Context: an optimization exercise on an open-source flow, tuned for small area. The choices shown serve that exercise and are no tape-out recipe.
In this exercise RTL edits were held to simulation tests only and were not proved equivalent to the original.
The series may have gaps, and a smaller design here may also do less where the tests do not look.

**design/flow/config.mk**
```make
export PLATFORM = sky130hd
export DESIGN_NAME = Main
export DESIGN_NICKNAME = Main
export VERILOG_FILES = /design/flow/design.v
export SDC_FILE = /design/flow/constraint.sdc
export NUM_CORES = 4
export LEC_CHECK = 0
export CAP_MARGIN = 20
export CORE_MARGIN = 2
export CORE_UTILIZATION = 40
export SLEW_MARGIN = 20
```
**design/flow/constraint.sdc**
```tcl
create_clock -name core_clock -period 10.0 [get_ports {CLOCK_SIGNAL_IN}]
set_input_delay 2.0000 -clock core_clock [delete_from_list [all_inputs] [get_ports {CLOCK_SIGNAL_IN}]]
set_output_delay 2.0000 -clock core_clock [all_outputs]
set_load 0.01 [all_outputs]
```
**design/flow/design.v**
```verilog
`timescale 1ns / 1ps
module CRC(
  input [63:0] data_in,
  input crc_en,
  output [14:0] crc_out,
  input rst,
  input clk);
  reg [14:0] lfsr_q ,lfsr_c ;
  assign crc_out[14:0] = lfsr_q[14:0];
  always @(*) begin
     lfsr_c[0] = lfsr_q[0] ^ lfsr_q[2] ^ lfsr_q[3] ^ lfsr_q[8] ^ lfsr_q[9] ^ lfsr_q[12] ^ lfsr_q[13] ^ lfsr_q[14] ^ data_in[0] ^ data_in[1] ^ data_in[2] ^ data_in[3] ^ data_in[4] ^ data_in[6] ^ data_in[7] ^ data_in[9] ^ data_in[10] ^ data_in[11] ^ data_in[12] ^ data_in[14] ^ data_in[17] ^ data_in[19] ^ data_in[20] ^ data_in[21] ^ data_in[27] ^ data_in[29] ^ data_in[33] ^ data_in[37] ^ data_in[38] ^ data_in[43] ^ data_in[45] ^ data_in[48] ^ data_in[49] ^ data_in[51] ^ data_in[52] ^ data_in[57] ^ data_in[58] ^ data_in[61] ^ data_in[62] ^ data_in[63];
    lfsr_c[1] = lfsr_q[0] ^ lfsr_q[1] ^ lfsr_q[3] ^ lfsr_q[4] ^ lfsr_q[9] ^ lfsr_q[10] ^ lfsr_q[13] ^ lfsr_q[14] ^ data_in[1] ^ data_in[2] ^ data_in[3] ^ data_in[4] ^ data_in[5] ^ data_in[7] ^ data_in[8] ^ data_in[10] ^ data_in[11] ^ data_in[12] ^ data_in[13] ^ data_in[15] ^ data_in[18] ^ data_in[20] ^ data_in[21] ^ data_in[22] ^ data_in[28] ^ data_in[30] ^ data_in[34] ^ data_in[38] ^ data_in[39] ^ data_in[44] ^ data_in[46] ^ data_in[49] ^ data_in[50] ^ data_in[52] ^ data_in[53] ^ data_in[58] ^ data_in[59] ^ data_in[62] ^ data_in[63];
    lfsr_c[2] = lfsr_q[1] ^ lfsr_q[2] ^ lfsr_q[4] ^ lfsr_q[5] ^ lfsr_q[10] ^ lfsr_q[11] ^ lfsr_q[14] ^ data_in[2] ^ data_in[3] ^ data_in[4] ^ data_in[5] ^ data_in[6] ^ data_in[8] ^ data_in[9] ^ data_in[11] ^ data_in[12] ^ data_in[13] ^ data_in[14] ^ data_in[16] ^ data_in[19] ^ data_in[21] ^ data_in[22] ^ data_in[23] ^ data_in[29] ^ data_in[31] ^ data_in[35] ^ data_in[39] ^ data_in[40] ^ data_in[45] ^ data_in[47] ^ data_in[50] ^ data_in[51] ^ data_in[53] ^ data_in[54] ^ data_in[59] ^ data_in[60] ^ data_in[63];
    lfsr_c[3] = lfsr_q[0] ^ lfsr_q[5] ^ lfsr_q[6] ^ lfsr_q[8] ^ lfsr_q[9] ^ lfsr_q[11] ^ lfsr_q[13] ^ lfsr_q[14] ^ data_in[0] ^ data_in[1] ^ data_in[2] ^ data_in[5] ^ data_in[11] ^ data_in[13] ^ data_in[15] ^ data_in[19] ^ data_in[21] ^ data_in[22] ^ data_in[23] ^ data_in[24] ^ data_in[27] ^ data_in[29] ^ data_in[30] ^ data_in[32] ^ data_in[33] ^ data_in[36] ^ data_in[37] ^ data_in[38] ^ data_in[40] ^ data_in[41] ^ data_in[43] ^ data_in[45] ^ data_in[46] ^ data_in[49] ^ data_in[54] ^ data_in[55] ^ data_in[57] ^ data_in[58] ^ data_in[60] ^ data_in[62] ^ data_in[63];
    lfsr_c[4] = lfsr_q[0] ^ lfsr_q[1] ^ lfsr_q[2] ^ lfsr_q[3] ^ lfsr_q[6] ^ lfsr_q[7] ^ lfsr_q[8] ^ lfsr_q[10] ^ lfsr_q[13] ^ data_in[0] ^ data_in[4] ^ data_in[7] ^ data_in[9] ^ data_in[10] ^ data_in[11] ^ data_in[16] ^ data_in[17] ^ data_in[19] ^ data_in[21] ^ data_in[22] ^ data_in[23] ^ data_in[24] ^ data_in[25] ^ data_in[27] ^ data_in[28] ^ data_in[29] ^ data_in[30] ^ data_in[31] ^ data_in[34] ^ data_in[39] ^ data_in[41] ^ data_in[42] ^ data_in[43] ^ data_in[44] ^ data_in[45] ^ data_in[46] ^ data_in[47] ^ data_in[48] ^ data_in[49] ^ data_in[50] ^ data_in[51] ^ data_in[52] ^ data_in[55] ^ data_in[56] ^ data_in[57] ^ data_in[59] ^ data_in[62];
    lfsr_c[5] = lfsr_q[0] ^ lfsr_q[1] ^ lfsr_q[2] ^ lfsr_q[3] ^ lfsr_q[4] ^ lfsr_q[7] ^ lfsr_q[8] ^ lfsr_q[9] ^ lfsr_q[11] ^ lfsr_q[14] ^ data_in[1] ^ data_in[5] ^ data_in[8] ^ data_in[10] ^ data_in[11] ^ data_in[12] ^ data_in[17] ^ data_in[18] ^ data_in[20] ^ data_in[22] ^ data_in[23] ^ data_in[24] ^ data_in[25] ^ data_in[26] ^ data_in[28] ^ data_in[29] ^ data_in[30] ^ data_in[31] ^ data_in[32] ^ data_in[35] ^ data_in[40] ^ data_in[42] ^ data_in[43] ^ data_in[44] ^ data_in[45] ^ data_in[46] ^ data_in[47] ^ data_in[48] ^ data_in[49] ^ data_in[50] ^ data_in[51] ^ data_in[52] ^ data_in[53] ^ data_in[56] ^ data_in[57] ^ data_in[58] ^ data_in[60] ^ data_in[63];
    lfsr_c[6] = lfsr_q[0] ^ lfsr_q[1] ^ lfsr_q[2] ^ lfsr_q[3] ^ lfsr_q[4] ^ lfsr_q[5] ^ lfsr_q[8] ^ lfsr_q[9] ^ lfsr_q[10] ^ lfsr_q[12] ^ data_in[2] ^ data_in[6] ^ data_in[9] ^ data_in[11] ^ data_in[12] ^ data_in[13] ^ data_in[18] ^ data_in[19] ^ data_in[21] ^ data_in[23] ^ data_in[24] ^ data_in[25] ^ data_in[26] ^ data_in[27] ^ data_in[29] ^ data_in[30] ^ data_in[31] ^ data_in[32] ^ data_in[33] ^ data_in[36] ^ data_in[41] ^ data_in[43] ^ data_in[44] ^ data_in[45] ^ data_in[46] ^ data_in[47] ^ data_in[48] ^ data_in[49] ^ data_in[50] ^ data_in[51] ^ data_in[52] ^ data_in[53] ^ data_in[54] ^ data_in[57] ^ data_in[58] ^ data_in[59] ^ data_in[61];
    lfsr_c[7] = lfsr_q[1] ^ lfsr_q[4] ^ lfsr_q[5] ^ lfsr_q[6] ^ lfsr_q[8] ^ lfsr_q[10] ^ lfsr_q[11] ^ lfsr_q[12] ^ lfsr_q[14] ^ data_in[0] ^ data_in[1] ^ data_in[2] ^ data_in[4] ^ data_in[6] ^ data_in[9] ^ data_in[11] ^ data_in[13] ^ data_in[17] ^ data_in[21] ^ data_in[22] ^ data_in[24] ^ data_in[25] ^ data_in[26] ^ data_in[28] ^ data_in[29] ^ data_in[30] ^ data_in[31] ^ data_in[32] ^ data_in[34] ^ data_in[38] ^ data_in[42] ^ data_in[43] ^ data_in[44] ^ data_in[46] ^ data_in[47] ^ data_in[50] ^ data_in[53] ^ data_in[54] ^ data_in[55] ^ data_in[57] ^ data_in[59] ^ data_in[60] ^ data_in[61] ^ data_in[63];
    lfsr_c[8] = lfsr_q[0] ^ lfsr_q[3] ^ lfsr_q[5] ^ lfsr_q[6] ^ lfsr_q[7] ^ lfsr_q[8] ^ lfsr_q[11] ^ lfsr_q[14] ^ data_in[0] ^ data_in[4] ^ data_in[5] ^ data_in[6] ^ data_in[9] ^ data_in[11] ^ data_in[17] ^ data_in[18] ^ data_in[19] ^ data_in[20] ^ data_in[21] ^ data_in[22] ^ data_in[23] ^ data_in[25] ^ data_in[26] ^ data_in[30] ^ data_in[31] ^ data_in[32] ^ data_in[35] ^ data_in[37] ^ data_in[38] ^ data_in[39] ^ data_in[44] ^ data_in[47] ^ data_in[49] ^ data_in[52] ^ data_in[54] ^ data_in[55] ^ data_in[56] ^ data_in[57] ^ data_in[60] ^ data_in[63];
    lfsr_c[9] = lfsr_q[1] ^ lfsr_q[4] ^ lfsr_q[6] ^ lfsr_q[7] ^ lfsr_q[8] ^ lfsr_q[9] ^ lfsr_q[12] ^ data_in[1] ^ data_in[5] ^ data_in[6] ^ data_in[7] ^ data_in[10] ^ data_in[12] ^ data_in[18] ^ data_in[19] ^ data_in[20] ^ data_in[21] ^ data_in[22] ^ data_in[23] ^ data_in[24] ^ data_in[26] ^ data_in[27] ^ data_in[31] ^ data_in[32] ^ data_in[33] ^ data_in[36] ^ data_in[38] ^ data_in[39] ^ data_in[40] ^ data_in[45] ^ data_in[48] ^ data_in[50] ^ data_in[53] ^ data_in[55] ^ data_in[56] ^ data_in[57] ^ data_in[58] ^ data_in[61];
    lfsr_c[10] = lfsr_q[3] ^ lfsr_q[5] ^ lfsr_q[7] ^ lfsr_q[10] ^ lfsr_q[12] ^ lfsr_q[14] ^ data_in[0] ^ data_in[1] ^ data_in[3] ^ data_in[4] ^ data_in[8] ^ data_in[9] ^ data_in[10] ^ data_in[12] ^ data_in[13] ^ data_in[14] ^ data_in[17] ^ data_in[22] ^ data_in[23] ^ data_in[24] ^ data_in[25] ^ data_in[28] ^ data_in[29] ^ data_in[32] ^ data_in[34] ^ data_in[38] ^ data_in[39] ^ data_in[40] ^ data_in[41] ^ data_in[43] ^ data_in[45] ^ data_in[46] ^ data_in[48] ^ data_in[52] ^ data_in[54] ^ data_in[56] ^ data_in[59] ^ data_in[61] ^ data_in[63];
    lfsr_c[11] = lfsr_q[0] ^ lfsr_q[4] ^ lfsr_q[6] ^ lfsr_q[8] ^ lfsr_q[11] ^ lfsr_q[13] ^ data_in[1] ^ data_in[2] ^ data_in[4] ^ data_in[5] ^ data_in[9] ^ data_in[10] ^ data_in[11] ^ data_in[13] ^ data_in[14] ^ data_in[15] ^ data_in[18] ^ data_in[23] ^ data_in[24] ^ data_in[25] ^ data_in[26] ^ data_in[29] ^ data_in[30] ^ data_in[33] ^ data_in[35] ^ data_in[39] ^ data_in[40] ^ data_in[41] ^ data_in[42] ^ data_in[44] ^ data_in[46] ^ data_in[47] ^ data_in[49] ^ data_in[53] ^ data_in[55] ^ data_in[57] ^ data_in[60] ^ data_in[62];
    lfsr_c[12] = lfsr_q[1] ^ lfsr_q[5] ^ lfsr_q[7] ^ lfsr_q[9] ^ lfsr_q[12] ^ lfsr_q[14] ^ data_in[2] ^ data_in[3] ^ data_in[5] ^ data_in[6] ^ data_in[10] ^ data_in[11] ^ data_in[12] ^ data_in[14] ^ data_in[15] ^ data_in[16] ^ data_in[19] ^ data_in[24] ^ data_in[25] ^ data_in[26] ^ data_in[27] ^ data_in[30] ^ data_in[31] ^ data_in[34] ^ data_in[36] ^ data_in[40] ^ data_in[41] ^ data_in[42] ^ data_in[43] ^ data_in[45] ^ data_in[47] ^ data_in[48] ^ data_in[50] ^ data_in[54] ^ data_in[56] ^ data_in[58] ^ data_in[61] ^ data_in[63];
    lfsr_c[13] = lfsr_q[0] ^ lfsr_q[2] ^ lfsr_q[6] ^ lfsr_q[8] ^ lfsr_q[10] ^ lfsr_q[13] ^ data_in[3] ^ data_in[4] ^ data_in[6] ^ data_in[7] ^ data_in[11] ^ data_in[12] ^ data_in[13] ^ data_in[15] ^ data_in[16] ^ data_in[17] ^ data_in[20] ^ data_in[25] ^ data_in[26] ^ data_in[27] ^ data_in[28] ^ data_in[31] ^ data_in[32] ^ data_in[35] ^ data_in[37] ^ data_in[41] ^ data_in[42] ^ data_in[43] ^ data_in[44] ^ data_in[46] ^ data_in[48] ^ data_in[49] ^ data_in[51] ^ data_in[55] ^ data_in[57] ^ data_in[59] ^ data_in[62];
    lfsr_c[14] = lfsr_q[1] ^ lfsr_q[2] ^ lfsr_q[7] ^ lfsr_q[8] ^ lfsr_q[11] ^ lfsr_q[12] ^ lfsr_q[13] ^ data_in[0] ^ data_in[1] ^ data_in[2] ^ data_in[3] ^ data_in[5] ^ data_in[6] ^ data_in[8] ^ data_in[9] ^ data_in[10] ^ data_in[11] ^ data_in[13] ^ data_in[16] ^ data_in[18] ^ data_in[19] ^ data_in[20] ^ data_in[26] ^ data_in[28] ^ data_in[32] ^ data_in[36] ^ data_in[37] ^ data_in[42] ^ data_in[44] ^ data_in[47] ^ data_in[48] ^ data_in[50] ^ data_in[51] ^ data_in[56] ^ data_in[57] ^ data_in[60] ^ data_in[61] ^ data_in[62];
  end  
  always @(posedge clk or posedge rst) begin
    if(rst) begin
      lfsr_q <= {15{1'b1}};
    end
    else begin
       lfsr_q[14:0] <= crc_en ? lfsr_c[14:0] : lfsr_q[14:0];
    end
  end  
endmodule  
`timescale 1ns / 1ps
module OneShot(
    input pulse,
    input clk,
    input rst,
    output reg out
    );
parameter waiting_l = 2'b00, on = 2'b01, waiting_h = 2'b10;
reg[1:0] next_state, current_state;
always @ (posedge clk or posedge rst) begin
	if(rst) begin
		current_state <= waiting_l;
	end
	else begin
		current_state <= next_state;
	end
end
always @ (current_state or pulse) begin
	if(current_state == on) begin
		next_state <= waiting_h;
	end
	else if(current_state == waiting_h) begin
		if(pulse) begin
			next_state <= waiting_h;
		end
		else begin
			next_state <= waiting_l;
		end
	end
	else if(pulse) begin
		next_state<= on;
	end
	else begin
		next_state<= waiting_l;
	end
end
always @(current_state or rst) begin
	if(rst)
		out <= 1'b0;
	else if(current_state == on)
		out <= 1'b1;
	else 
		out <= 1'b0;
end
endmodule
`timescale 1ns / 1ps
module can_tx(
	output reg tx,
	output reg can_bitstuff,
	output reg txing,
	input rx,
	input[10:0] address,
	input clk,
	input baud_tick,
	input rst,
	input [63:0] data,
	input send_data,
	input bitstuffed_output,
	input clear_to_tx
	);
	wire rx_buf;
	assign rx_buf = rx;
	parameter all_ones = 15'b111111111111111;
	parameter idle = 8'h0,  start_of_frame = 8'h1, addressing =8'h2 ,rtr = 8'h3 ,ide = 8'h4, reserve_bit = 8'h5, num_of_bytes = 8'h6,
			data_out = 8'h7, crc_out = 8'h8, crc_delimiter = 8'h9 , ack = 8'hA, ack_delimiter =  8'hB, end_of_frame = 8'hC, waiting = 8'hD;
	parameter bytes = 5'd8;
	reg[10:0] address_count, crc_count, eof_count, data_bit_count, data_byte_count;
	reg[7:0] c_state, n_state;
	reg[14:0] crc_output, crc_holder;
	wire one_shotted_send;
	wire[14:0] crc_buff;
	CRC cyclic_red_check(data, one_shotted_send, crc_buff,rst,clk);
	OneShot os(send_data, clk, rst, one_shotted_send);
	always @(crc_buff or crc_holder) begin
		if(crc_buff != all_ones) 
			crc_output <= crc_buff;
		else
			crc_output <= crc_holder;
	end
	always @ (posedge clk or posedge rst) begin
		if(rst == 1) begin
			crc_holder <= 15'd0;
		end
		else begin
			crc_holder <= crc_output;
		end
	end
	always @ (posedge clk or posedge rst) begin
		if(rst == 1) begin
			c_state <= 32'd0;
		end
		else if(baud_tick) begin
			c_state <= n_state;
		end
	end
	always @ (posedge clk) begin
		if(baud_tick)
		case(c_state) 
			idle: begin
				address_count <= 11'd0;
				data_bit_count<= 11'd0;
				data_byte_count<= 11'd0;
				crc_count <= 11'd0; 
				eof_count <= 11'd0;
			end
			waiting: begin
				address_count <= 11'd0;
				data_bit_count<= 11'd0;
				data_byte_count<= 11'd0;
				crc_count <= 11'd0; 
				eof_count <= 11'd0;
			end
			start_of_frame:begin
				address_count <= 11'd0;
				data_bit_count<= 11'd0;
				data_byte_count<= 11'd0;
				crc_count <= 11'd0; 
				eof_count <= 11'd0;
			end
			addressing: begin
				address_count <= address_count + 1'b1;
				data_bit_count<= 11'd0;
				data_byte_count<= 11'd0;
				crc_count <= 11'd0; 
				eof_count <= 11'd0;
			end
			rtr: begin
				address_count <= 11'd0;
				data_bit_count<= 11'd0;
				data_byte_count<= 11'd0;
				crc_count <= 11'd0; 
				eof_count <= 11'd0;
			end
			ide: begin
				address_count <= 11'd0;
				data_bit_count<= 11'd0;
				data_byte_count<= 11'd0;
				crc_count <= 11'd0; 
				eof_count <= 11'd0;
			end
			reserve_bit: begin
				address_count <= 11'd0;
				data_bit_count<= 11'd0;
				data_byte_count<= 11'd0;
				crc_count <= 11'd0; 
				eof_count <= 11'd0;
			end
			num_of_bytes: begin
				address_count <= 11'd0;
				data_bit_count<= 11'd0;
				data_byte_count<= data_byte_count +1'b1;
				crc_count <= 11'd0; 
				eof_count <= 11'd0;
			end
			data_out: begin
				address_count <= 11'd0;
				data_bit_count<= data_bit_count +1'b1;
				data_byte_count<= 11'd0;
				crc_count <= 11'd0; 
				eof_count <= 11'd0;
			end
			crc_out: begin
				address_count <= 11'd0;
				data_bit_count<= 11'd0;
				data_byte_count<= 11'd0;
				crc_count <= crc_count + 1'b1; 
				eof_count <= 11'd0;
			end
			crc_delimiter: begin
				address_count <= 11'd0;
				data_bit_count<= 11'd0;
				data_byte_count<= 11'd0;
				crc_count <= 11'd0; 
				eof_count <= 11'd0;
			end
			ack: begin
				address_count <= 11'd0;
				data_bit_count<= 11'd0;
				data_byte_count<= 11'd0;
				crc_count <= 11'd0; 
				eof_count <= 11'd0;
			end
			ack_delimiter:begin
				address_count <= 11'd0;
				data_bit_count<= 11'd0;
				data_byte_count<= 11'd0;
				crc_count <= 11'd0; 
				eof_count <= 11'd0;
			end
			end_of_frame: begin
				address_count <= 11'd0;
				data_bit_count<= 11'd0;
				data_byte_count<= 11'd0;
				crc_count <= 11'd0; 
				eof_count <= eof_count +1'b1;
			end
			default: begin
				address_count <= 11'd0;
				data_bit_count<= 11'd0;
				data_byte_count<= 11'd0;
				crc_count <= 11'd0; 
				eof_count <= 11'd0;
			end
		endcase
	end
	always @ (c_state or rx_buf or data or send_data or address_count or bitstuffed_output or data_byte_count
		or data_bit_count or crc_count or eof_count or clear_to_tx or crc_output) begin
		case(c_state)
			idle: begin
				if(send_data && clear_to_tx) begin
					n_state <= start_of_frame;
				end
				else begin
					n_state <= idle;
				end
			end
			start_of_frame: begin
				if(!rx_buf) begin
					n_state <= addressing;
				end
				else begin
					n_state <= waiting;
				end
			end
			waiting: begin
				if(send_data && clear_to_tx) begin
					n_state <= start_of_frame;
				end
				else begin
					n_state <= waiting;
				end
			end
			addressing: begin
				if(rx_buf != bitstuffed_output) begin
					n_state <= waiting;  
				end
				else if(address_count == 11'd10) begin
					n_state <= rtr;
				end
				else begin
					n_state <= addressing;
				end
			end
			rtr: begin
				n_state <= ide;
			end
			ide: begin
				n_state <= reserve_bit;
			end
			reserve_bit: begin
				n_state <= num_of_bytes;
			end
			num_of_bytes: begin
				if(data_byte_count == 11'd3) begin
					n_state <= data_out;
				end
				else begin
					n_state <= num_of_bytes;
				end
			end
			data_out: begin
				if(data_bit_count == 11'd63) begin
					n_state <= crc_out;
				end
				else begin
					n_state <= data_out;
				end
			end
			crc_out: begin
				if(crc_count == 11'd14) begin
					n_state <= crc_delimiter;
				end
				else begin
					n_state <= crc_out;
				end
			end
			crc_delimiter: begin
				n_state <= ack;
			end
			ack: begin
				n_state <= ack_delimiter;
			end
			ack_delimiter: begin
				n_state <= end_of_frame;
			end
			end_of_frame: begin
				if(eof_count == 11'd6) begin
					n_state <= idle;
				end
				else begin
					n_state <= end_of_frame;
				end
			end
			default:
			begin
				n_state <= idle;
			end
		endcase
	end
	always @(c_state or address or data or crc_output or crc_count or data_byte_count or data_bit_count or address_count) begin
		case(c_state) 
			idle: begin
				tx <= 1;
				can_bitstuff <= 0;
				txing <= 1'b0;
			end
			addressing: begin
				tx <= address[11'd10-address_count];
				can_bitstuff <= 1;
				txing <= 1'b1;
			end
			start_of_frame: begin
				tx<= 0;
				can_bitstuff <= 1'b0;
				txing <= 1'b1;
			end
			rtr: begin
				tx <= 0;
				can_bitstuff <= 1;
				txing <= 1'b1;
			end
			ide: begin
				tx <= 0;
				can_bitstuff <= 1;
				txing <= 1'b1;
			end
			reserve_bit: begin
				tx <= 0;
				can_bitstuff <= 1;
				txing <= 1'b1;
			end
			num_of_bytes: begin
				tx <= bytes[11'd3-data_byte_count];
				can_bitstuff <= 1;
				txing <= 1'b1;
			end
			data_out: begin
				tx <= data[11'd63-data_bit_count];
				can_bitstuff <= 1;
				txing <= 1'b1;
			end
			crc_out: begin
				tx <= crc_output[11'd14-crc_count];
				can_bitstuff <= 1;
				txing <= 1'b1;
			end
			crc_delimiter: begin
				tx <= 1;
				can_bitstuff <= 0;
				txing <= 1'b1;
			end
			ack: begin
				tx <= 1;
				can_bitstuff <= 0;
				txing <= 1'b1;
			end
			ack_delimiter:begin
				tx <= 1;
				can_bitstuff <= 0;
				txing <= 1'b1;
			end
			end_of_frame: begin
				tx <= 1;
				can_bitstuff <= 0;
				txing <= 1'b1;
			end
			waiting: begin
				tx <= 1;
				can_bitstuff <= 0;
				txing <= 1'b0;
			end
			default: begin
				tx <= 1;
				can_bitstuff <= 0;
				txing <= 1'b1;
			end
		endcase
	end
endmodule
`timescale 1ns / 1ps
module tx_container(
	output reg tx,
	output txing,
	input rx,
	input rxing,
	input[10:0] address,
	input clk,
	input baud_tick,
	input rst,
	input [63:0] data,
	input send_data
    );
	parameter  init = 2'h0,  ones = 2'h1, zeros = 2'h2;
	wire clear_to_tx;
	wire tx_buf;
	assign clear_to_tx =1;
	reg bit_stuffing;
	reg[1:0] c_state, n_state;
	reg[31:0] bit_stuffing_count;
	wire can_bitstuff;
	can_tx tx_block(tx_buf,can_bitstuff,txing,rx,address,clk,baud_tick,rst,data,send_data,tx,clear_to_tx);
	always @ (posedge clk or posedge rst) begin
		if(rst) begin
			bit_stuffing_count<= 0;
			bit_stuffing <= 0;
		end
		else begin
			if(n_state != c_state) begin
				bit_stuffing_count<= 0;
				bit_stuffing <= 0;
			end
			else if(!can_bitstuff) begin
				bit_stuffing_count <= 0;
				bit_stuffing <= 0;
			end 
			else if(bit_stuffing_count >= 5000)begin
				bit_stuffing_count <= 0;
				bit_stuffing <= 0;
			end
			else if(bit_stuffing_count >= 4000)begin
				bit_stuffing_count <= bit_stuffing_count + 1;
				bit_stuffing <= 1;
			end
			else begin
				bit_stuffing_count <= bit_stuffing_count +1;
				bit_stuffing <= 0;
			end
		end
	end
	always @ (posedge clk) begin
		c_state <= n_state;
	end
	always @ (tx_buf) begin
		if(tx_buf == 1) begin
			n_state<= ones;
		end
		else begin
			n_state <= zeros;
		end
	end
	always @ (bit_stuffing or tx_buf) begin
		if(bit_stuffing) begin
			tx <= ~tx_buf;
		end
		else begin
			tx <= tx_buf;
		end
	end
endmodule
`timescale 1ns / 1ps
module BaudGen(clk,rst,baud_clk,baud_tick);
input clk,rst;
output reg baud_clk;
output baud_tick;
parameter EndCount = 10'd800;
reg[9:0] count;
assign baud_tick = !rst && (count == EndCount) && !baud_clk;
always@(posedge clk)begin
	if(rst == 1) begin
		count <=10'd0;
		baud_clk <= 10'd0;
	end
	else if(count == EndCount) begin
		count <= 10'd0; 
		baud_clk <= ~baud_clk;
		end
	else begin
		count <= count + 10'd1;
		baud_clk <= baud_clk;
		end
	end
endmodule
`timescale 1ns / 1ps
module Main(
	output CAN_TX,
	output txing,
	input CAN_RX,
	input RESET,
	input CLOCK_SIGNAL_IN,
	input send_data,
	input[10:0] address,
	input[63:0] transmit_data
	);
	wire[63:0] tx_data;
	wire clk;
	wire baud_clk, baud_tick;
	assign tx_data = transmit_data;
	parameter rxing = 1'b1;
	assign clk = CLOCK_SIGNAL_IN;
	BaudGen baud_calc(clk,RESET,baud_clk,baud_tick);
	tx_container tx_can(CAN_TX,txing,CAN_RX,rxing,address,clk,baud_tick,RESET,tx_data,send_data);
endmodule
```
**design/flow/run.sh**
```bash
#!/bin/bash
# synth_recipe.tcl (not shown) runs the flow's synth.tcl, then flattens the netlist and writes it again
# the make line also repeats each setting of config.mk as NAME=value (left out here)
make -C /OpenROAD-flow-scripts/flow DESIGN_CONFIG=/design/flow/config.mk WORK_HOME=/design/flow/orfs CLKGATE_MAP_FILE= SYNTH_SCRIPT=/design/flow/synth_recipe.tcl finish
```
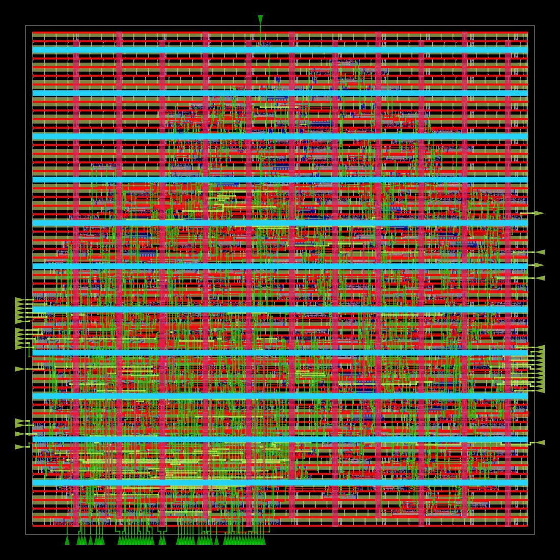
*Full-chip view from the flow's report step, run 1*
Rows: 57
final instance area: 0.0115 mm²
fin util: 47.6%
die area: 0.0256 mm²

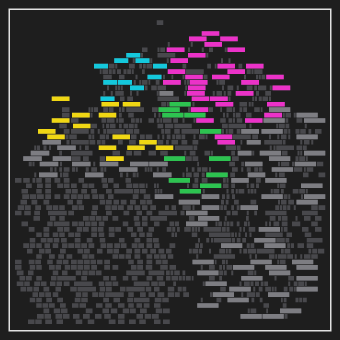
*Where the registers sit, run 1*
Scale: 2 px per µm.
color	name in the netlist	sequential cells
magenta	tx_can.bit_stuffing_count	32
yellow	tx_can.tx_block.crc_holder	15
cyan	baud_calc.count	10
green	tx_can.tx_block.crc_count	11
Register Area: 0.00366 mm²
Seq/total area: 31.8%

==> impl_metrics.yaml, run 1 <==
sta:
  fmax_mhz: 136
  worst_pin_slew_ps: 909
  setup_viol: 0
  hold_viol: 0
  hold_ws_ps: 472
  rsz0062_at_grt: "no"
  setup_tns_ps: 0
  report.final.slew_viol_count: 0
  skew_ps: 6.59
  period_share_pct: 73.3
  fin_ws_ps: 2670
synthesis:
  synth_top_family_by_area: "XOR/XNOR gates"
  synth_area_mm2: 0.00973
  synth-edff-count: 55
  synth-xor-area-share_pct: 30.6
  synthMuxAreaShare_pct: 6.21
  synth_ff_type: "edfxtp_1"
  synthTopCellsByArea: "xnor2_1 (23%), edfxtp_1 (17%), dfrtp_1 (14%)"
  synth_area_leader_cell: "xnor2_1"
  synth_fa_ha_area_share_pct: 1.93
  synth_cell_types: 64
  synth_most_common_cell: "xnor2_1"
  synth-simple-area-share_pct: 15.2
  ys_warn_count: 5
  syn-instance-count: 977
  ys_ff_latch: 137
  synth-async-reset-ratio_pct: 50.4
  ys_seq_area_share_pct: 37.6
global_routing:
  antenna_found_initial: 0
  track_usage_pct: 19.1
  grt_pass1_vias: 7155
  grt_max_degree: 71
  grt-ovfl-total: 0
final_layout:
  layout.nets: 1150
  drive_gt1_share_pct: 6.92
  area_delta_synth_final_pct: 18.0
  layout_common_cells: "xnor2_1 (254), nor2_1 (98), xor2_1 (83)"
  top_regs: "tx_can.bit_stuffing_count x32, tx_can.tx_block.crc_holder x15, tx_can.tx_block.cyclic_red_check.lfsr_q x15"
  final_common_cell: "xnor2_1"
  stdcell_count: 1393
  insertedDiodeCount: 0
critical_path:
  crit_path_max_incr_delay_ps: 590
  crit_end: "CAN_TX"
  worst-path-buf-inv: 3
  reg2regPathDepth: 10
  path_delay_family: "buffers and inverters"
  r2r-end: "tx_can.bit_stuffing_count[12]"
  r2r-start: "tx_can.tx_block.cyclic_red_check.lfsr_q[1]"
  worstPathRequired_ps: 8000
  path_max_fanout: 5
  r2r_slack_ps: 6160
  cp_slowest_cell: "mux4_1"
  path_cells: "clkdlybuf4s50_1 > mux4_1 > mux4_2 > nand3_1 > o21ai_1 > a311o_1 > or2_2 > inv_1 > xnor2_1 > clkdlybuf4s50_1"
  end_kind: "output pin"
  startpoint: "transmit_data[27]"
hold_path:
  worstHoldPathCells: 1
  worstHoldStart: "baud_calc.count[0]"
  hp-class: "reg -> reg"
  hold_path_end: "baud_calc.count[0]"
cts:
  cts_tree: "yes"
  cts.htree.levels: 4
  cts_root_buffer: "clkbuf_16"
  cts_buffer_depth: 2
  cts_setup_buffers: 0
  clkSinkCount: 137
  postCtsHoldBufs: 0
route:
  vias: 7109
  drtIter0Drc: 500
  wl_mm: 23.8
  wl_per_cell_um: 17.1
  firstDrtPassIters: 5
  drcViolationCount: 0
die:
  initial_core_util_pct: 40.4
  io_pins: 81
  fp.dieH_um: 160
  die_w_um: 160
placed_design:
  gp_congestion: 0.948
  pre_cts_slack_ps: 2670
  placed_area_mm2: 0.0108
  dp_hpwl_mm: 18.1
status:
  run_status: "timing/DRC/antenna clean"
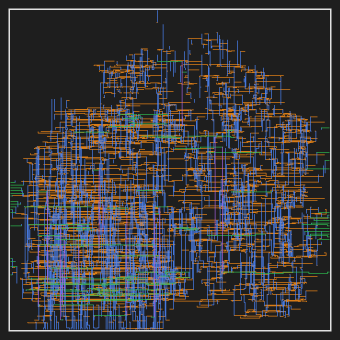
*Metal layers overlaid, run 1*
Scale: 2 px per µm.
color	layer	wire length
purple	met4	532 µm
blue	met2	10900 µm
orange	met1	11100 µm
green	met3	1270 µm

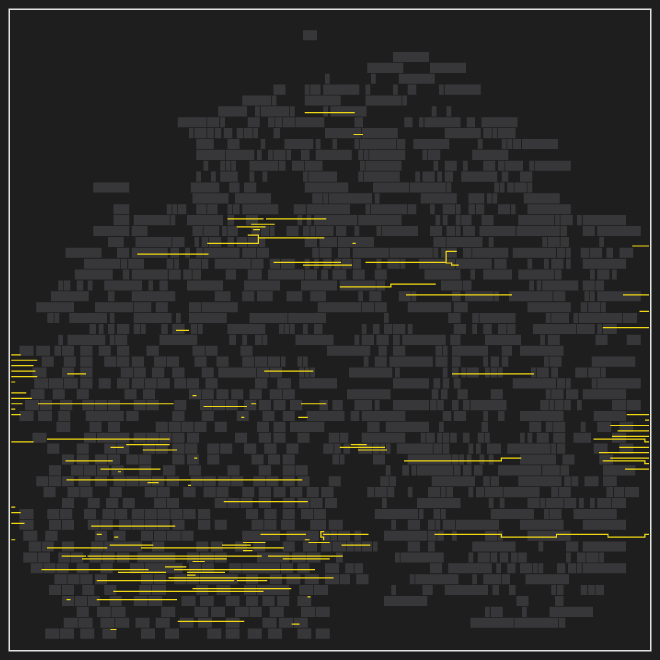
*The metal 3 layer, run 1*
Scale: 4 px per µm. Cells faint in the background.
main direction	horizontal
nets with wire on the layer	84

run 1: per-layer routing:
layer,vias up,share of wire (%),track usage [%]
li1,3465,-,-
met1,3434,47,26.1
met2,179,46,30.1
met3,31,5.3,4.34
met4,0,2.2,5.98
met5,-,0,0
run 1: final cells by class:
cell class              count  area (µm²)  share of cell area [%]
clock buffers              19         433                    3.77
clock inverters            13         201                    1.75
inverters                  24        90.1                   0.784
multi-input cells         793        5870                    51.1
flip-flops and latches    137        3660                    31.8
well taps                 324         405                    3.53
repair buffers             83         823                    7.17
==> run 2: a larger rewrite; changed files in full <==
==> design/flow/design.v <==
module CRC(input [14:0] q, input [63:0] d, output [14:0] c);
  wire x0 = q[8] ^ d[57];
  wire x1 = d[11] ^ x0;
  wire x2 = q[1] ^ d[50];
  wire x3 = q[0] ^ d[49];
  wire x4 = q[14] ^ d[63];
  wire x5 = x1 ^ x3;
  wire x6 = d[30] ^ d[47];
  wire x7 = d[29] ^ d[43];
  wire x8 = d[6] ^ d[26];
  wire x9 = d[19] ^ d[45];
  wire x10 = q[13] ^ d[62];
  wire x11 = q[9] ^ d[58];
  wire x12 = d[31] ^ x2;
  wire x13 = d[12] ^ d[48];
  wire x14 = d[21] ^ d[22];
  wire x15 = q[2] ^ d[51];
  wire x16 = d[24] ^ d[46];
  wire x17 = d[1] ^ d[10];
  wire x18 = d[25] ^ d[44];
  wire x19 = q[7] ^ d[56];
  wire x20 = q[3] ^ d[52];
  wire x21 = d[2] ^ d[13];
  wire x22 = q[6] ^ d[55];
  wire x23 = d[4] ^ d[9];
  wire x24 = q[12] ^ d[61];
  wire x25 = q[5] ^ d[54];
  wire x26 = q[10] ^ d[59];
  wire x27 = q[11] ^ d[60];
  wire x28 = q[4] ^ d[53];
  wire x29 = d[23] ^ d[40];
  wire x30 = x4 ^ x25;
  wire x31 = d[32] ^ x8;
  wire x32 = d[5] ^ d[18];
  wire x33 = x6 ^ x18;
  wire x34 = x7 ^ x16;
  wire x35 = d[27] ^ x9;
  wire x36 = d[20] ^ x32;
  wire x37 = x5 ^ x22;
  wire x38 = d[39] ^ x14;
  wire x39 = x12 ^ x28;
  wire x40 = d[0] ^ d[38];
  wire x41 = d[28] ^ x26;
  wire x42 = x13 ^ x24;
  wire x43 = x11 ^ x35;
  wire x44 = x21 ^ x27;
  wire x45 = d[17] ^ x23;
  wire x46 = x20 ^ x33;
  wire x47 = x10 ^ x17;
  wire x48 = d[16] ^ d[42];
  wire x49 = d[41] ^ x37;
  wire x50 = d[36] ^ x43;
  wire x51 = d[34] ^ x41;
  wire x52 = d[3] ^ x15;
  wire x53 = x30 ^ x40;
  wire x54 = x19 ^ x36;
  wire x55 = d[32] ^ x34;
  wire x56 = x45 ^ x51;
  wire x57 = d[33] ^ x50;
  wire x58 = d[15] ^ x49;
  wire x59 = x17 ^ x29;
  wire x60 = x31 ^ x39;
  wire x61 = d[23] ^ x46;
  wire x62 = d[41] ^ x42;
  wire x63 = x29 ^ x44;
  wire x64 = d[7] ^ x38;
  wire x65 = d[37] ^ x52;
  wire x66 = d[14] ^ x19;
  wire x67 = x34 ^ x61;
  wire x68 = d[44] ^ x47;
  wire x69 = d[26] ^ d[35];
  wire x70 = d[8] ^ d[47];
  wire x71 = d[5] ^ x30;
  wire x72 = d[8] ^ d[22];
  wire x73 = d[38] ^ x64;
  wire x74 = x4 ^ x20;
  wire x75 = x53 ^ x56;
  wire x76 = d[3] ^ x62;
  wire x77 = d[0] ^ d[48];
  wire x78 = d[6] ^ d[14];
  wire x79 = d[35] ^ x31;
  wire x80 = d[45] ^ x59;
  wire x81 = d[20] ^ x65;
  wire x82 = x58 ^ x63;
  wire x83 = d[1] ^ x14;
  wire x84 = d[31] ^ x79;
  wire x85 = x22 ^ x60;
  wire x86 = d[17] ^ x13;
  wire x87 = d[10] ^ x12;
  wire x88 = x1 ^ x44;
  wire x89 = x48 ^ x87;
  wire x90 = x66 ^ x76;
  wire x91 = d[29] ^ x23;
  wire x92 = d[42] ^ x69;
  wire x93 = x2 ^ x68;
  wire x94 = x27 ^ x54;
  wire x95 = x15 ^ x67;
  wire x96 = x24 ^ x88;
  wire x97 = x72 ^ x80;
  wire x98 = d[33] ^ x47;
  wire x99 = d[11] ^ d[12];
  wire x100 = d[25] ^ x90;
  wire x101 = d[37] ^ x53;
  wire x102 = d[21] ^ x5;
  wire x103 = x55 ^ x97;
  wire x104 = d[7] ^ x81;
  wire x105 = d[4] ^ d[46];
  wire x106 = d[18] ^ x25;
  wire x107 = x6 ^ x100;
  wire x108 = d[43] ^ x71;
  wire x109 = x46 ^ x94;
  wire x110 = x9 ^ x52;
  wire x111 = x4 ^ x39;
  wire x112 = x38 ^ x110;
  wire x113 = d[16] ^ x99;
  wire x114 = x10 ^ x86;
  wire x115 = x3 ^ x105;
  wire x116 = x19 ^ x64;
  wire x117 = x63 ^ x71;
  wire x118 = d[8] ^ x11;
  wire x119 = d[2] ^ x8;
  wire x120 = d[36] ^ x77;
  wire x121 = d[28] ^ x65;
  wire x122 = x43 ^ x104;
  wire x123 = d[34] ^ x89;
  wire x124 = x42 ^ x59;
  wire x125 = x28 ^ x118;
  wire x126 = x96 ^ x121;
  wire x127 = d[2] ^ x45;
  wire x128 = x78 ^ x112;
  wire x129 = x54 ^ x57;
  wire x130 = d[30] ^ x93;
  wire x131 = x103 ^ x109;
  wire x132 = x35 ^ x49;
  wire x133 = x31 ^ x70;
  wire x134 = x55 ^ x57;
  wire x135 = d[13] ^ d[39];
  wire x136 = d[14] ^ x91;
  wire x137 = d[40] ^ x107;
  wire x138 = d[3] ^ x51;
  wire x139 = d[19] ^ x84;
  wire x140 = x73 ^ x124;
  wire x141 = x21 ^ x26;
  wire x142 = x42 ^ x102;
  wire x143 = x7 ^ x78;
  wire x144 = x111 ^ x131;
  wire x145 = x60 ^ x95;
  wire x146 = x39 ^ x70;
  wire x147 = x32 ^ x33;
  wire x148 = x119 ^ x123;
  wire x149 = d[24] ^ x50;
  wire x150 = d[11] ^ x148;
  wire x151 = x16 ^ x92;
  wire x152 = x56 ^ x77;
  wire x153 = x83 ^ x134;
  wire x154 = x62 ^ x141;
  wire x155 = x122 ^ x142;
  wire x156 = d[24] ^ x140;
  wire x157 = d[43] ^ x41;
  wire x158 = x128 ^ x146;
  wire x159 = x117 ^ x158;
  wire x160 = x102 ^ x154;
  wire x161 = x137 ^ x149;
  wire x162 = x5 ^ x144;
  wire x163 = x33 ^ x75;
  wire x164 = d[27] ^ x104;
  wire x165 = x57 ^ x145;
  wire x166 = x28 ^ x147;
  wire x167 = d[42] ^ x163;
  wire x168 = x101 ^ x139;
  wire x169 = d[5] ^ x101;
  wire x170 = x92 ^ x162;
  wire x171 = x99 ^ x130;
  wire x172 = d[13] ^ x18;
  wire x173 = d[28] ^ x170;
  wire x174 = x37 ^ x38;
  wire x175 = x98 ^ x127;
  wire x176 = x11 ^ x15;
  wire x177 = x45 ^ x94;
  wire x178 = x75 ^ x103;
  wire x179 = x21 ^ x125;
  wire x180 = x36 ^ x73;
  wire x181 = d[15] ^ x115;
  wire x182 = d[19] ^ x48;
  wire x183 = x40 ^ x143;
  wire x184 = x168 ^ x174;
  wire x185 = x89 ^ x132;
  wire x186 = x58 ^ x114;
  wire x187 = x157 ^ x186;
  wire x188 = x133 ^ x182;
  wire x189 = x151 ^ x166;
  wire x190 = d[39] ^ x82;
  wire x191 = x74 ^ x171;
  wire x192 = x10 ^ x116;
  wire x193 = x85 ^ x129;
  wire x194 = x83 ^ x85;
  wire x195 = d[35] ^ x91;
  wire x196 = x26 ^ x195;
  wire x197 = x138 ^ x179;
  wire x198 = x159 ^ x196;
  wire x199 = x0 ^ x156;
  wire x200 = x82 ^ x153;
  wire x201 = x173 ^ x176;
  wire x202 = x61 ^ x184;
  wire x203 = x177 ^ x202;
  wire x204 = x54 ^ x93;
  wire x205 = x136 ^ x190;
  wire x206 = x167 ^ x194;
  wire x207 = x155 ^ x183;
  wire x208 = d[15] ^ x161;
  wire x209 = x95 ^ x152;
  wire x210 = d[30] ^ x200;
  wire x211 = x84 ^ x172;
  wire x212 = x100 ^ x178;
  wire x213 = x20 ^ x212;
  wire x214 = x48 ^ x211;
  wire x215 = x164 ^ x187;
  wire x216 = x135 ^ x213;
  wire x217 = x175 ^ x207;
  wire x218 = x34 ^ x206;
  wire x219 = d[9] ^ x188;
  wire x220 = x106 ^ x160;
  wire x221 = x10 ^ x169;
  wire x222 = x180 ^ x197;
  wire x223 = d[9] ^ x165;
  wire x224 = x210 ^ x221;
  wire x225 = x150 ^ x208;
  wire x226 = x126 ^ x219;
  wire x227 = x113 ^ x198;
  wire x228 = x74 ^ x217;
  wire x229 = x220 ^ x223;
  wire x230 = x185 ^ x209;
  wire x231 = x191 ^ x222;
  wire x232 = x189 ^ x205;
  wire x233 = x98 ^ x232;
  wire x234 = x192 ^ x230;
  wire x235 = x105 ^ x214;
  wire x236 = x108 ^ x225;
  wire x237 = x193 ^ x199;
  wire x238 = x181 ^ x231;
  wire x239 = x204 ^ x226;
  wire x240 = x96 ^ x218;
  wire x241 = x120 ^ x239;
  wire x242 = x86 ^ x201;
  wire x243 = x215 ^ x235;
  assign c[0] = x228;
  assign c[1] = x238;
  assign c[2] = x227;
  assign c[3] = x224;
  assign c[4] = x234;
  assign c[5] = x242;
  assign c[6] = x229;
  assign c[7] = x240;
  assign c[8] = x203;
  assign c[9] = x237;
  assign c[10] = x216;
  assign c[11] = x233;
  assign c[12] = x236;
  assign c[13] = x243;
  assign c[14] = x241;
endmodule
module OneShot(input pulse, input clk, input rst, output out);
	reg on, hi;
	always @(posedge clk or posedge rst) begin
		if (rst) begin
			on <= 1'b0;
			hi <= 1'b0;
		end else begin
			on <= pulse & ~on & ~hi;
			hi <= on | (hi & pulse);
		end
	end
	assign out = on;
endmodule
module can_tx(
	output tx_buf,
	output can_bitstuff,
	output txing,
	input rx,
	input tx,
	input [10:0] address,
	input [63:0] data,
	input send_data,
	input baud_tick,
	input clk,
	input rst
	);
	localparam IDLE = 7'd44;
	reg [6:0] p;
	reg f;
	reg [14:0] d;
	wire upd;
	wire [14:0] n;
	OneShot os(send_data, clk, rst, upd);
	CRC crc(d | {15{f}}, data, n);
	wire ones = &n;
	always @(posedge clk or posedge rst) begin
		if (rst) begin
			f <= 1'b1;
			d <= 15'd0;
		end else if (upd) begin
			f <= ones;
			if (!ones) d <= n;
		end
	end
	wire idle = ~p[6] & p[5] & ~p[4] & ~p[1] & ~p[0];
	wire sof_addr = ~p[6] & p[5] & ((~p[4] & (p[1] | p[0])) | (p[4] & (~p[3] | ~(p[2] | p[1] | p[0]))));
	wire eof_last = ~p[6] & ~p[5] & p[4] & p[3];
	assign txing = ~idle;
	assign can_bitstuff = p[6] | (~p[5] & ~p[4] & ~(&p[3:0])) | (p[5] & (p[4] | p[1]));
	reg amux, cmux;
	always @(*) begin
		case (p[3:0])
			4'd0: amux = address[8];
			4'd1: amux = address[7];
			4'd2: amux = address[6];
			4'd3: amux = address[5];
			4'd4: amux = address[4];
			4'd5: amux = address[3];
			4'd6: amux = address[2];
			4'd7: amux = address[1];
			4'd8: amux = address[0];
			4'd12: amux = 1'b1;
			4'd14: amux = address[10] & ~p[4];
			4'd15: amux = address[9] & ~p[4];
			default: amux = 1'b0;
		endcase
		case (p[3:0])
			4'd15: cmux = 1'b1;
			default: cmux = d[4'd14 - p[3:0]];
		endcase
	end
	wire dmux = data[6'd63 - p[5:0]];
	assign tx_buf = p[6] ? dmux : p[5] ? amux : p[4] | cmux;
	wire load = (sof_addr & (rx ^ tx)) | eof_last;
	always @(posedge clk or posedge rst) begin
		if (rst) p <= IDLE;
		else if (baud_tick) begin
			if (load) p <= IDLE;
			else if (~idle | send_data) p <= p + 7'd1;
		end
	end
endmodule
module tx_container(output tx, input tx_buf, input can_bitstuff, input clk);
	reg prev;
	reg [12:0] t;
	reg w;
	wire keep = can_bitstuff & (tx_buf == prev);
	wire m4000 = t[0] & t[1] & t[2] & ~t[3] & ~t[4] & t[5] & ~t[7] & ~t[9] & ~t[11] & ~t[12];
	wire m5000 = t[2] & t[3] & t[4] & t[5] & t[6] & t[7];
	wire clr = ~keep | (w & m5000);
	always @(posedge clk) begin
		prev <= tx_buf;
		if (clr) begin
			t <= 13'd34;
			w <= 1'b0;
		end else begin
			t <= {t[11:0], ~(t[12] ^ t[0])};
			w <= w | m4000;
		end
	end
	assign tx = tx_buf ^ w;
endmodule
module BaudGen(input clk, input rst, output baud_tick);
	reg [9:0] s;
	reg half;
	wire last = s[0] & ~s[1] & ~s[3] & s[4] & ~s[5] & ~s[7] & s[8];
	assign baud_tick = last & ~half;
	always @(posedge clk) begin
		if (rst | last) s <= 10'd95;
		else s <= {s[8:0], ~(s[9] ^ s[2])};
		if (rst) half <= 1'b0;
		else if (last) half <= ~half;
	end
endmodule
module Main(
	output CAN_TX,
	output txing,
	input CAN_RX,
	input RESET,
	input CLOCK_SIGNAL_IN,
	input send_data,
	input [10:0] address,
	input [63:0] transmit_data
	);
	wire baud_tick, tx_buf, can_bitstuff;
	BaudGen baud_calc(CLOCK_SIGNAL_IN, RESET, baud_tick);
	can_tx tx_block(tx_buf, can_bitstuff, txing, CAN_RX, CAN_TX, address,
		transmit_data, send_data, baud_tick, CLOCK_SIGNAL_IN, RESET);
	tx_container stuffer(CAN_TX, tx_buf, can_bitstuff, CLOCK_SIGNAL_IN);
endmodule
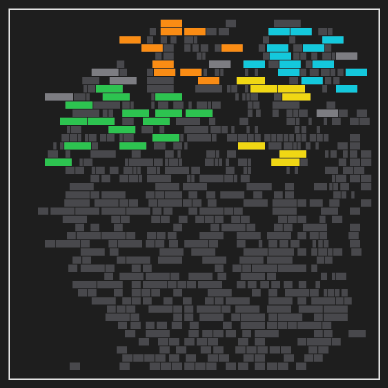
*Where the registers sit, run 2*
Scale: 3 px per µm.
color	name in the netlist	sequential cells
cyan	stuffer.t	13
green	tx_block.d	15
yellow	tx_block.p	7
orange	baud_calc.s	10
not colored	6
Seq/total area: 16.9%
fin util: 49.1%
Register Area: 0.00115 mm²

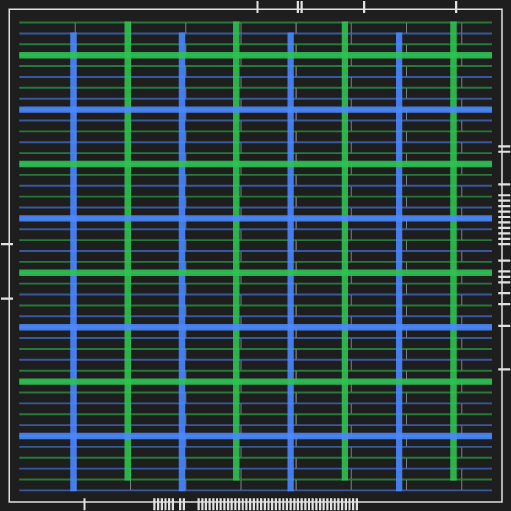
*Power grid, run 2*
Scale: 4 px per µm. Pins as bars on the die edge. Tap cells in gray.
color	net
green	VDD
blue	VSS
rows	43
met5 straps	8
met1 rails	44
tap cells	180
met4 straps	8
core area: 0.0138 mm²
die width: 123 µm
Die Height: 123 µm

==> run 2 against run 1 <==
Net effect: hold slack got worse by 44 ps; register-to-register slack got worse by 200 ps; via count fell by 42%; critical path depth fell by 2; area after synthesis shrank 42%.
==> impl_metrics.yaml, run 2 <==
sta:
  hold_viol: 0
  report.final.slew_viol_count: 0
  setup_viol: 0
  rsz0062_at_grt: "no"
  hold_ws_ps: 428
  setup_tns_ps: 0
  worst_pin_slew_ps: 963
  period_share_pct: 68.5
  fin_ws_ps: 3150
  fmax_mhz: 146
final_layout:
  stdcell_count: 757
  final_common_cell: "xnor2_1"
  layout.nets: 659
  insertedDiodeCount: 0
  drive_gt1_share_pct: 7.80
  area_delta_synth_final_pct: 20.3
  top_regs: "tx_block.d x15, stuffer.t x13, baud_calc.s x10"
  layout_common_cells: "xnor2_1 (126), clkdlybuf4s50_1 (80), xnor3_1 (54)"
  regMostFlops: "tx_block.d"
placed_design:
  placed_cells: 749
  placed_area_mm2: 0.00661
  pre_cts_slack_ps: 3160
  gp_congestion: 0.949
  dp_hpwl_mm: 14.1
synthesis:
  synthTopCellsByArea: "xnor3_1 (22%), xnor2_1 (20%), dfrtp_1 (9.3%)"
  synth-simple-area-share_pct: 9.22
  syn-instance-count: 503
  ys_seq_area_share_pct: 20.4
  synth-edff-count: 0
  synth-async-reset-ratio_pct: 49.0
  synth_ff_type: "dfxtp_1"
  synth_top_family_by_area: "XOR/XNOR gates"
  synth_most_common_cell: "xnor2_1"
  synthMuxAreaShare_pct: 9.68
  synth_area_mm2: 0.00565
  ys_ff_latch: 51
  synth_cell_types: 58
  synth_area_leader_cell: "xnor3_1"
  synth-xor-area-share_pct: 50.0
route:
  wl_met3_mm: 1.73
  wl_mm: 17.0
  maxUsedRoutingLayer: "met4"
  dr_wl_met2_mm: 8.00
  firstDrtPassIters: 5
  drtIter0Drc: 430
  vias: 4154
  drcViolationCount: 0
  wirelength_met1_mm: 7.04
  wl_per_cell_um: 22.4
status:
  run_status: "timing/DRC/antenna clean"
cts:
  cts_buffer_depth: 2
  cts_setup_buffers: 0
  cts.htree.levels: 2
  cts_root_buffer: "clkbuf_16"
  postCtsHoldBufs: 0
  cts_tree: "yes"
die:
  dieArea_mm2: 0.0151
  std_cell_rows: 43
  initial_core_util_pct: 40.8
hold_path:
  hp-class: "reg -> reg"
  worstHoldPathCells: 1
critical_path:
  r2r_slack_ps: 5960
  worstPathRequired_ps: 8000
  path_class: "in -> out"
  end_kind: "output pin"
  reg2regPathDepth: 9
  path_max_fanout: 4
global_routing:
  grt-ovfl-total: 0
  grt_pass1_vias: 4222
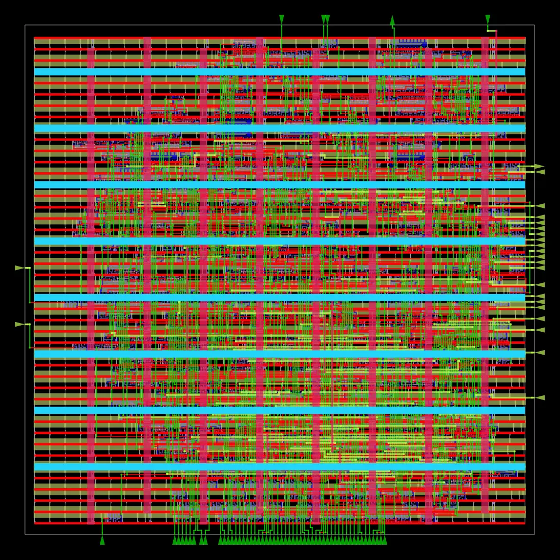
*Full-chip view from the flow's report step, run 2*
IO Pins: 81
final instance area: 0.00680 mm²

[run 2: changes by cell type after synthesis, sizes merged, moves of 21 or more]
cell,delta
edfxtp,-55
dfrtp,-33
xor2,-47
clkbuf,-25
nand3,-41
xnor3,+56
nor2,-64
xnor2,-127
nand2,-49
o21ai,-21
[run 2: critical path: stages]
cell,delay (ps)
clkdlybuf4s50_1,570
mux4_2,560
a22o_1,250
o21ai_0,150
a21oi_1,100
o311ai_2,480
xnor2_1,170
clkdlybuf4s50_1,550
[run 2: final cells by class]
cell class	count	area, µm²
timing repair buffer	82	816
clock buffer	7	175
sequential	51	1150
clock inverter	1	6.26
multi-input combinational	415	4340
tap	180	225
fill	1232	7030
inverter	21	78.8
[run 2: per-layer routing]
layer	GRT usage [%]	vias to the layer above
li1	-	1902
met1	30.1	2066
met2	37.9	169
met3	9.20	17
met4	3.23	0
met5	0	-
[run 2: final timing paths]
| kind | from | endpoint |
|---|---|---|
| max | transmit_data[51] | CAN_TX |
| min | tx_block.os.hi | tx_block.os.on |
| max reg2reg | tx_block.f | tx_block.d[9] |
| min reg2reg | tx_block.os.hi | tx_block.os.on |
| max in group asynchronous | RESET | tx_block.os.on |
| min in group asynchronous | RESET | tx_block.p[0] |
==> run 3: a larger rewrite; changed files in full <==
==> design/flow/design.v <==
module CRC(input [14:0] q, input [63:0] d, output [14:0] c);
  wire [243:0] x;
  XOR2 g0(q[8], d[57], x[0]);
  XOR2 g1(d[11], x[0], x[1]);
  XOR2 g2(q[1], d[50], x[2]);
  XOR2 g3(q[0], d[49], x[3]);
  XOR2 g4(q[14], d[63], x[4]);
  XOR2 g5(x[1], x[3], x[5]);
  XOR2 g6(d[30], d[47], x[6]);
  XOR2 g7(d[29], d[43], x[7]);
  XOR2 g8(d[6], d[26], x[8]);
  XOR2 g9(d[19], d[45], x[9]);
  XOR2 g10(q[13], d[62], x[10]);
  XOR2 g11(q[9], d[58], x[11]);
  XOR2 g12(d[31], x[2], x[12]);
  XOR2 g13(d[12], d[48], x[13]);
  XOR2 g14(d[21], d[22], x[14]);
  XOR2 g15(q[2], d[51], x[15]);
  XOR2 g16(d[24], d[46], x[16]);
  XOR2 g17(d[1], d[10], x[17]);
  XOR2 g18(d[25], d[44], x[18]);
  XOR2 g19(q[7], d[56], x[19]);
  XOR2 g20(q[3], d[52], x[20]);
  XOR2 g21(d[2], d[13], x[21]);
  XOR2 g22(q[6], d[55], x[22]);
  XOR2 g23(d[4], d[9], x[23]);
  XOR2 g24(q[12], d[61], x[24]);
  XOR2 g25(q[5], d[54], x[25]);
  XOR2 g26(q[10], d[59], x[26]);
  XOR2 g27(q[11], d[60], x[27]);
  XOR2 g28(q[4], d[53], x[28]);
  XOR2 g29(d[23], d[40], x[29]);
  XOR2 g30(x[4], x[25], x[30]);
  XOR2 g31(d[32], x[8], x[31]);
  XOR2 g32(d[5], d[18], x[32]);
  XOR2 g33(x[6], x[18], x[33]);
  XOR2 g34(x[7], x[16], x[34]);
  XOR2 g35(d[27], x[9], x[35]);
  XOR2 g36(d[20], x[32], x[36]);
  XOR2 g37(x[5], x[22], x[37]);
  XOR2 g38(d[39], x[14], x[38]);
  XOR2 g39(x[12], x[28], x[39]);
  XOR2 g40(d[0], d[38], x[40]);
  XOR2 g41(d[28], x[26], x[41]);
  XOR2 g42(x[13], x[24], x[42]);
  XOR2 g43(x[11], x[35], x[43]);
  XOR2 g44(x[21], x[27], x[44]);
  XOR2 g45(d[17], x[23], x[45]);
  XOR2 g46(x[20], x[33], x[46]);
  XOR2 g47(x[10], x[17], x[47]);
  XOR2 g48(d[16], d[42], x[48]);
  XOR2 g49(d[41], x[37], x[49]);
  XOR2 g50(d[36], x[43], x[50]);
  XOR2 g51(d[34], x[41], x[51]);
  XOR2 g52(d[3], x[15], x[52]);
  XOR2 g53(x[30], x[40], x[53]);
  XOR2 g54(x[19], x[36], x[54]);
  XOR2 g55(d[32], x[34], x[55]);
  XOR2 g56(x[45], x[51], x[56]);
  XOR2 g57(d[33], x[50], x[57]);
  XOR2 g58(d[15], x[49], x[58]);
  XOR2 g59(x[17], x[29], x[59]);
  XOR2 g60(x[31], x[39], x[60]);
  XOR2 g61(d[23], x[46], x[61]);
  XOR2 g62(d[41], x[42], x[62]);
  XOR2 g63(x[29], x[44], x[63]);
  XOR2 g64(d[7], x[38], x[64]);
  XOR2 g65(d[37], x[52], x[65]);
  XOR2 g66(d[14], x[19], x[66]);
  XOR2 g67(x[34], x[61], x[67]);
  XOR2 g68(d[44], x[47], x[68]);
  XOR2 g69(d[26], d[35], x[69]);
  XOR2 g70(d[8], d[47], x[70]);
  XOR2 g71(d[5], x[30], x[71]);
  XOR2 g72(d[8], d[22], x[72]);
  XOR2 g73(d[38], x[64], x[73]);
  XOR2 g74(x[4], x[20], x[74]);
  XOR2 g75(x[53], x[56], x[75]);
  XOR2 g76(d[3], x[62], x[76]);
  XOR2 g77(d[0], d[48], x[77]);
  XOR2 g78(d[6], d[14], x[78]);
  XOR2 g79(d[35], x[31], x[79]);
  XOR2 g80(d[45], x[59], x[80]);
  XOR2 g81(d[20], x[65], x[81]);
  XOR2 g82(x[58], x[63], x[82]);
  XOR2 g83(d[1], x[14], x[83]);
  XOR2 g84(d[31], x[79], x[84]);
  XOR2 g85(x[22], x[60], x[85]);
  XOR2 g86(d[17], x[13], x[86]);
  XOR2 g87(d[10], x[12], x[87]);
  XOR2 g88(x[1], x[44], x[88]);
  XOR2 g89(x[48], x[87], x[89]);
  XOR2 g90(x[66], x[76], x[90]);
  XOR2 g91(d[29], x[23], x[91]);
  XOR2 g92(d[42], x[69], x[92]);
  XOR2 g93(x[2], x[68], x[93]);
  XOR2 g94(x[27], x[54], x[94]);
  XOR2 g95(x[15], x[67], x[95]);
  XOR2 g96(x[24], x[88], x[96]);
  XOR2 g97(x[72], x[80], x[97]);
  XOR2 g98(d[33], x[47], x[98]);
  XOR2 g99(d[11], d[12], x[99]);
  XOR2 g100(d[25], x[90], x[100]);
  XOR2 g101(d[37], x[53], x[101]);
  XOR2 g102(d[21], x[5], x[102]);
  XOR2 g103(x[55], x[97], x[103]);
  XOR2 g104(d[7], x[81], x[104]);
  XOR2 g105(d[4], d[46], x[105]);
  XOR2 g106(d[18], x[25], x[106]);
  XOR2 g107(x[6], x[100], x[107]);
  XOR2 g108(d[43], x[71], x[108]);
  XOR2 g109(x[46], x[94], x[109]);
  XOR2 g110(x[9], x[52], x[110]);
  XOR2 g111(x[4], x[39], x[111]);
  XOR2 g112(x[38], x[110], x[112]);
  XOR2 g113(d[16], x[99], x[113]);
  XOR2 g114(x[10], x[86], x[114]);
  XOR2 g115(x[3], x[105], x[115]);
  XOR2 g116(x[19], x[64], x[116]);
  XOR2 g117(x[63], x[71], x[117]);
  XOR2 g118(d[8], x[11], x[118]);
  XOR2 g119(d[2], x[8], x[119]);
  XOR2 g120(d[36], x[77], x[120]);
  XOR2 g121(d[28], x[65], x[121]);
  XOR2 g122(x[43], x[104], x[122]);
  XOR2 g123(d[34], x[89], x[123]);
  XOR2 g124(x[42], x[59], x[124]);
  XOR2 g125(x[28], x[118], x[125]);
  XOR2 g126(x[96], x[121], x[126]);
  XOR2 g127(d[2], x[45], x[127]);
  XOR2 g128(x[78], x[112], x[128]);
  XOR2 g129(x[54], x[57], x[129]);
  XOR2 g130(d[30], x[93], x[130]);
  XOR2 g131(x[103], x[109], x[131]);
  XOR2 g132(x[35], x[49], x[132]);
  XOR2 g133(x[31], x[70], x[133]);
  XOR2 g134(x[55], x[57], x[134]);
  XOR2 g135(d[13], d[39], x[135]);
  XOR2 g136(d[14], x[91], x[136]);
  XOR2 g137(d[40], x[107], x[137]);
  XOR2 g138(d[3], x[51], x[138]);
  XOR2 g139(d[19], x[84], x[139]);
  XOR2 g140(x[73], x[124], x[140]);
  XOR2 g141(x[21], x[26], x[141]);
  XOR2 g142(x[42], x[102], x[142]);
  XOR2 g143(x[7], x[78], x[143]);
  XOR2 g144(x[111], x[131], x[144]);
  XOR2 g145(x[60], x[95], x[145]);
  XOR2 g146(x[39], x[70], x[146]);
  XOR2 g147(x[32], x[33], x[147]);
  XOR2 g148(x[119], x[123], x[148]);
  XOR2 g149(d[24], x[50], x[149]);
  XOR2 g150(d[11], x[148], x[150]);
  XOR2 g151(x[16], x[92], x[151]);
  XOR2 g152(x[56], x[77], x[152]);
  XOR2 g153(x[83], x[134], x[153]);
  XOR2 g154(x[62], x[141], x[154]);
  XOR2 g155(x[122], x[142], x[155]);
  XOR2 g156(d[24], x[140], x[156]);
  XOR2 g157(d[43], x[41], x[157]);
  XOR2 g158(x[128], x[146], x[158]);
  XOR2 g159(x[117], x[158], x[159]);
  XOR2 g160(x[102], x[154], x[160]);
  XOR2 g161(x[137], x[149], x[161]);
  XOR2 g162(x[5], x[144], x[162]);
  XOR2 g163(x[33], x[75], x[163]);
  XOR2 g164(d[27], x[104], x[164]);
  XOR2 g165(x[57], x[145], x[165]);
  XOR2 g166(x[28], x[147], x[166]);
  XOR2 g167(d[42], x[163], x[167]);
  XOR2 g168(x[101], x[139], x[168]);
  XOR2 g169(d[5], x[101], x[169]);
  XOR2 g170(x[92], x[162], x[170]);
  XOR2 g171(x[99], x[130], x[171]);
  XOR2 g172(d[13], x[18], x[172]);
  XOR2 g173(d[28], x[170], x[173]);
  XOR2 g174(x[37], x[38], x[174]);
  XOR2 g175(x[98], x[127], x[175]);
  XOR2 g176(x[11], x[15], x[176]);
  XOR2 g177(x[45], x[94], x[177]);
  XOR2 g178(x[75], x[103], x[178]);
  XOR2 g179(x[21], x[125], x[179]);
  XOR2 g180(x[36], x[73], x[180]);
  XOR2 g181(d[15], x[115], x[181]);
  XOR2 g182(d[19], x[48], x[182]);
  XOR2 g183(x[40], x[143], x[183]);
  XOR2 g184(x[168], x[174], x[184]);
  XOR2 g185(x[89], x[132], x[185]);
  XOR2 g186(x[58], x[114], x[186]);
  XOR2 g187(x[157], x[186], x[187]);
  XOR2 g188(x[133], x[182], x[188]);
  XOR2 g189(x[151], x[166], x[189]);
  XOR2 g190(d[39], x[82], x[190]);
  XOR2 g191(x[74], x[171], x[191]);
  XOR2 g192(x[10], x[116], x[192]);
  XOR2 g193(x[85], x[129], x[193]);
  XOR2 g194(x[83], x[85], x[194]);
  XOR2 g195(d[35], x[91], x[195]);
  XOR2 g196(x[26], x[195], x[196]);
  XOR2 g197(x[138], x[179], x[197]);
  XOR2 g198(x[159], x[196], x[198]);
  XOR2 g199(x[0], x[156], x[199]);
  XOR2 g200(x[82], x[153], x[200]);
  XOR2 g201(x[173], x[176], x[201]);
  XOR2 g202(x[61], x[184], x[202]);
  XOR2 g203(x[177], x[202], x[203]);
  XOR2 g204(x[54], x[93], x[204]);
  XOR2 g205(x[136], x[190], x[205]);
  XOR2 g206(x[167], x[194], x[206]);
  XOR2 g207(x[155], x[183], x[207]);
  XOR2 g208(d[15], x[161], x[208]);
  XOR2 g209(x[95], x[152], x[209]);
  XOR2 g210(d[30], x[200], x[210]);
  XOR2 g211(x[84], x[172], x[211]);
  XOR2 g212(x[100], x[178], x[212]);
  XOR2 g213(x[20], x[212], x[213]);
  XOR2 g214(x[48], x[211], x[214]);
  XOR2 g215(x[164], x[187], x[215]);
  XOR2 g216(x[135], x[213], x[216]);
  XOR2 g217(x[175], x[207], x[217]);
  XOR2 g218(x[34], x[206], x[218]);
  XOR2 g219(d[9], x[188], x[219]);
  XOR2 g220(x[106], x[160], x[220]);
  XOR2 g221(x[10], x[169], x[221]);
  XOR2 g222(x[180], x[197], x[222]);
  XOR2 g223(d[9], x[165], x[223]);
  XOR2 g224(x[210], x[221], x[224]);
  XOR2 g225(x[150], x[208], x[225]);
  XOR2 g226(x[126], x[219], x[226]);
  XOR2 g227(x[113], x[198], x[227]);
  XOR2 g228(x[74], x[217], x[228]);
  XOR2 g229(x[220], x[223], x[229]);
  XOR2 g230(x[185], x[209], x[230]);
  XOR2 g231(x[191], x[222], x[231]);
  XOR2 g232(x[189], x[205], x[232]);
  XOR2 g233(x[98], x[232], x[233]);
  XOR2 g234(x[192], x[230], x[234]);
  XOR2 g235(x[105], x[214], x[235]);
  XOR2 g236(x[108], x[225], x[236]);
  XOR2 g237(x[193], x[199], x[237]);
  XOR2 g238(x[181], x[231], x[238]);
  XOR2 g239(x[204], x[226], x[239]);
  XOR2 g240(x[96], x[218], x[240]);
  XOR2 g241(x[120], x[239], x[241]);
  XOR2 g242(x[86], x[201], x[242]);
  XOR2 g243(x[215], x[235], x[243]);
  assign c[0] = x[228];
  assign c[1] = x[238];
  assign c[2] = x[227];
  assign c[3] = x[224];
  assign c[4] = x[234];
  assign c[5] = x[242];
  assign c[6] = x[229];
  assign c[7] = x[240];
  assign c[8] = x[203];
  assign c[9] = x[237];
  assign c[10] = x[216];
  assign c[11] = x[233];
  assign c[12] = x[236];
  assign c[13] = x[243];
  assign c[14] = x[241];
endmodule
module XOR2(input a, input b, output y);
  assign y = a ^ b;
endmodule
module OneShot(input pulse, input clk, input rst, output out);
	reg on, hi;
	always @(posedge clk or posedge rst) begin
		if (rst) begin
			on <= 1'b0;
			hi <= 1'b0;
		end else begin
			on <= pulse & ~on & ~hi;
			hi <= on | (hi & pulse);
		end
	end
	assign out = on;
endmodule
module can_tx(
	output tx_buf,
	output can_bitstuff,
	output txing,
	input rx,
	input tx,
	input [10:0] address,
	input [63:0] data,
	input send_data,
	input baud_tick,
	input clk,
	input rst
	);
	localparam IDLE = 7'd44;
	reg [6:0] p;
	reg f;
	reg [14:0] d;
	wire upd;
	wire [14:0] n;
	OneShot os(send_data, clk, rst, upd);
	CRC crc(d | {15{f}}, data, n);
	wire ones = &n;
	always @(posedge clk or posedge rst) begin
		if (rst) begin
			f <= 1'b1;
			d <= 15'd0;
		end else if (upd) begin
			f <= ones;
			if (!ones) d <= n;
		end
	end
	wire idle = ~p[6] & p[5] & ~p[4] & ~p[1] & ~p[0];
	wire sof_addr = ~p[6] & p[5] & ((~p[4] & (p[1] | p[0])) | (p[4] & (~p[3] | ~(p[2] | p[1] | p[0]))));
	wire eof_last = ~p[6] & ~p[5] & p[4] & p[3];
	assign txing = ~idle;
	assign can_bitstuff = p[6] | (~p[5] & ~p[4] & ~(&p[3:0])) | (p[5] & (p[4] | p[1]));
	reg amux, cmux;
	always @(*) begin
		case (p[3:0])
			4'd0: amux = address[8];
			4'd1: amux = address[7];
			4'd2: amux = address[6];
			4'd3: amux = address[5];
			4'd4: amux = address[4];
			4'd5: amux = address[3];
			4'd6: amux = address[2];
			4'd7: amux = address[1];
			4'd8: amux = address[0];
			4'd12: amux = 1'b1;
			4'd14: amux = address[10] & ~p[4];
			4'd15: amux = address[9] & ~p[4];
			default: amux = 1'b0;
		endcase
		case (p[3:0])
			4'd15: cmux = 1'b1;
			default: cmux = d[4'd14 - p[3:0]];
		endcase
	end
	wire dmux = data[6'd63 - p[5:0]];
	assign tx_buf = p[6] ? dmux : p[5] ? amux : p[4] | cmux;
	wire load = (sof_addr & (rx ^ tx)) | eof_last;
	always @(posedge clk or posedge rst) begin
		if (rst) p <= IDLE;
		else if (baud_tick) begin
			if (load) p <= IDLE;
			else if (~idle | send_data) p <= p + 7'd1;
		end
	end
endmodule
module tx_container(output tx, input tx_buf, input can_bitstuff, input clk);
	reg prev;
	reg [12:0] t;
	reg w;
	wire keep = can_bitstuff & (tx_buf == prev);
	wire m4000 = t[0] & t[1] & t[2] & ~t[3] & ~t[4] & t[5] & ~t[7] & ~t[9] & ~t[11] & ~t[12];
	wire m5000 = t[2] & t[3] & t[4] & t[5] & t[6] & t[7];
	wire clr = ~keep | (w & m5000);
	always @(posedge clk) begin
		prev <= tx_buf;
		if (clr) begin
			t <= 13'd34;
			w <= 1'b0;
		end else begin
			t <= {t[11:0], ~(t[12] ^ t[0])};
			w <= w | m4000;
		end
	end
	assign tx = tx_buf ^ w;
endmodule
module BaudGen(input clk, input rst, output baud_tick);
	reg [9:0] s;
	reg half;
	wire last = s[0] & ~s[1] & ~s[3] & s[4] & ~s[5] & ~s[7] & s[8];
	assign baud_tick = last & ~half;
	always @(posedge clk) begin
		if (rst | last) s <= 10'd95;
		else s <= {s[8:0], ~(s[9] ^ s[2])};
		if (rst) half <= 1'b0;
		else if (last) half <= ~half;
	end
endmodule
module Main(
	output CAN_TX,
	output txing,
	input CAN_RX,
	input RESET,
	input CLOCK_SIGNAL_IN,
	input send_data,
	input [10:0] address,
	input [63:0] transmit_data
	);
	wire baud_tick, tx_buf, can_bitstuff;
	BaudGen baud_calc(CLOCK_SIGNAL_IN, RESET, baud_tick);
	can_tx tx_block(tx_buf, can_bitstuff, txing, CAN_RX, CAN_TX, address,
		transmit_data, send_data, baud_tick, CLOCK_SIGNAL_IN, RESET);
	tx_container stuffer(CAN_TX, tx_buf, can_bitstuff, CLOCK_SIGNAL_IN);
endmodule
==> design/flow/config.mk <==
export PLATFORM = sky130hd
export DESIGN_NAME = Main
export DESIGN_NICKNAME = Main
export VERILOG_FILES = /design/flow/design.v
export SDC_FILE = /design/flow/constraint.sdc
export NUM_CORES = 4
export LEC_CHECK = 0
export CAP_MARGIN = 20
export CORE_MARGIN = 2
export CORE_UTILIZATION = 40
export SLEW_MARGIN = 20
export SYNTH_HIERARCHICAL = 1
export SYNTH_MINIMUM_KEEP_SIZE = 0
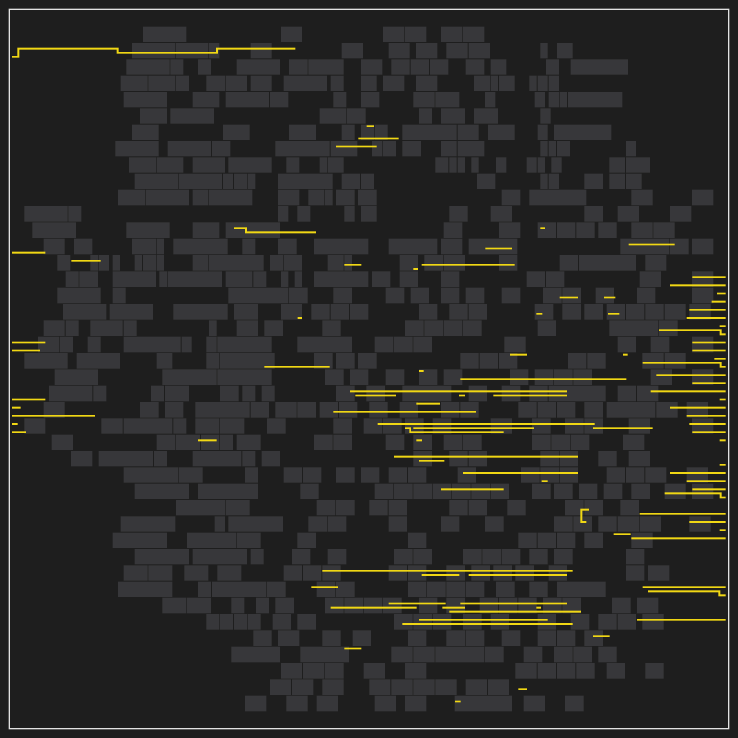
*The metal 3 layer, run 3*
Scale: 6 px per µm. Cells faint in the background.
share of all routed wire	5.0%
main direction	horizontal
GR Util met3: 2.57%
vias: 4061
final WL: 17.1 mm

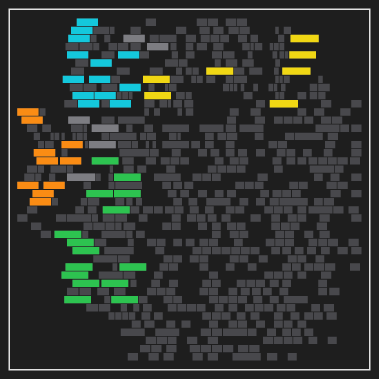
*Where the registers sit, run 3*
Scale: 3 px per µm.
color	name in the netlist	sequential cells
green	tx_block.d	15
orange	baud_calc.s	10
yellow	tx_block.p	7
cyan	stuffer.t	13
not colored	6

==> run 3 against run 2 <==
Net effect: still clean; maximum frequency decreased by 6.1%; critical path depth rose by 8; design area decreased by 6.8%; hold slack gained 9.3 ps; utilization shrank 0.96 points; via count down 2.2%; final cell count is 0.26% higher; first-iteration DRC count decreased by 32%; sequential share of layout area rose by 1.2 points; critical path type is now in -> reg; highest routed layer unchanged.
==> impl_metrics.yaml, run 3 <==
synthesis:
  synth_area_mm2: 0.00535
  synth-edff-count: 0
  ys_seq_area_share_pct: 21.5
  synth_cell_types: 65
  synthTopCellsByArea: "xor2_1 (40%), dfrtp_1 (9.8%), dfxtp_1 (9.7%)"
  synth_top_area_share_pct: 40.4
  synth-async-reset-ratio_pct: 49.0
  synth_most_common_cell: "xor2_1"
  synth_area_leader_cell: "xor2_1"
  netlist_top_cells_count: "xor2_1 (247), dfxtp_1 (26), dfrtp_1 (21)"
  synth_ff_type: "dfxtp_1"
  ys_ff_latch: 51
  syn-instance-count: 524
placed_design:
  io_buffer_count: 80
  placed_cells: 751
  gp_congestion: 0.973
  dp_hpwl_mm: 13.8
  placed_area_mm2: 0.00617
critical_path:
  cp_slowest_cell: "o41ai_4"
  crit_path_max_incr_delay_ps: 970
  path_max_fanout: 16
  worstPathRequired_ps: 10170
  crit_path_frequent_cell: "xor2_1"
  start_kind: "input port"
  worst-path-buf-inv: 1
  cp.arrival_ps: 7450
  end_kind: "flip-flop"
  path_cells: "clkdlybuf4s50_1 > xor2_1 > xor2_1 > xor2_1 > xor2_1 > xor2_1 > xor2_1 > xor2_1 > xor2_1 > xor2_1 > xor2_1 > xor2_1 > xor2_1 > nand4_1 > o41ai_4 > mux2_2"
  path_delay_family: "XOR/XNOR gates"
  path_class: "in -> reg"
  r2r-start: "tx_block.f"
  startpoint: "transmit_data[12]"
final_layout:
  layout_common_cells: "xor2_1 (247), clkdlybuf4s50_1 (80), dfxtp_1 (26)"
  regMostFlops: "tx_block.d"
  top_regs: "tx_block.d x15, stuffer.t x13, baud_calc.s x10"
  largest_reg_flops: 15
  stdcell_count: 759
  drive_gt1_share_pct: 14.9
  insertedDiodeCount: 0
  multiInputGateArea_mm2: 0.00395
  layout.nets: 666
  final-seq-area_mm2: 0.00115
  area_delta_synth_final_pct: 18.3
  final_common_cell: "xor2_1"
  n_fill_cell: 1270
route:
  wl_met3_um: 858
  dr_wl_met2_mm: 8.13
  drcViolationCount: 0
  wl_per_cell_um: 22.5
  drtIter0Drc: 292
  firstDrtPassIters: 5
  maxUsedRoutingLayer: "met4"
  wirelength_met1_mm: 7.59
  vias_per_cell: 5.35
sta:
  period_share_pct: 72.9
  fmax_mhz: 137
  report.final.slew_viol_count: 0
  rsz0062_at_grt: "no"
  hold_viol: 0
  finalCriticalPeriod_ps: 7290
  setup_tns_ps: 0
  skew_ps: 12.5
  setup_viol: 0
  worst_pin_slew_ps: 1020
hold_path:
  worstHoldStart: "baud_calc.s[0]"
  hp-class: "reg -> reg"
global_routing:
  grt.met2_usage_pct: 40.1
  grt_pass1_vias: 4278
  grt-busiest-layer: "met2"
  grt_use_met1_pct: 32.9
  grt-ovfl-total: 0
cts:
  cts.htree.levels: 2
  numCtsBuffers: 5
  clock_latency_ps: 290
  cts.clk_slew.worst_paths_ps: 70
  cts_tree: "yes"
  cts_root_buffer: "clkbuf_16"
  cts_setup_buffers: 0
  postCtsHoldBufs: 0
  cts_buffer_depth: 2
  cts_resized: 0
die:
  io_pins: 81
  core-area_mm2: 0.0131
  initial_core_util_pct: 40.7
  die_w_um: 120
  dieArea_mm2: 0.0143
  fp.dieH_um: 120
status:
  run_status: "timing/DRC/antenna clean"
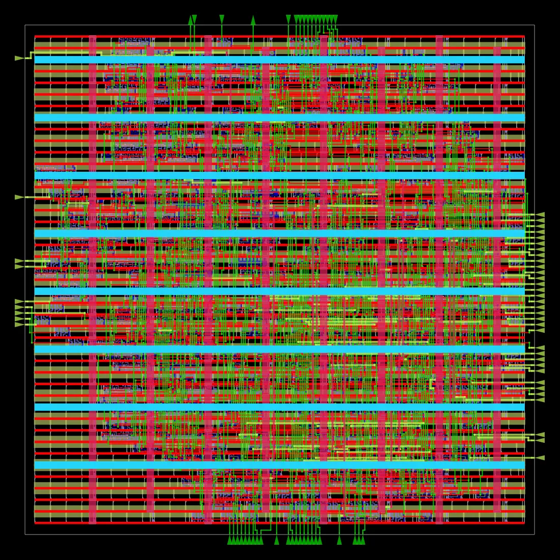
*Full-chip view from the flow's report step, run 3*
Rows: 42
final instance area: 0.00633 mm²

run 3: path summary, 6_finish.rpt:
path                                   to  slack (ps)  cells after the start
max in group asynchronous  tx_block.d[10]        7000                      2
min                        baud_calc.s[1]         440                      1
min in group asynchronous  tx_block.os.on        2020                      2
max                        tx_block.d[10]        2710                     16
max reg2reg                tx_block.d[10]        4140                     15
min reg2reg                baud_calc.s[1]         440                      1
run 3: kinds of logic after synthesis:
family	count (synthesis)	synth area share (%)
buffers and inverters	40	4.77
adders and majority gates	5	1.17
xor gates and xnor gates	252	41.7
DFF	51	21.5
and+or+nand+nor	93	12.1
AOI/OAI and AO/OA	37	5.54
muxes	46	13.2
run 3: through the flow:
stage	worst slack, ps	util (%)	hold slack, ps
3_3_place_gp	2550	46.9	414
5_1_grt	2510	48.2	462
6_report	2710	48.2	437
4_1_cts	2830	48.2	443
3_5_place_dp	2560	46.9	424
2_1_floorplan	4120	-	403
run 3: final cells by class:
type	instances	share of cell area (%)
tap	176	3.48
inverter	9	0.534
clock buffer	6	2.37
multi-input combinational	433	62.3
sequential	51	18.2
clock inverter	2	0.217
timing repair buffer	82	12.9
## Run 4: files that changed since run 3, shown whole
==> design/flow/design.v <==
module CRC(input [14:0] q, input f, input [63:0] d, output [14:0] c);
  wire [14:0] m = ~(q | {15{f}});
  wire [237:0] x;
  XOR2 g0(m[8], d[57], x[0]);
  XOR2 g1(d[11], x[0], x[1]);
  XOR2 g2(m[0], d[49], x[2]);
  XOR2 g3(m[14], d[63], x[3]);
  XOR2 g4(m[1], d[50], x[4]);
  XOR2 g5(d[44], x[1], x[5]);
  XOR2 g6(d[30], d[47], x[6]);
  XOR2 g7(d[25], x[5], x[7]);
  XOR2 g8(d[12], d[48], x[8]);
  XOR2 g9(m[11], d[60], x[9]);
  XOR2 g10(m[6], d[55], x[10]);
  XOR2 g11(d[24], d[29], x[11]);
  XOR2 g12(m[3], d[52], x[12]);
  XOR2 g13(d[21], d[22], x[13]);
  XOR2 g14(d[6], d[26], x[14]);
  XOR2 g15(d[31], x[4], x[15]);
  XOR2 g16(m[5], d[54], x[16]);
  XOR2 g17(m[2], d[51], x[17]);
  XOR2 g18(d[43], d[46], x[18]);
  XOR2 g19(d[4], d[9], x[19]);
  XOR2 g20(m[9], d[58], x[20]);
  XOR2 g21(d[2], d[13], x[21]);
  XOR2 g22(m[13], d[62], x[22]);
  XOR2 g23(m[10], d[59], x[23]);
  XOR2 g24(m[12], d[61], x[24]);
  XOR2 g25(d[1], d[10], x[25]);
  XOR2 g26(m[4], d[53], x[26]);
  XOR2 g27(d[19], d[45], x[27]);
  XOR2 g28(m[7], d[56], x[28]);
  XOR2 g29(d[23], x[2], x[29]);
  XOR2 g30(d[5], d[18], x[30]);
  XOR2 g31(d[32], x[14], x[31]);
  XOR2 g32(x[3], x[16], x[32]);
  XOR2 g33(d[27], x[27], x[33]);
  XOR2 g34(x[11], x[18], x[34]);
  XOR2 g35(x[6], x[7], x[35]);
  XOR2 g36(x[8], x[24], x[36]);
  XOR2 g37(x[20], x[33], x[37]);
  XOR2 g38(d[38], x[13], x[38]);
  XOR2 g39(x[29], x[35], x[39]);
  XOR2 g40(d[28], d[42], x[40]);
  XOR2 g41(x[25], x[30], x[41]);
  XOR2 g42(x[15], x[26], x[42]);
  XOR2 g43(x[9], x[21], x[43]);
  XOR2 g44(d[0], d[17], x[44]);
  XOR2 g45(x[19], x[44], x[45]);
  XOR2 g46(x[12], x[45], x[46]);
  XOR2 g47(d[3], d[14], x[47]);
  XOR2 g48(d[41], x[34], x[48]);
  XOR2 g49(d[20], x[31], x[49]);
  XOR2 g50(d[7], x[22], x[50]);
  XOR2 g51(d[40], x[28], x[51]);
  XOR2 g52(x[17], x[23], x[52]);
  XOR2 g53(d[33], x[37], x[53]);
  XOR2 g54(x[10], x[38], x[54]);
  XOR2 g55(d[39], x[39], x[55]);
  XOR2 g56(d[36], x[36], x[56]);
  XOR2 g57(d[8], d[39], x[57]);
  XOR2 g58(d[40], x[43], x[58]);
  XOR2 g59(x[32], x[47], x[59]);
  XOR2 g60(d[37], x[49], x[60]);
  XOR2 g61(x[32], x[54], x[61]);
  XOR2 g62(d[16], x[52], x[62]);
  XOR2 g63(x[2], x[50], x[63]);
  XOR2 g64(d[20], x[3], x[64]);
  XOR2 g65(d[34], x[23], x[65]);
  XOR2 g66(d[15], d[41], x[66]);
  XOR2 g67(d[32], d[45], x[67]);
  XOR2 g68(x[34], x[40], x[68]);
  XOR2 g69(x[42], x[53], x[69]);
  XOR2 g70(x[25], x[36], x[70]);
  XOR2 g71(x[51], x[67], x[71]);
  XOR2 g72(d[0], d[36], x[72]);
  XOR2 g73(d[46], x[41], x[73]);
  XOR2 g74(d[35], x[19], x[74]);
  XOR2 g75(x[24], x[43], x[75]);
  XOR2 g76(x[10], x[40], x[76]);
  XOR2 g77(x[28], x[46], x[77]);
  XOR2 g78(d[6], d[29], x[78]);
  XOR2 g79(d[5], d[11], x[79]);
  XOR2 g80(d[35], x[60], x[80]);
  XOR2 g81(d[42], x[66], x[81]);
  XOR2 g82(x[1], x[53], x[82]);
  XOR2 g83(d[2], d[43], x[83]);
  XOR2 g84(x[12], x[21], x[84]);
  XOR2 g85(x[51], x[56], x[85]);
  XOR2 g86(d[23], x[57], x[86]);
  XOR2 g87(x[22], x[72], x[87]);
  XOR2 g88(x[42], x[68], x[88]);
  XOR2 g89(x[62], x[76], x[89]);
  XOR2 g90(d[10], d[34], x[90]);
  XOR2 g91(x[55], x[77], x[91]);
  XOR2 g92(x[20], x[64], x[92]);
  XOR2 g93(d[3], x[63], x[93]);
  XOR2 g94(x[46], x[70], x[94]);
  XOR2 g95(d[37], x[82], x[95]);
  XOR2 g96(d[25], x[59], x[96]);
  XOR2 g97(x[26], x[73], x[97]);
  XOR2 g98(d[38], x[94], x[98]);
  XOR2 g99(d[17], x[8], x[99]);
  XOR2 g100(d[15], d[30], x[100]);
  XOR2 g101(d[1], x[61], x[101]);
  XOR2 g102(x[17], x[41], x[102]);
  XOR2 g103(d[24], x[85], x[103]);
  XOR2 g104(x[15], x[90], x[104]);
  XOR2 g105(d[28], x[65], x[105]);
  XOR2 g106(d[31], x[80], x[106]);
  XOR2 g107(d[8], x[102], x[107]);
  XOR2 g108(x[58], x[74], x[108]);
  XOR2 g109(d[22], x[71], x[109]);
  XOR2 g110(d[4], x[93], x[110]);
  XOR2 g111(d[19], x[106], x[111]);
  XOR2 g112(d[19], x[60], x[112]);
  XOR2 g113(x[47], x[83], x[113]);
  XOR2 g114(x[4], x[75], x[114]);
  XOR2 g115(d[26], x[39], x[115]);
  XOR2 g116(d[9], x[28], x[116]);
  XOR2 g117(d[44], x[92], x[117]);
  XOR2 g118(d[11], x[117], x[118]);
  XOR2 g119(x[39], x[56], x[119]);
  XOR2 g120(x[5], x[114], x[120]);
  XOR2 g121(d[14], x[108], x[121]);
  XOR2 g122(d[3], x[120], x[122]);
  XOR2 g123(x[22], x[97], x[123]);
  XOR2 g124(x[27], x[62], x[124]);
  XOR2 g125(x[38], x[118], x[125]);
  XOR2 g126(x[66], x[106], x[126]);
  XOR2 g127(x[57], x[125], x[127]);
  XOR2 g128(x[6], x[83], x[128]);
  XOR2 g129(d[21], x[98], x[129]);
  XOR2 g130(d[27], x[18], x[130]);
  XOR2 g131(x[99], x[115], x[131]);
  XOR2 g132(x[63], x[64], x[132]);
  XOR2 g133(d[47], x[42], x[133]);
  XOR2 g134(x[103], x[104], x[134]);
  XOR2 g135(x[78], x[133], x[135]);
  XOR2 g136(x[45], x[88], x[136]);
  XOR2 g137(x[31], x[84], x[137]);
  XOR2 g138(x[108], x[135], x[138]);
  XOR2 g139(x[16], x[119], x[139]);
  XOR2 g140(d[18], x[52], x[140]);
  XOR2 g141(d[16], x[40], x[141]);
  XOR2 g142(x[48], x[58], x[142]);
  XOR2 g143(x[89], x[130], x[143]);
  XOR2 g144(x[88], x[131], x[144]);
  XOR2 g145(d[48], x[122], x[145]);
  XOR2 g146(x[9], x[111], x[146]);
  XOR2 g147(x[89], x[104], x[147]);
  XOR2 g148(x[79], x[86], x[148]);
  XOR2 g149(d[47], x[87], x[149]);
  XOR2 g150(x[107], x[144], x[150]);
  XOR2 g151(x[84], x[127], x[151]);
  XOR2 g152(d[48], x[33], x[152]);
  XOR2 g153(x[145], x[149], x[153]);
  XOR2 g154(d[35], x[109], x[154]);
  XOR2 g155(x[13], x[152], x[155]);
  XOR2 g156(x[95], x[142], x[156]);
  XOR2 g157(d[12], x[59], x[157]);
  XOR2 g158(x[65], x[101], x[158]);
  XOR2 g159(d[13], x[99], x[159]);
  XOR2 g160(x[96], x[105], x[160]);
  XOR2 g161(x[12], x[92], x[161]);
  XOR2 g162(x[37], x[81], x[162]);
  XOR2 g163(x[48], x[109], x[163]);
  XOR2 g164(x[61], x[146], x[164]);
  XOR2 g165(x[112], x[116], x[165]);
  XOR2 g166(x[29], x[156], x[166]);
  XOR2 g167(x[98], x[160], x[167]);
  XOR2 g168(x[107], x[141], x[168]);
  XOR2 g169(x[14], x[134], x[169]);
  XOR2 g170(d[16], x[79], x[170]);
  XOR2 g171(x[163], x[167], x[171]);
  XOR2 g172(x[113], x[129], x[172]);
  XOR2 g173(x[0], x[103], x[173]);
  XOR2 g174(x[10], x[55], x[174]);
  XOR2 g175(d[32], x[100], x[175]);
  XOR2 g176(d[12], x[151], x[176]);
  XOR2 g177(x[137], x[140], x[177]);
  XOR2 g178(x[4], x[97], x[178]);
  XOR2 g179(x[169], x[170], x[179]);
  XOR2 g180(d[9], x[69], x[180]);
  XOR2 g181(x[35], x[75], x[181]);
  XOR2 g182(x[139], x[177], x[182]);
  XOR2 g183(d[21], x[182], x[183]);
  XOR2 g184(d[33], x[174], x[184]);
  XOR2 g185(x[143], x[159], x[185]);
  XOR2 g186(x[110], x[126], x[186]);
  XOR2 g187(x[100], x[176], x[187]);
  XOR2 g188(x[96], x[179], x[188]);
  XOR2 g189(x[78], x[172], x[189]);
  XOR2 g190(x[158], x[181], x[190]);
  XOR2 g191(x[147], x[155], x[191]);
  XOR2 g192(x[81], x[184], x[192]);
  XOR2 g193(x[50], x[91], x[193]);
  XOR2 g194(d[7], x[49], x[194]);
  XOR2 g195(x[150], x[161], x[195]);
  XOR2 g196(x[95], x[189], x[196]);
  XOR2 g197(d[39], x[69], x[197]);
  XOR2 g198(x[87], x[175], x[198]);
  XOR2 g199(x[178], x[187], x[199]);
  XOR2 g200(x[162], x[188], x[200]);
  XOR2 g201(x[30], x[164], x[201]);
  XOR2 g202(x[48], x[193], x[202]);
  XOR2 g203(x[180], x[183], x[203]);
  XOR2 g204(x[54], x[173], x[204]);
  XOR2 g205(x[31], x[136], x[205]);
  XOR2 g206(x[13], x[138], x[206]);
  XOR2 g207(x[148], x[157], x[207]);
  XOR2 g208(x[9], x[195], x[208]);
  XOR2 g209(x[41], x[204], x[209]);
  XOR2 g210(x[124], x[207], x[210]);
  XOR2 g211(x[101], x[198], x[211]);
  XOR2 g212(x[194], x[209], x[212]);
  XOR2 g213(d[5], x[166], x[213]);
  XOR2 g214(d[26], x[11], x[214]);
  XNOR2 g215(x[191], x[202], x[215]);
  XOR2 g216(x[192], x[214], x[216]);
  XOR2 g217(x[211], x[213], x[217]);
  XOR2 g218(x[86], x[171], x[218]);
  XNOR2 g219(x[190], x[205], x[219]);
  XOR2 g220(x[153], x[168], x[220]);
  XOR2 g221(x[185], x[186], x[221]);
  XOR2 g222(x[17], x[132], x[222]);
  XOR2 g223(x[128], x[200], x[223]);
  XNOR2 g224(x[206], x[210], x[224]);
  XOR2 g225(x[110], x[199], x[225]);
  XOR2 g226(x[121], x[216], x[226]);
  XOR2 g227(x[105], x[225], x[227]);
  XOR2 g228(d[23], x[197], x[228]);
  XOR2 g229(x[154], x[208], x[229]);
  XOR2 g230(d[13], x[218], x[230]);
  XOR2 g231(x[7], x[221], x[231]);
  XOR2 g232(x[196], x[222], x[232]);
  XOR2 g233(x[91], x[201], x[233]);
  XOR2 g234(x[48], x[203], x[234]);
  XNOR2 g235(x[165], x[220], x[235]);
  XNOR2 g236(x[212], x[228], x[236]);
  XOR2 g237(x[123], x[226], x[237]);
  assign c[0] = x[232];
  assign c[1] = x[227];
  assign c[2] = x[224];
  assign c[3] = x[217];
  assign c[4] = x[215];
  assign c[5] = x[229];
  assign c[6] = x[234];
  assign c[7] = x[219];
  assign c[8] = x[233];
  assign c[9] = x[236];
  assign c[10] = x[230];
  assign c[11] = x[237];
  assign c[12] = x[223];
  assign c[13] = x[231];
  assign c[14] = x[235];
endmodule
module XOR2(input a, input b, output y);
  assign y = a ^ b;
endmodule
module XNOR2(input a, input b, output y);
  assign y = ~(a ^ b);
endmodule
module OneShot(input pulse, input clk, input rst, output out);
	reg on, hi;
	always @(posedge clk or posedge rst) begin
		if (rst) begin
			on <= 1'b0;
			hi <= 1'b0;
		end else begin
			on <= pulse & ~on & ~hi;
			hi <= on | (hi & pulse);
		end
	end
	assign out = on;
endmodule
module can_tx(
	output tx_buf,
	output can_bitstuff,
	output txing,
	input rx,
	input tx,
	input [10:0] address,
	input [63:0] data,
	input send_data,
	input baud_tick,
	input clk,
	input rst
	);
	localparam IDLE = 7'd44;
	reg [6:0] p;
	reg f;
	reg [14:0] d;
	wire upd;
	wire [14:0] n;
	OneShot os(send_data, clk, rst, upd);
	CRC crc(d, f, data, n);
	wire ones = &n;
	always @(posedge clk or posedge rst) begin
		if (rst) begin
			f <= 1'b1;
			d <= 15'd0;
		end else if (upd) begin
			f <= ones;
			if (!ones) d <= n;
		end
	end
	wire idle = ~p[6] & p[5] & ~p[4] & ~p[1] & ~p[0];
	wire sof_addr = ~p[6] & p[5] & ((~p[4] & (p[1] | p[0])) | (p[4] & (~p[3] | ~(p[2] | p[1] | p[0]))));
	wire eof_last = ~p[6] & ~p[5] & p[4] & p[3];
	assign txing = ~idle;
	assign can_bitstuff = p[6] | (~p[5] & ~p[4] & ~(&p[3:0])) | (p[5] & (p[4] | p[1]));
	wire [7:0] s;
	DEC8 dec(p[2:0], s);
	wire [7:0] dg;
	genvar g, k;
	generate
		for (g = 0; g < 8; g = g + 1) begin : dgrp
			wire [7:0] din;
			for (k = 0; k < 8; k = k + 1) begin : bit_
				assign din[k] = data[63 - 8*g - k];
			end
			SEL8 sel(din, s, dg[g]);
		end
	endgenerate
	wire g0, g1, g6;
	SEL8 sel_c0({d[7], d[8], d[9], d[10], d[11], d[12], d[13], d[14]}, s, g0);
	SEL8 sel_c1({1'b1, d[0], d[1], d[2], d[3], d[4], d[5], d[6]}, s, g1);
	SEL8 sel_a1({address[1], address[2], address[3], address[4],
		address[5], address[6], address[7], address[8]}, s, g6);
	wire g5 = s[4] | (address[10] & s[6]) | (address[9] & s[7]);
	wire g7 = (address[0] & s[0]) | s[4];
	wire nd = p[5] ? (p[4] ? (p[3] ? g7 : g6) : g5) : (p[4] | (p[3] ? g1 : g0));
	assign tx_buf = p[6] ? dg[p[5:3]] : nd;
	wire inc = baud_tick & (~idle | send_data);
	wire load = baud_tick & ((sof_addr & (rx ^ tx)) | eof_last);
	always @(posedge clk or posedge rst) begin
		if (rst) p <= IDLE;
		else p <= load ? IDLE : p + {6'd0, inc};
	end
endmodule
module DEC8(input [2:0] a, output [7:0] s);
	assign s[0] = a == 3'd0;
	assign s[1] = a == 3'd1;
	assign s[2] = a == 3'd2;
	assign s[3] = a == 3'd3;
	assign s[4] = a == 3'd4;
	assign s[5] = a == 3'd5;
	assign s[6] = a == 3'd6;
	assign s[7] = a == 3'd7;
endmodule
module SEL8(input [7:0] a, input [7:0] s, output y);
	assign y = |(a & s);
endmodule
module tx_container(output tx, input tx_buf, input can_bitstuff, input clk);
	reg prev;
	reg [12:0] t;
	reg w;
	wire keep = can_bitstuff & (tx_buf == prev);
	wire m4000 = t[0] & t[1] & t[2] & ~t[3] & ~t[4] & t[5] & ~t[7] & ~t[9] & ~t[11] & ~t[12];
	wire m5000 = t[2] & t[3] & t[4] & t[5] & t[6] & t[7];
	wire clr = ~keep | (w & m5000);
	always @(posedge clk) begin
		prev <= tx_buf;
		if (clr) begin
			t <= 13'd34;
			w <= 1'b0;
		end else begin
			t <= {t[11:0], ~(t[12] ^ t[0])};
			w <= w | m4000;
		end
	end
	assign tx = tx_buf ^ w;
endmodule
module BaudGen(input clk, input rst, output baud_tick);
	reg [9:0] s;
	reg half;
	wire last = s[0] & ~s[1] & ~s[3] & s[4] & ~s[5] & ~s[7] & s[8];
	assign baud_tick = last & ~half;
	always @(posedge clk) begin
		if (rst | last) s <= 10'd95;
		else s <= {s[8:0], ~(s[9] ^ s[2])};
		if (rst) half <= 1'b0;
		else if (last) half <= ~half;
	end
endmodule
module Main(
	output CAN_TX,
	output txing,
	input CAN_RX,
	input RESET,
	input CLOCK_SIGNAL_IN,
	input send_data,
	input [10:0] address,
	input [63:0] transmit_data
	);
	wire baud_tick, tx_buf, can_bitstuff;
	BaudGen baud_calc(CLOCK_SIGNAL_IN, RESET, baud_tick);
	can_tx tx_block(tx_buf, can_bitstuff, txing, CAN_RX, CAN_TX, address,
		transmit_data, send_data, baud_tick, CLOCK_SIGNAL_IN, RESET);
	tx_container stuffer(CAN_TX, tx_buf, can_bitstuff, CLOCK_SIGNAL_IN);
endmodule
==> design/flow/config.mk <==
export PLATFORM = sky130hd
export DESIGN_NAME = Main
export DESIGN_NICKNAME = Main
export VERILOG_FILES = /design/flow/design.v
export SDC_FILE = /design/flow/constraint.sdc
export NUM_CORES = 4
export LEC_CHECK = 0
export CAP_MARGIN = 20
export CORE_MARGIN = 2
export CORE_UTILIZATION = 40
export CTS_BUF_LIST = sky130_fd_sc_hd__clkbuf_8
export SLEW_MARGIN = 20
export SYNTH_HIERARCHICAL = 1
export SYNTH_MINIMUM_KEEP_SIZE = 0
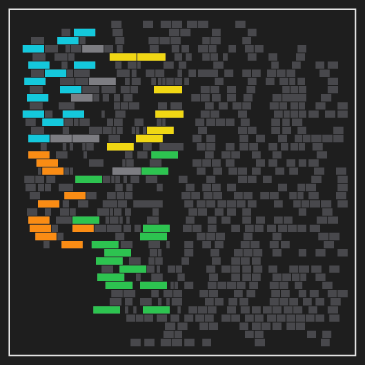
*Where the registers sit, run 4*
Scale: 3 px per µm.
color	name in the netlist	sequential cells
green	tx_block.d	15
yellow	tx_block.p	7
orange	baud_calc.s	10
cyan	stuffer.t	13
Seq/total area: 19.6%
fin util: 48.8%

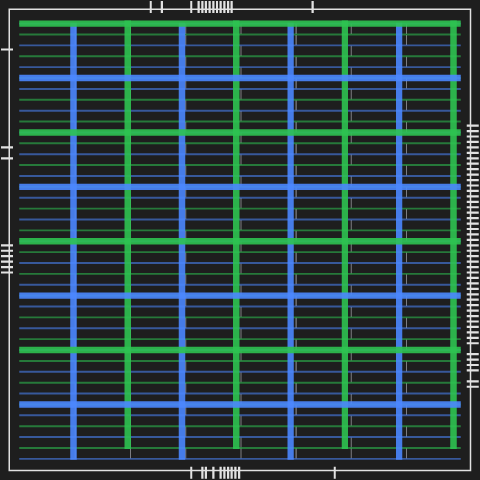
*Power grid, run 4*
Scale: 4 px per µm. Pins as bars on the die edge. Tap cells in gray.
color	net
blue	VSS
green	VDD
met1 rails	41
rows	40

==> run 4 against run 3 <==
Net effect: highest routed layer unchanged; via count fell by 0.22%; hold slack about the same; routed wire length is 0.17% lower; still clean; area after synthesis shrank 8.0%; final cell count decreased by 4.9%.
==> impl_metrics.yaml, run 4 <==
final_layout:
  top_regs: "tx_block.d x15, stuffer.t x13, baud_calc.s x10"
  area_delta_synth_final_pct: 19.1
  layout_common_cells: "xor2_1 (240), clkdlybuf4s50_1 (80), a22oi_1 (44)"
  n_fill_cell: 1177
  drive_gt1_share_pct: 10.4
  final_common_cell: "xor2_1"
  layout.nets: 654
  insertedDiodeCount: 0
  largest_reg_flops: 15
  stdcell_count: 722
  regMostFlops: "tx_block.d"
route:
  vias_per_cell: 5.61
  maxUsedRoutingLayer: "met4"
  wl_met3_mm: 1.05
  drcViolationCount: 0
  dr_wl_met2_mm: 8.11
  drtIter0Drc: 329
  firstDrtPassIters: 6
  wirelength_met1_mm: 6.89
die:
  die_w_um: 115
  core-area_mm2: 0.0120
  std_cell_rows: 40
  fp.dieH_um: 115
  io_pins: 81
  initial_core_util_pct: 41.0
  dieArea_mm2: 0.0132
critical_path:
  start_kind: "input port"
  cp_slowest_cell: "o41ai_4"
  worst-path-buf-inv: 1
  cp.arrival_ps: 7610
  reg2regPathDepth: 17
  r2r_slack_ps: 3940
  crit_path_max_incr_delay_ps: 950
  cp.depth: 17
  r2r-start: "tx_block.f"
  crit_path_frequent_cell: "xor2_1"
  path_delay_family: "XOR/XNOR gates"
  r2r-end: "tx_block.d[4]"
  end_kind: "flip-flop"
  path_max_fanout: 16
  path_class: "in -> reg"
  startpoint: "transmit_data[57]"
  path_cells: "clkdlybuf4s50_1 > xor2_1 > xor2_1 > xor2_1 > xor2_1 > xor2_1 > xor2_1 > xor2_1 > xor2_1 > xor2_1 > xor2_1 > xor2_1 > xor2_1 > xor2_1 > nand4_1 > o41ai_4 > mux2_2"
global_routing:
  grt-ovfl-total: 0
  grt_use_met3_pct: 3.27
  grt.met2_usage_pct: 44.2
  grt-busiest-layer: "met2"
  grt_use_met1_pct: 29.9
cts:
  cts.htree.levels: 2
  cts_tree: "yes"
  cts_root_buffer: "clkbuf_8"
  cts_setup_buffers: 0
  postCtsHoldBufs: 0
  cts.clk_slew.worst_paths_ps: 80
  clock_latency_ps: 300
  cts_buffer_depth: 2
sta:
  hold_viol: 0
  setup_tns_ps: 0
  fin_ws_ps: 2570
  finalCriticalPeriod_ps: 7430
  period_share_pct: 74.3
  setup_viol: 0
  rsz0062_at_grt: "no"
  fmax_mhz: 135
  worst_pin_slew_ps: 1030
  skew_ps: 15.1
  report.final.slew_viol_count: 0
synthesis:
  synth_cell_types: 53
  synth_area_mm2: 0.00492
  ys_warn_count: 10
  synth_area_leader_cell: "xor2_1"
  synthMuxAreaShare_pct: 5.01
  synth_ff_type: "dfxtp_1"
  synth_top_area_share_pct: 42.7
  synth-async-reset-ratio_pct: 49.0
  synthTopCellsByArea: "xor2_1 (43%), dfrtp_1 (11%), dfxtp_1 (11%)"
  syn-instance-count: 507
  synth_fa_ha_area_share_pct: 0.254
  ys_seq_area_share_pct: 23.4
  synth-xor-area-share_pct: 44.3
  synth_top_family_by_area: "XOR/XNOR gates"
  netlist_top_cells_count: "xor2_1 (240), a22oi_1 (44), dfxtp_1 (26)"
  synth-simple-area-share_pct: 13.2
  synth-edff-count: 0
  synth_compound_area_share_pct: 9.99
  ys_ff_latch: 51
placed_design:
  placed_cells: 714
  io_buffer_count: 80
  pre_cts_slack_ps: 2350
  gp_congestion: 1.01
hold_path:
  hold_path_end: "baud_calc.s[7]"
  worstHoldStart: "baud_calc.s[6]"
  hp-class: "reg -> reg"
  worstHoldPathCells: 1
status:
  run_status: "timing/DRC/antenna clean"
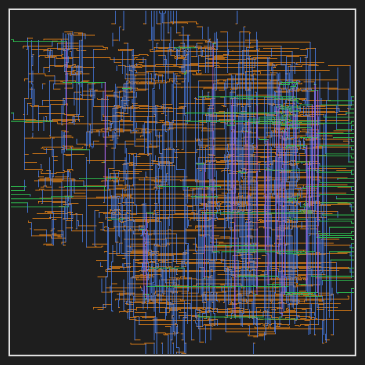
*Metal layers overlaid, run 4*
Scale: 3 px per µm.
color	layer	wire length
orange	met1	6890 µm
green	met3	1050 µm
blue	met2	8110 µm
purple	met4	991 µm
vias: 4052
Wirelength per Cell: 23.6 µm
global-route usage over all layers: 25.3%
final WL: 17.0 mm

-- run 4: area by class of cell --
class,count,area [µm²],share of cell area [%]
inverter,3,11.3,0.192
clock buffer,6,82.6,1.41
sequential,51,1150,19.6
multi-input combinational,430,3600,61.4
timing repair buffer,83,823,14.0
tap,147,184,3.14
clock inverter,2,12.5,0.213
-- run 4: per-stage QoR --
step	area (µm²)	hold WS (ps)
finish	5860	436
global route	5860	478
CTS	5860	439
detailed placement	5760	420
global placement	5760	409
floorplan	4920	403
-- run 4: Yosys stat by module (local to each module, per instance), excerpt --
module / times used / flops+latches / cells inside / cell area [µm²]
can_tx: 1 / 23 / 99 / 1210
tx_container: 1 / 15 / 41 / 567
BaudGen: 1 / 11 / 30 / 347
CRC: 1 / 0 / 31 / 180
OneShot: 1 / 2 / 5 / 73.8
DEC8: 1 / 0 / 8 / 65.1
SEL8: 11 / 0 / 5 / 36.3
XNOR2: 5 / 0 / 1 / 8.76
XOR2: 233 / 0 / 1 / 8.76
==> run 5: changes to the inputs <==
==> design/flow/flow/run.sh (new file) <==
#!/bin/bash
# Layout: the standard flow (standard.sh, standard synthesis unchanged) with
#  - buf_1 as the cell that buffers each input and output port,
#  - power recovery (downsizing of cells with slack) after global routing,
#  - CTS without dummy loads.
# make's full output goes to flow_make.log in the work folder; ORFS's per-step
# logs are under orfs/logs/.
set -euo pipefail
bash standard.sh \
  BUFFER_PORTS_ARGS="-buffer_cell sky130_fd_sc_hd__buf_1" \
  RECOVER_POWER=100 \
  CTS_ARGS="-sink_clustering_enable -repair_clock_nets -buf_list sky130_fd_sc_hd__clkbuf_8 -dont_use_dummy_load" \
  finish > flow_make.log 2>&1
==> design/flow/standard.sh (new file) <==
#!/bin/bash
# synth_recipe.tcl (not shown) runs the flow's synth.tcl, then flattens the netlist and writes it again
# the make line also repeats each setting of config.mk as NAME=value (left out here)
make -C /OpenROAD-flow-scripts/flow DESIGN_CONFIG=/design/flow/config.mk WORK_HOME=/design/flow/orfs CLKGATE_MAP_FILE= SYNTH_SCRIPT=/design/flow/synth_recipe.tcl "${@:-finish}"
removed: design/flow/run.sh
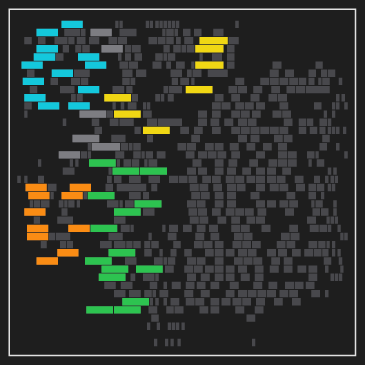
*Where the registers sit, run 5*
Scale: 3 px per µm.
color	name in the netlist	sequential cells
orange	baud_calc.s	10
green	tx_block.d	15
yellow	tx_block.p	7
cyan	stuffer.t	13
not colored	6
fin util: 44.0%
Seq/total area: 21.8%

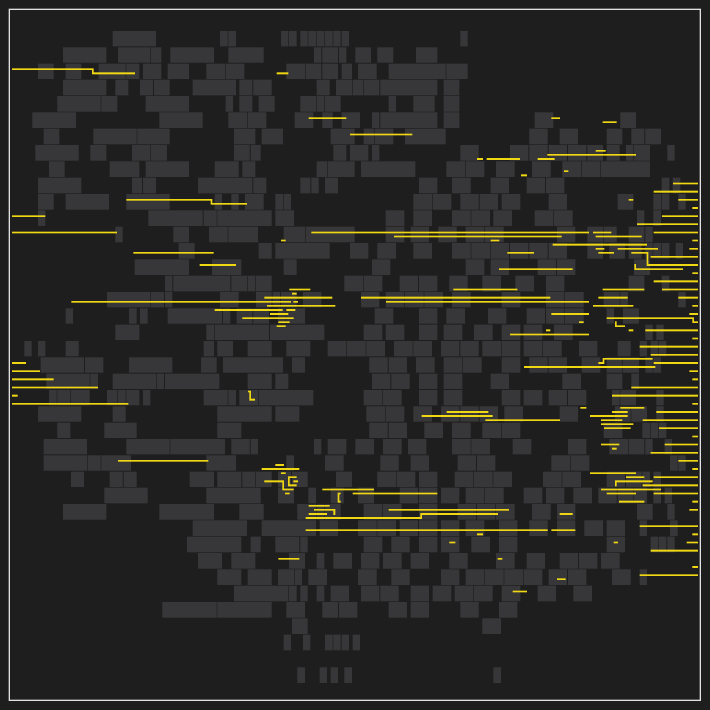
*The metal 3 layer, run 5*
Scale: 6 px per µm. Cells faint in the background.
nets with wire on the layer	116
share of all routed wire	6.6%
wire length on this layer	1060 µm
main direction	horizontal
vias: 4070
final WL: 16.2 mm
GR Util met3: 2.79%

==> run 5 against run 4 <==
Net effect: still clean on timing, DRC and antenna; design area is 9.8% lower; synthesized cell count stayed put; count of clock-buffer cells in the layout is 1 lower; non-clock buffer count stayed put; global-route usage is 0.60 points lower; utilization is 4.8 points lower; first-iteration DRC count is 14% lower; critical path type unchanged; largest cell class unchanged.
==> impl_metrics.yaml, run 5 <==
status:
  run_status: "timing/DRC/antenna clean"
critical_path:
  path_max_fanout: 16
  end_kind: "flip-flop"
  reg2regPathDepth: 17
  path_class: "in -> reg"
  cp.depth: 17
  r2r-start: "tx_block.f"
  crit_path_frequent_cell: "xor2_1"
  crit_path_max_incr_delay_ps: 920
  path_cells: "buf_1 > xor2_1 > xor2_1 > xor2_1 > xor2_1 > xor2_1 > xor2_1 > xor2_1 > xor2_1 > xor2_1 > xor2_1 > xor2_1 > xor2_1 > xor2_1 > nand4_1 > o41ai_4 > mux2_2"
  path_delay_family: "XOR/XNOR gates"
  worst-path-buf-inv: 1
  cp.arrival_ps: 7220
  start_kind: "input port"
  r2r_slack_ps: 3970
  startpoint: "transmit_data[57]"
  r2r-end: "tx_block.d[0]"
  cp_slowest_cell: "o41ai_4"
synthesis:
  ys_seq_area_share_pct: 23.4
  synthTopCellsByArea: "xor2_1 (43%), dfrtp_1 (11%), dfxtp_1 (11%)"
  synth-async-reset-ratio_pct: 49.0
  synth_cell_types: 53
  synth_area_mm2: 0.00492
  ys_ff_latch: 51
  netlist_top_cells_count: "xor2_1 (240), a22oi_1 (44), dfxtp_1 (26)"
  syn-instance-count: 507
  synth_area_leader_cell: "xor2_1"
  synth_ff_type: "dfxtp_1"
  ys_warn_count: 10
  synth_top_area_share_pct: 42.7
  synth-edff-count: 0
final_layout:
  layout_common_cells: "xor2_1 (240), buf_1 (78), a22oi_1 (44)"
  n_all_inverters: 3
  largest_reg_flops: 15
  n_fill_cell: 1242
  multi_input_cells: 430
  multi_input_area_share_pct: 67.1
  nClkBuffers: 5
  buffer_area_share_pct: 6.11
  stdcell_area_mm2: 0.00529
  final_common_cell: "xor2_1"
  insertedDiodeCount: 0
  seq_cells: 51
  regMostFlops: "tx_block.d"
  layout.nets: 654
  nNonClkBuffers: 83
  dominant_cells: "multi-input gates"
  final-seq-area_mm2: 0.00115
  multiInputGateArea_mm2: 0.00355
  drive_gt1_share_pct: 8.22
  top_regs: "tx_block.d x15, stuffer.t x13, baud_calc.s x10"
  clock_area_share_pct: 1.30
  area_delta_synth_final_pct: 7.42
  stdcell_count: 719
sta:
  hold_ws_ps: 408
  report.final.slew_viol_count: 0
  fin_ws_ps: 2950
  rsz0062_at_grt: "no"
  hold_viol: 0
  setup_tns_ps: 0
  finalCriticalPeriod_ps: 7050
  slew_headroom_pct: 27.1
  skew_ps: 23.3
  setup_viol: 0
  period_share_pct: 70.5
  worst_pin_slew_ps: 1090
  fmax_mhz: 142
global_routing:
  grt-busiest-layer: "met2"
  grt-ovfl-total: 0
  antenna_found_initial: 0
  grt_use_met1_pct: 32.3
  grt.met2_usage_pct: 40.6
  grt_pass1_vias: 4132
route:
  drtIter0Drc: 282
  drtAntennaViolNets: 0
  maxUsedRoutingLayer: "met4"
  firstDrtPassIters: 5
  drcViolationCount: 0
  dr_wl_met2_mm: 7.42
  wirelength_met1_mm: 6.93
  vias_per_cell: 5.66
  wl_met3_mm: 1.06
die:
  die_w_um: 115
  io_pins: 81
  initial_core_util_pct: 41.0
  dieArea_mm2: 0.0132
  core-area_mm2: 0.0120
  fp.dieH_um: 115
  taps: 147
  std_cell_rows: 40
cts:
  cts.htree.levels: 2
  clkSinkCount: 51
  cts_setup_buffers: 0
  cts.clk_slew.worst_paths_ps: 90
  cts_buffer_depth: 2
  cts_resized: 0
  clock_latency_ps: 300
  cts_root_buffer: "clkbuf_8"
  cts_tree: "yes"
  postCtsHoldBufs: 0
placed_design:
  gp_congestion: 1.02
  dp_hpwl_mm: 13.0
  placed_cells: 714
  io_buffer_count: 80
  placed_area_mm2: 0.00526
  pre_cts_slack_ps: 2720
hold_path:
  hp-class: "reg -> reg"
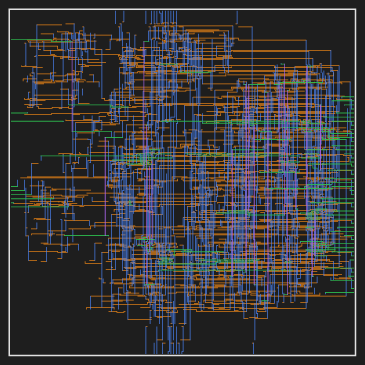
*Metal layers overlaid, run 5*
Scale: 3 px per µm.
color	layer	wire length
blue	met2	7420 µm
green	met3	1060 µm
purple	met4	761 µm
orange	met1	6930 µm
global-route usage over all layers: 24.7%
Wirelength per Cell: 22.5 µm

run 5: cell types whose count changed in the layout (fill, tap and decap cells not counted), sizes merged:
cell | before | now
clkdlybuf4s50 | 80 | 0
buf | 3 | 81
clkbuf | 6 | 7
clkinv | 1 | 0
inv | 4 | 3
run 5: worst min-delay path by stage:
stage                              start  cells after the start  slack [ps]             end
after global routing      tx_block.os.hi                      1         460  tx_block.os.on
final                     baud_calc.s[6]                      1         410  baud_calc.s[7]
after global placement    baud_calc.s[6]                      1         420  baud_calc.s[7]
after CTS                 baud_calc.s[6]                      1         420  baud_calc.s[7]
after floorplan           baud_calc.s[1]                      1         400  baud_calc.s[2]
after detailed placement  baud_calc.s[1]                      1         430  baud_calc.s[2]
run 5: logic make-up (layout without fill, tap and decap cells):
family                     after synthesis  after routing  share of synthesized area, %
DFF                                     51             51                          23.4
AOI/OAI and AO/OA                       64             64                          9.99
adders and majority gates                1              1                         0.254
buffers and inverters                   26             91                          3.76
xor gates and xnor gates               248            248                          44.3
and+or+nand+nor                         96             96                          13.2
other                                    1              1                        0.0762
muxes                                   20             20                          5.01
==> run 6: changes to the inputs <==
--- a/design/flow/design.v
+++ b/design/flow/design.v
@@ -263,14 +263,9 @@
 endmodule
 module OneShot(input pulse, input clk, input rst, output out);
 	reg on, hi;
-	always @(posedge clk or posedge rst) begin
-		if (rst) begin
-			on <= 1'b0;
-			hi <= 1'b0;
-		end else begin
-			on <= pulse & ~on & ~hi;
-			hi <= on | (hi & pulse);
-		end
+	always @(posedge clk) begin
+		on <= ~rst & pulse & ~on & ~hi;
+		hi <= ~rst & (on | (hi & pulse));
 	end
 	assign out = on;
 endmodule
@@ -334,9 +329,8 @@
 	assign tx_buf = p[6] ? dg[p[5:3]] : nd;
 	wire inc = baud_tick & (~idle | send_data);
 	wire load = baud_tick & ((sof_addr & (rx ^ tx)) | eof_last);
-	always @(posedge clk or posedge rst) begin
-		if (rst) p <= IDLE;
-		else p <= load ? IDLE : p + {6'd0, inc};
+	always @(posedge clk) begin
+		p <= (load | rst) ? IDLE : p + {6'd0, inc};
 	end
 endmodule
 module DEC8(input [2:0] a, output [7:0] s);
@@ -350,7 +344,20 @@
 	assign s[7] = a == 3'd7;
 endmodule
 module SEL8(input [7:0] a, input [7:0] s, output y);
-	assign y = |(a & s);
+	wire n0, n1, n2;
+	AOI222 u0(a[0], s[0], a[1], s[1], a[2], s[2], n0);
+	AOI222 u1(a[3], s[3], a[4], s[4], a[5], s[5], n1);
+	AOI22 u2(a[6], s[6], a[7], s[7], n2);
+	NAND3 u3(n0, n1, n2, y);
+endmodule
+module AOI222(input a0, input b0, input a1, input b1, input a2, input b2, output y);
+	assign y = ~((a0 & b0) | (a1 & b1) | (a2 & b2));
+endmodule
+module AOI22(input a0, input b0, input a1, input b1, output y);
+	assign y = ~((a0 & b0) | (a1 & b1));
+endmodule
+module NAND3(input a, input b, input c, output y);
+	assign y = ~(a & b & c);
 endmodule
 module tx_container(output tx, input tx_buf, input can_bitstuff, input clk);
 	reg prev;
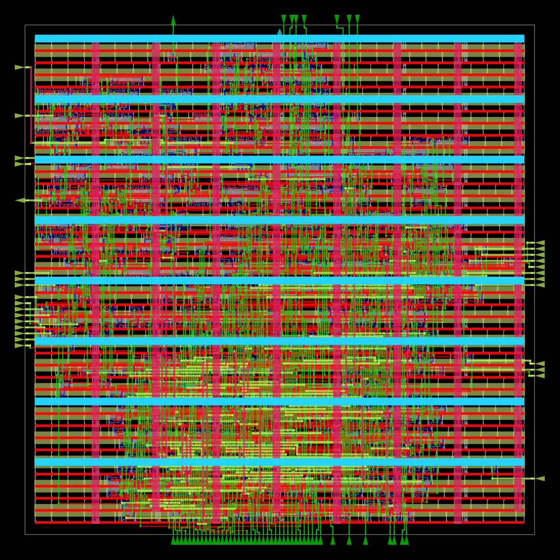
*Full-chip view from the flow's report step, run 6*
Final Non-Filler Cells: 712
die width: 115 µm
die area: 0.0131 mm²
final instance area: 0.00525 mm²
fin util: 43.9%

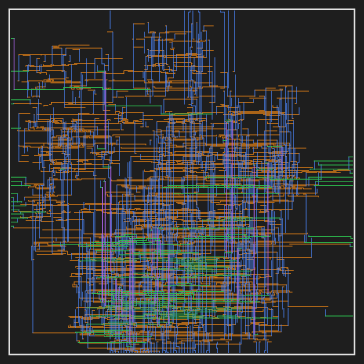
*Metal layers overlaid, run 6*
Scale: 3 px per µm.
color	layer	wire length
green	met3	1520 µm
blue	met2	6750 µm
orange	met1	6740 µm
purple	met4	550 µm

==> run 6 against run 5 <==
Net effect: still clean; via count down 0.79%; critical path depth did not move; non-clock buffer count grew 1; die area shrank 0.62%; worst setup slack got worse by 760 ps; sequential share of layout area is 0.76 points lower; flip-flop and latch count is the same.
==> impl_metrics.yaml, run 6 <==
synthesis:
  synthTopCellsByArea: "xor2_1 (43%), dfxtp_1 (14%), dfrtp_1 (7.7%)"
  synth_fa_ha_area_share_pct: 0.256
  synthMuxAreaShare_pct: 4.81
  ys_ff_latch: 51
  synth-xor-area-share_pct: 44.6
  synth_ff_type: "dfxtp_1"
  synth_cell_types: 56
  synth-async-reset-ratio_pct: 31.4
  synth_area_leader_cell: "xor2_1"
  ys_warn_count: 10
  netlist_top_cells_count: "xor2_1 (240), dfxtp_1 (35), a222oi_1 (22), nor2_1 (22), mux2_2 (18)"
  synth_compound_area_share_pct: 10.1
  synth_top_family_by_area: "XOR/XNOR gates"
  ys_seq_area_share_pct: 22.5
  synth-simple-area-share_pct: 13.9
  synth_top_area_share_pct: 43.0
  synth_area_mm2: 0.00489
  syn-instance-count: 499
placed_design:
  placed_cells: 707
  pre_cts_slack_ps: 2140
  gp_congestion: 0.991
  io_buffer_count: 80
  placed_area_mm2: 0.00523
  dp_hpwl_mm: 12.6
critical_path:
  path_class: "in -> reg"
  path_cells: "buf_1 > xor2_1 > xor2_1 > xor2_1 > xor2_1 > xor2_1 > xor2_1 > xor2_1 > xor2_1 > xor2_1 > xor2_1 > xor2_1 > xor2_1 > xor2_1 > nand4_1 > o41ai_4 > mux2_2"
  end_kind: "flip-flop"
  cp.depth: 17
  r2r-end: "tx_block.d[3]"
  path_max_fanout: 16
  r2r_slack_ps: 3290
  r2r-start: "tx_block.f"
  worstPathRequired_ps: 10180
  crit_path_frequent_cell: "xor2_1"
  cp_slowest_cell: "o41ai_4"
  reg2regPathDepth: 17
  crit_path_max_incr_delay_ps: 1010
  cp.arrival_ps: 7990
  worst-path-buf-inv: 1
  start_kind: "input port"
sta:
  skew_ps: 15.7
  fmax_mhz: 128
  hold_ws_ps: 433
  worst_pin_slew_ps: 1040
  fin_ws_ps: 2190
  finalCriticalPeriod_ps: 7810
  report.final.slew_viol_count: 0
  setup_viol: 0
  rsz0062_at_grt: "no"
  hold_viol: 0
  setup_tns_ps: 0
  slew_headroom_pct: 30.3
  period_share_pct: 78.1
final_layout:
  largest_reg_flops: 15
  layout.nets: 647
  n_fill_cell: 1187
  top_regs: "tx_block.d x15, stuffer.t x13, baud_calc.s x10"
  n_all_inverters: 2
  nClkBuffers: 5
  area_delta_synth_final_pct: 7.27
  dominant_cells: "multi-input gates"
  clock_area_share_pct: 1.31
  nNonClkBuffers: 84
  seq_cells: 51
  insertedDiodeCount: 0
  drive_gt1_share_pct: 9.38
  final-seq-area_mm2: 0.00110
  multi_input_cells: 423
  regMostFlops: "tx_block.d"
  buffer_area_share_pct: 6.30
  multiInputGateArea_mm2: 0.00355
  final_common_cell: "xor2_1"
  layout_common_cells: "xor2_1 (240), buf_1 (78), dfxtp_1 (35)"
  multi_input_area_share_pct: 67.7
global_routing:
  track_usage_pct: 23.9
  grt_pass1_vias: 4150
  grt-ovfl-total: 0
  antenna_found_initial: 0
status:
  run_status: "timing/DRC/antenna clean"
hold_path:
  worstHoldStart: "baud_calc.s[1]"
  hp-class: "reg -> reg"
  hold_path_end: "baud_calc.s[2]"
  worstHoldPathCells: 1
die:
  io_pins: 81
  std_cell_rows: 40
  core-area_mm2: 0.0120
  initial_core_util_pct: 40.9
  taps: 147
route:
  vias: 4038
  wl_per_cell_um: 21.9
  vias_per_cell: 5.67
  firstDrtPassIters: 7
  drtAntennaViolNets: 0
  wl_mm: 15.6
  drcViolationCount: 0
cts:
  cts_root_buffer: "clkbuf_8"
  cts_setup_buffers: 0
  cts_tree: "yes"
  clock_latency_ps: 300
  cts.htree.levels: 2
  cts_buffer_depth: 2
  postCtsHoldBufs: 0
  cts.clk_slew.worst_paths_ps: 90
  clkSinkCount: 51
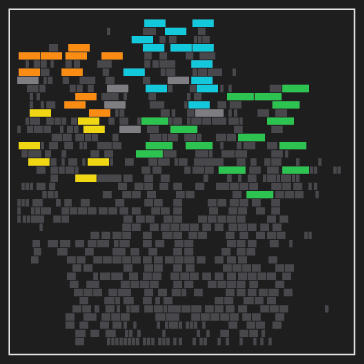
*Where the registers sit, run 6*
Scale: 3 px per µm.
color	name in the netlist	sequential cells
orange	baud_calc.s	10
green	tx_block.d	15
cyan	stuffer.t	13
yellow	tx_block.p	7
not colored	6
Seq/total area: 21.0%

run 6: changes by cell type after synthesis, moves of 6 or more:
cell / before / now
a22oi_1: 44 / 0
a222oi_1: 0 / 22
a22oi_2: 0 / 11
nand3_1: 4 / 15
nand4_1: 15 / 5
dfxtp_1: 26 / 35
dfrtp_1: 21 / 15
run 6: layer usage:
| layer | part of all wire (%) | GRT usage, % | wire length, µm | up-vias |
|---|---|---|---|---|
| li1 | - | - | - | 1858 |
| met1 | 43 | 32.7 | 6740 | 1914 |
| met2 | 43 | 36.7 | 6750 | 219 |
| met3 | 9.8 | 5.08 | 1520 | 47 |
| met4 | 3.5 | 9.11 | 550 | 0 |
| met5 | 0 | 0 | 0 | - |
run 6: worst max path at each step:
stage / from / slack [ps] / endpoint
after floorplan: transmit_data[57] / 3730 / tx_block.d[0]
after global placement: transmit_data[57] / 1920 / tx_block.d[3]
after detailed placement: transmit_data[57] / 2140 / tx_block.d[3]
after CTS: transmit_data[57] / 2390 / tx_block.d[2]
after global routing: transmit_data[57] / 2020 / tx_block.d[5]
final: transmit_data[57] / 2190 / tx_block.d[3]
==> run 7: changes to the inputs <==
--- a/design/flow/design.v
+++ b/design/flow/design.v
@@ -360,35 +360,65 @@
 	assign y = ~(a & b & c);
 endmodule
 module tx_container(output tx, input tx_buf, input can_bitstuff, input clk);
+	localparam [12:0] POL = 13'h0aaa;
+	localparam [12:0] SEED = 13'd34;
+	localparam [12:0] C = SEED ^ POL;	 
 	reg prev;
 	reg [12:0] t;
 	reg w;
+	wire [12:0] l = t ^ POL;
 	wire keep = can_bitstuff & (tx_buf == prev);
-	wire m4000 = t[0] & t[1] & t[2] & ~t[3] & ~t[4] & t[5] & ~t[7] & ~t[9] & ~t[11] & ~t[12];
-	wire m5000 = t[2] & t[3] & t[4] & t[5] & t[6] & t[7];
-	wire clr = ~keep | (w & m5000);
+	wire m4000 = l[0] & l[1] & l[2] & ~l[3] & ~l[4] & l[5] & ~l[7] & ~l[9] & ~l[11] & ~l[12];
+	wire m5000 = l[2] & l[3] & l[4] & l[5] & l[6] & l[7];
+	wire clr, clr_n;
+	CLR2 cg(~keep | (w & m5000), clr, clr_n);
+	wire [12:0] tn;
+	wire fb = ~(l[12] ^ l[0]) ^ POL[0];
+	assign tn[0] = clr ? C[0] : fb;
+	genvar i;
+	generate
+		for (i = 1; i < 13; i = i + 1) begin : stage
+			if (C[i]) begin : one
+				NAND2 g(clr_n, t[i-1], tn[i]);
+			end else begin : zero
+				NOR2 g(clr, t[i-1], tn[i]);
+			end
+		end
+	endgenerate
 	always @(posedge clk) begin
 		prev <= tx_buf;
-		if (clr) begin
-			t <= 13'd34;
-			w <= 1'b0;
-		end else begin
-			t <= {t[11:0], ~(t[12] ^ t[0])};
-			w <= w | m4000;
-		end
+		t <= tn;
+		w <= ~clr & (w | m4000);
 	end
 	assign tx = tx_buf ^ w;
 endmodule
 module BaudGen(input clk, input rst, output baud_tick);
+	localparam [9:0] POL = 10'h2aa;
+	localparam [9:0] SEED = 10'd95;
+	localparam [9:0] C = SEED ^ POL;
 	reg [9:0] s;
 	reg half;
-	wire last = s[0] & ~s[1] & ~s[3] & s[4] & ~s[5] & ~s[7] & s[8];
+	wire [9:0] l = s ^ POL;
+	wire last = l[0] & ~l[1] & ~l[3] & l[4] & ~l[5] & ~l[7] & l[8];
 	assign baud_tick = last & ~half;
+	wire clr, clr_n;
+	CLR2 cg(rst | last, clr, clr_n);
+	wire [9:0] sn;
+	wire fb = ~(l[9] ^ l[2]) ^ POL[0];
+	assign sn[0] = clr ? C[0] : fb;
+	genvar i;
+	generate
+		for (i = 1; i < 10; i = i + 1) begin : stage
+			if (C[i]) begin : one
+				NAND2 g(clr_n, s[i-1], sn[i]);
+			end else begin : zero
+				NOR2 g(clr, s[i-1], sn[i]);
+			end
+		end
+	endgenerate
 	always @(posedge clk) begin
-		if (rst | last) s <= 10'd95;
-		else s <= {s[8:0], ~(s[9] ^ s[2])};
-		if (rst) half <= 1'b0;
-		else if (last) half <= ~half;
+		s <= sn;
+		half <= ~rst & (half ^ last);
 	end
 endmodule
 module Main(
@@ -407,3 +437,13 @@
 		transmit_data, send_data, baud_tick, CLOCK_SIGNAL_IN, RESET);
 	tx_container stuffer(CAN_TX, tx_buf, can_bitstuff, CLOCK_SIGNAL_IN);
 endmodule
+module NOR2(input a, input b, output y);
+	assign y = ~(a | b);
+endmodule
+module NAND2(input a, input b, output y);
+	assign y = ~(a & b);
+endmodule
+module CLR2(input a, output y, output y_n);
+	assign y = a;
+	assign y_n = ~a;
+endmodule
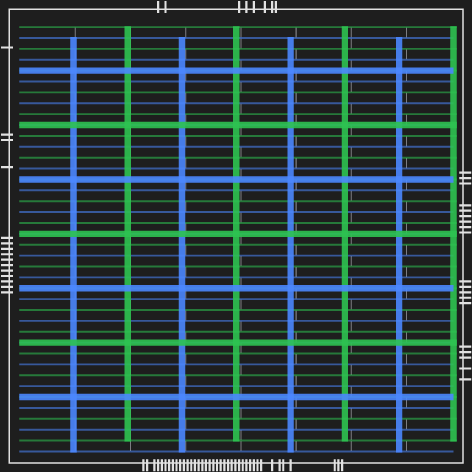
*Power grid, run 7*
Scale: 4 px per µm. Pins as bars on the die edge. Tap cells in gray.
color	net
green	VDD
blue	VSS
tap cells	143
met1 rails	40
rows	39
met5 straps	7
signal pins	81

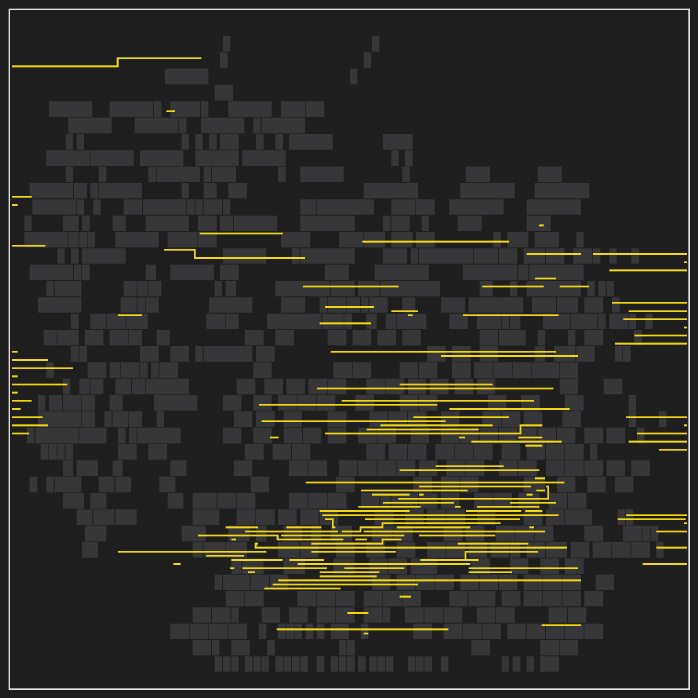
*The metal 3 layer, run 7*
Scale: 6 px per µm. Cells faint in the background.
main direction	horizontal
nets with wire on the layer	97
wire length on this layer	1540 µm
longest straight run	51.8 µm
final WL: 14.9 mm
vias: 3989

==> run 7 against run 6 <==
Net effect: still clean on timing, DRC and antenna; design area down 1.6%; die area down 2.6%; final cell count down 0.28%; global-route usage decreased by 0.68 points; hold slack got worse by 58 ps; routed wire length is 4.4% lower.
==> impl_metrics.yaml, run 7 <==
final_layout:
  stdcell_area_mm2: 0.00516
  final-seq-area_mm2: 0.00110
  final_common_cell: "xor2_1"
  area_delta_synth_final_pct: 8.44
  n_fill_cell: 1142
  layout.nets: 650
  layout_common_cells: "xor2_1 (239), buf_1 (78), dfxtp_1 (35)"
  regMostFlops: "tx_block.d"
  drive_gt1_share_pct: 7.76
critical_path:
  cp_slowest_cell: "o41ai_4"
  startpoint: "transmit_data[57]"
  crit_path_frequent_cell: "xor2_1"
  path_max_fanout: 16
  reg2regPathDepth: 17
  start_kind: "input port"
  path_class: "in -> reg"
  path_cells: "buf_1 > xor2_1 > xor2_1 > xor2_1 > xor2_1 > xor2_1 > xor2_1 > xor2_1 > xor2_1 > xor2_1 > xor2_1 > xor2_1 > xor2_1 > xor2_1 > nand4_1 > o41ai_4 > mux2_2"
  r2r-end: "tx_block.d[6]"
  end_kind: "flip-flop"
status:
  run_status: "timing/DRC/antenna clean"
route:
  vias_per_cell: 5.62
  drtAntennaViolNets: 0
  maxUsedRoutingLayer: "met4"
  drcViolationCount: 0
  firstDrtPassIters: 19
synthesis:
  synth_area_mm2: 0.00476
  ys_ff_latch: 51
  netlist_top_cells_count: "xor2_1 (239), dfxtp_1 (35), nor2_1 (34)"
  synth_area_leader_cell: "xor2_1"
  synth_top_area_share_pct: 44.0
  synthTopCellsByArea: "xor2_1 (44%), dfxtp_1 (15%), dfrtp_1 (7.9%)"
  synth-async-reset-ratio_pct: 31.4
  ys_warn_count: 10
sta:
  period_share_pct: 70.5
  report.final.slew_viol_count: 0
  setup_tns_ps: 0
  hold_viol: 0
  skew_ps: 27.0
cts:
  cts_root_buffer: "clkbuf_8"
  clkSinkCount: 51
  postCtsHoldBufs: 0
  clock_latency_ps: 310
  cts.clk_slew.worst_paths_ps: 100
placed_design:
  placed_area_mm2: 0.00511
  io_buffer_count: 80
hold_path:
  worstHoldStart: "stuffer.t[8]"
  hp-class: "reg -> reg"
  worstHoldPathCells: 1
global_routing:
  grt_pass1_vias: 3946
  antenna_found_initial: 0
  grt-ovfl-total: 0
  grt-busiest-layer: "met2"
die:
  core-area_mm2: 0.0115
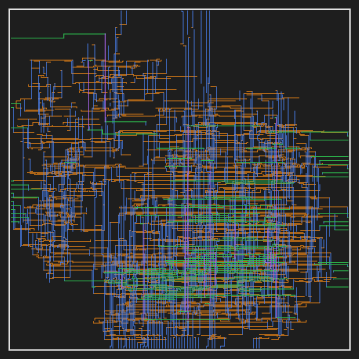
*Metal layers overlaid, run 7*
Scale: 3 px per µm.
color	layer	wire length
green	met3	1540 µm
blue	met2	6690 µm
purple	met4	366 µm
orange	met1	6290 µm
global-route usage over all layers: 23.2%
Wirelength per Cell: 21.0 µm

[run 7: cell count changes after synthesis, sizes merged, moves of 2 or more]
cell and delta:
nor4b -3, or2 -2, nand4bb +2, nor2b -2, nor3 -2, nor2 +11, nand2 +7, inv +4
nor3b -10, and2 -3
[run 7: cells by family after synthesis]
logic type | after synthesis | share of synthesized area [%]
xor+xnor | 248 | 45.6
simple gates | 101 | 11.1
flops | 51 | 23.2
compound gates | 49 | 10.8
buf+inv | 29 | 3.97
mux | 19 | 4.71
fa+ha+maj | 2 | 0.526
other cells | 1 | 0.0788
[run 7: how the worst max path moves through the flow]
stage                     end  cells past startpoint
3_3_place_gp   tx_block.d[13]                     17
3_5_place_dp    tx_block.d[8]                     17
5_1_grt        tx_block.d[10]                     17
2_1_floorplan   tx_block.d[0]                     18
6_report        tx_block.d[6]                     17
4_1_cts         tx_block.d[8]                     17
[run 7: final cells by class]
cell class	instances	area share (%)
timing repair buffer	85	6.47
inverter	6	0.436
tap	143	3.47
clock buffer	5	1.33
sequential	51	21.4
multi-input combinational	420	66.9
[run 7: stage by stage]
step,setup slack (ps),instances
after global routing,2690,710
after floorplan,3730,500
after detailed placement,2770,705
final,2950,710
after CTS,3040,710
after global placement,2880,705

[afterwards: timing with drivers on the ports]
How much do the figures lean on ideal ports? The routed layouts below were timed once more, with nothing changed but the port constraints.
Step 1 (the two cells are an assumption about what drives the block):
set clk [get_ports {CLOCK_SIGNAL_IN}]
set_driving_cell -lib_cell sky130_fd_sc_hd__clkbuf_16 $clk
set_driving_cell -lib_cell sky130_fd_sc_hd__buf_2 [delete_from_list [all_inputs] $clk]
Step 2 adds t to the input delays and takes it off the output delays; t is the mean of the earliest and latest rising clock arrival at the registers after step 1. Input paths then give back, and output paths get back, about the clock's delay inside the block.
Slacks: ideal / step 1 / step 2; pairs: ideal / step 1.
| run | shift t [ns] | slack for setup (ns) | worst setup path at the end | pins driven straight from the clock port |
|---|---|---|---|---|
| run 1 | 0.456 | 2.669 / 2.649 / 2.649 | input to output | 1 |
| run 2 | 0.325 | 3.154 / 3.128 / 3.128 | input to output | 1 |
| run 3 | 0.325 | 2.713 / 2.725 / 2.401 | input to register | 1 |
| run 4 | 0.325 | 2.565 / 2.556 / 2.231 | input to register | 1 |
| run 5 | 0.319 | 2.948 / 2.951 / 2.632 | input to register | 1 |
| run 6 | 0.323 | 2.191 / 2.186 / 1.863 | input to register | 1 |
| run 7 | 0.329 | 2.949 / 2.949 / 2.620 | input to register | 1 |
After both steps setup and hold are still met in every run listed. For run 4, which loses most, drivers alone change the setup slack by -0.009 ns; drivers and shift together by -0.334 ns.
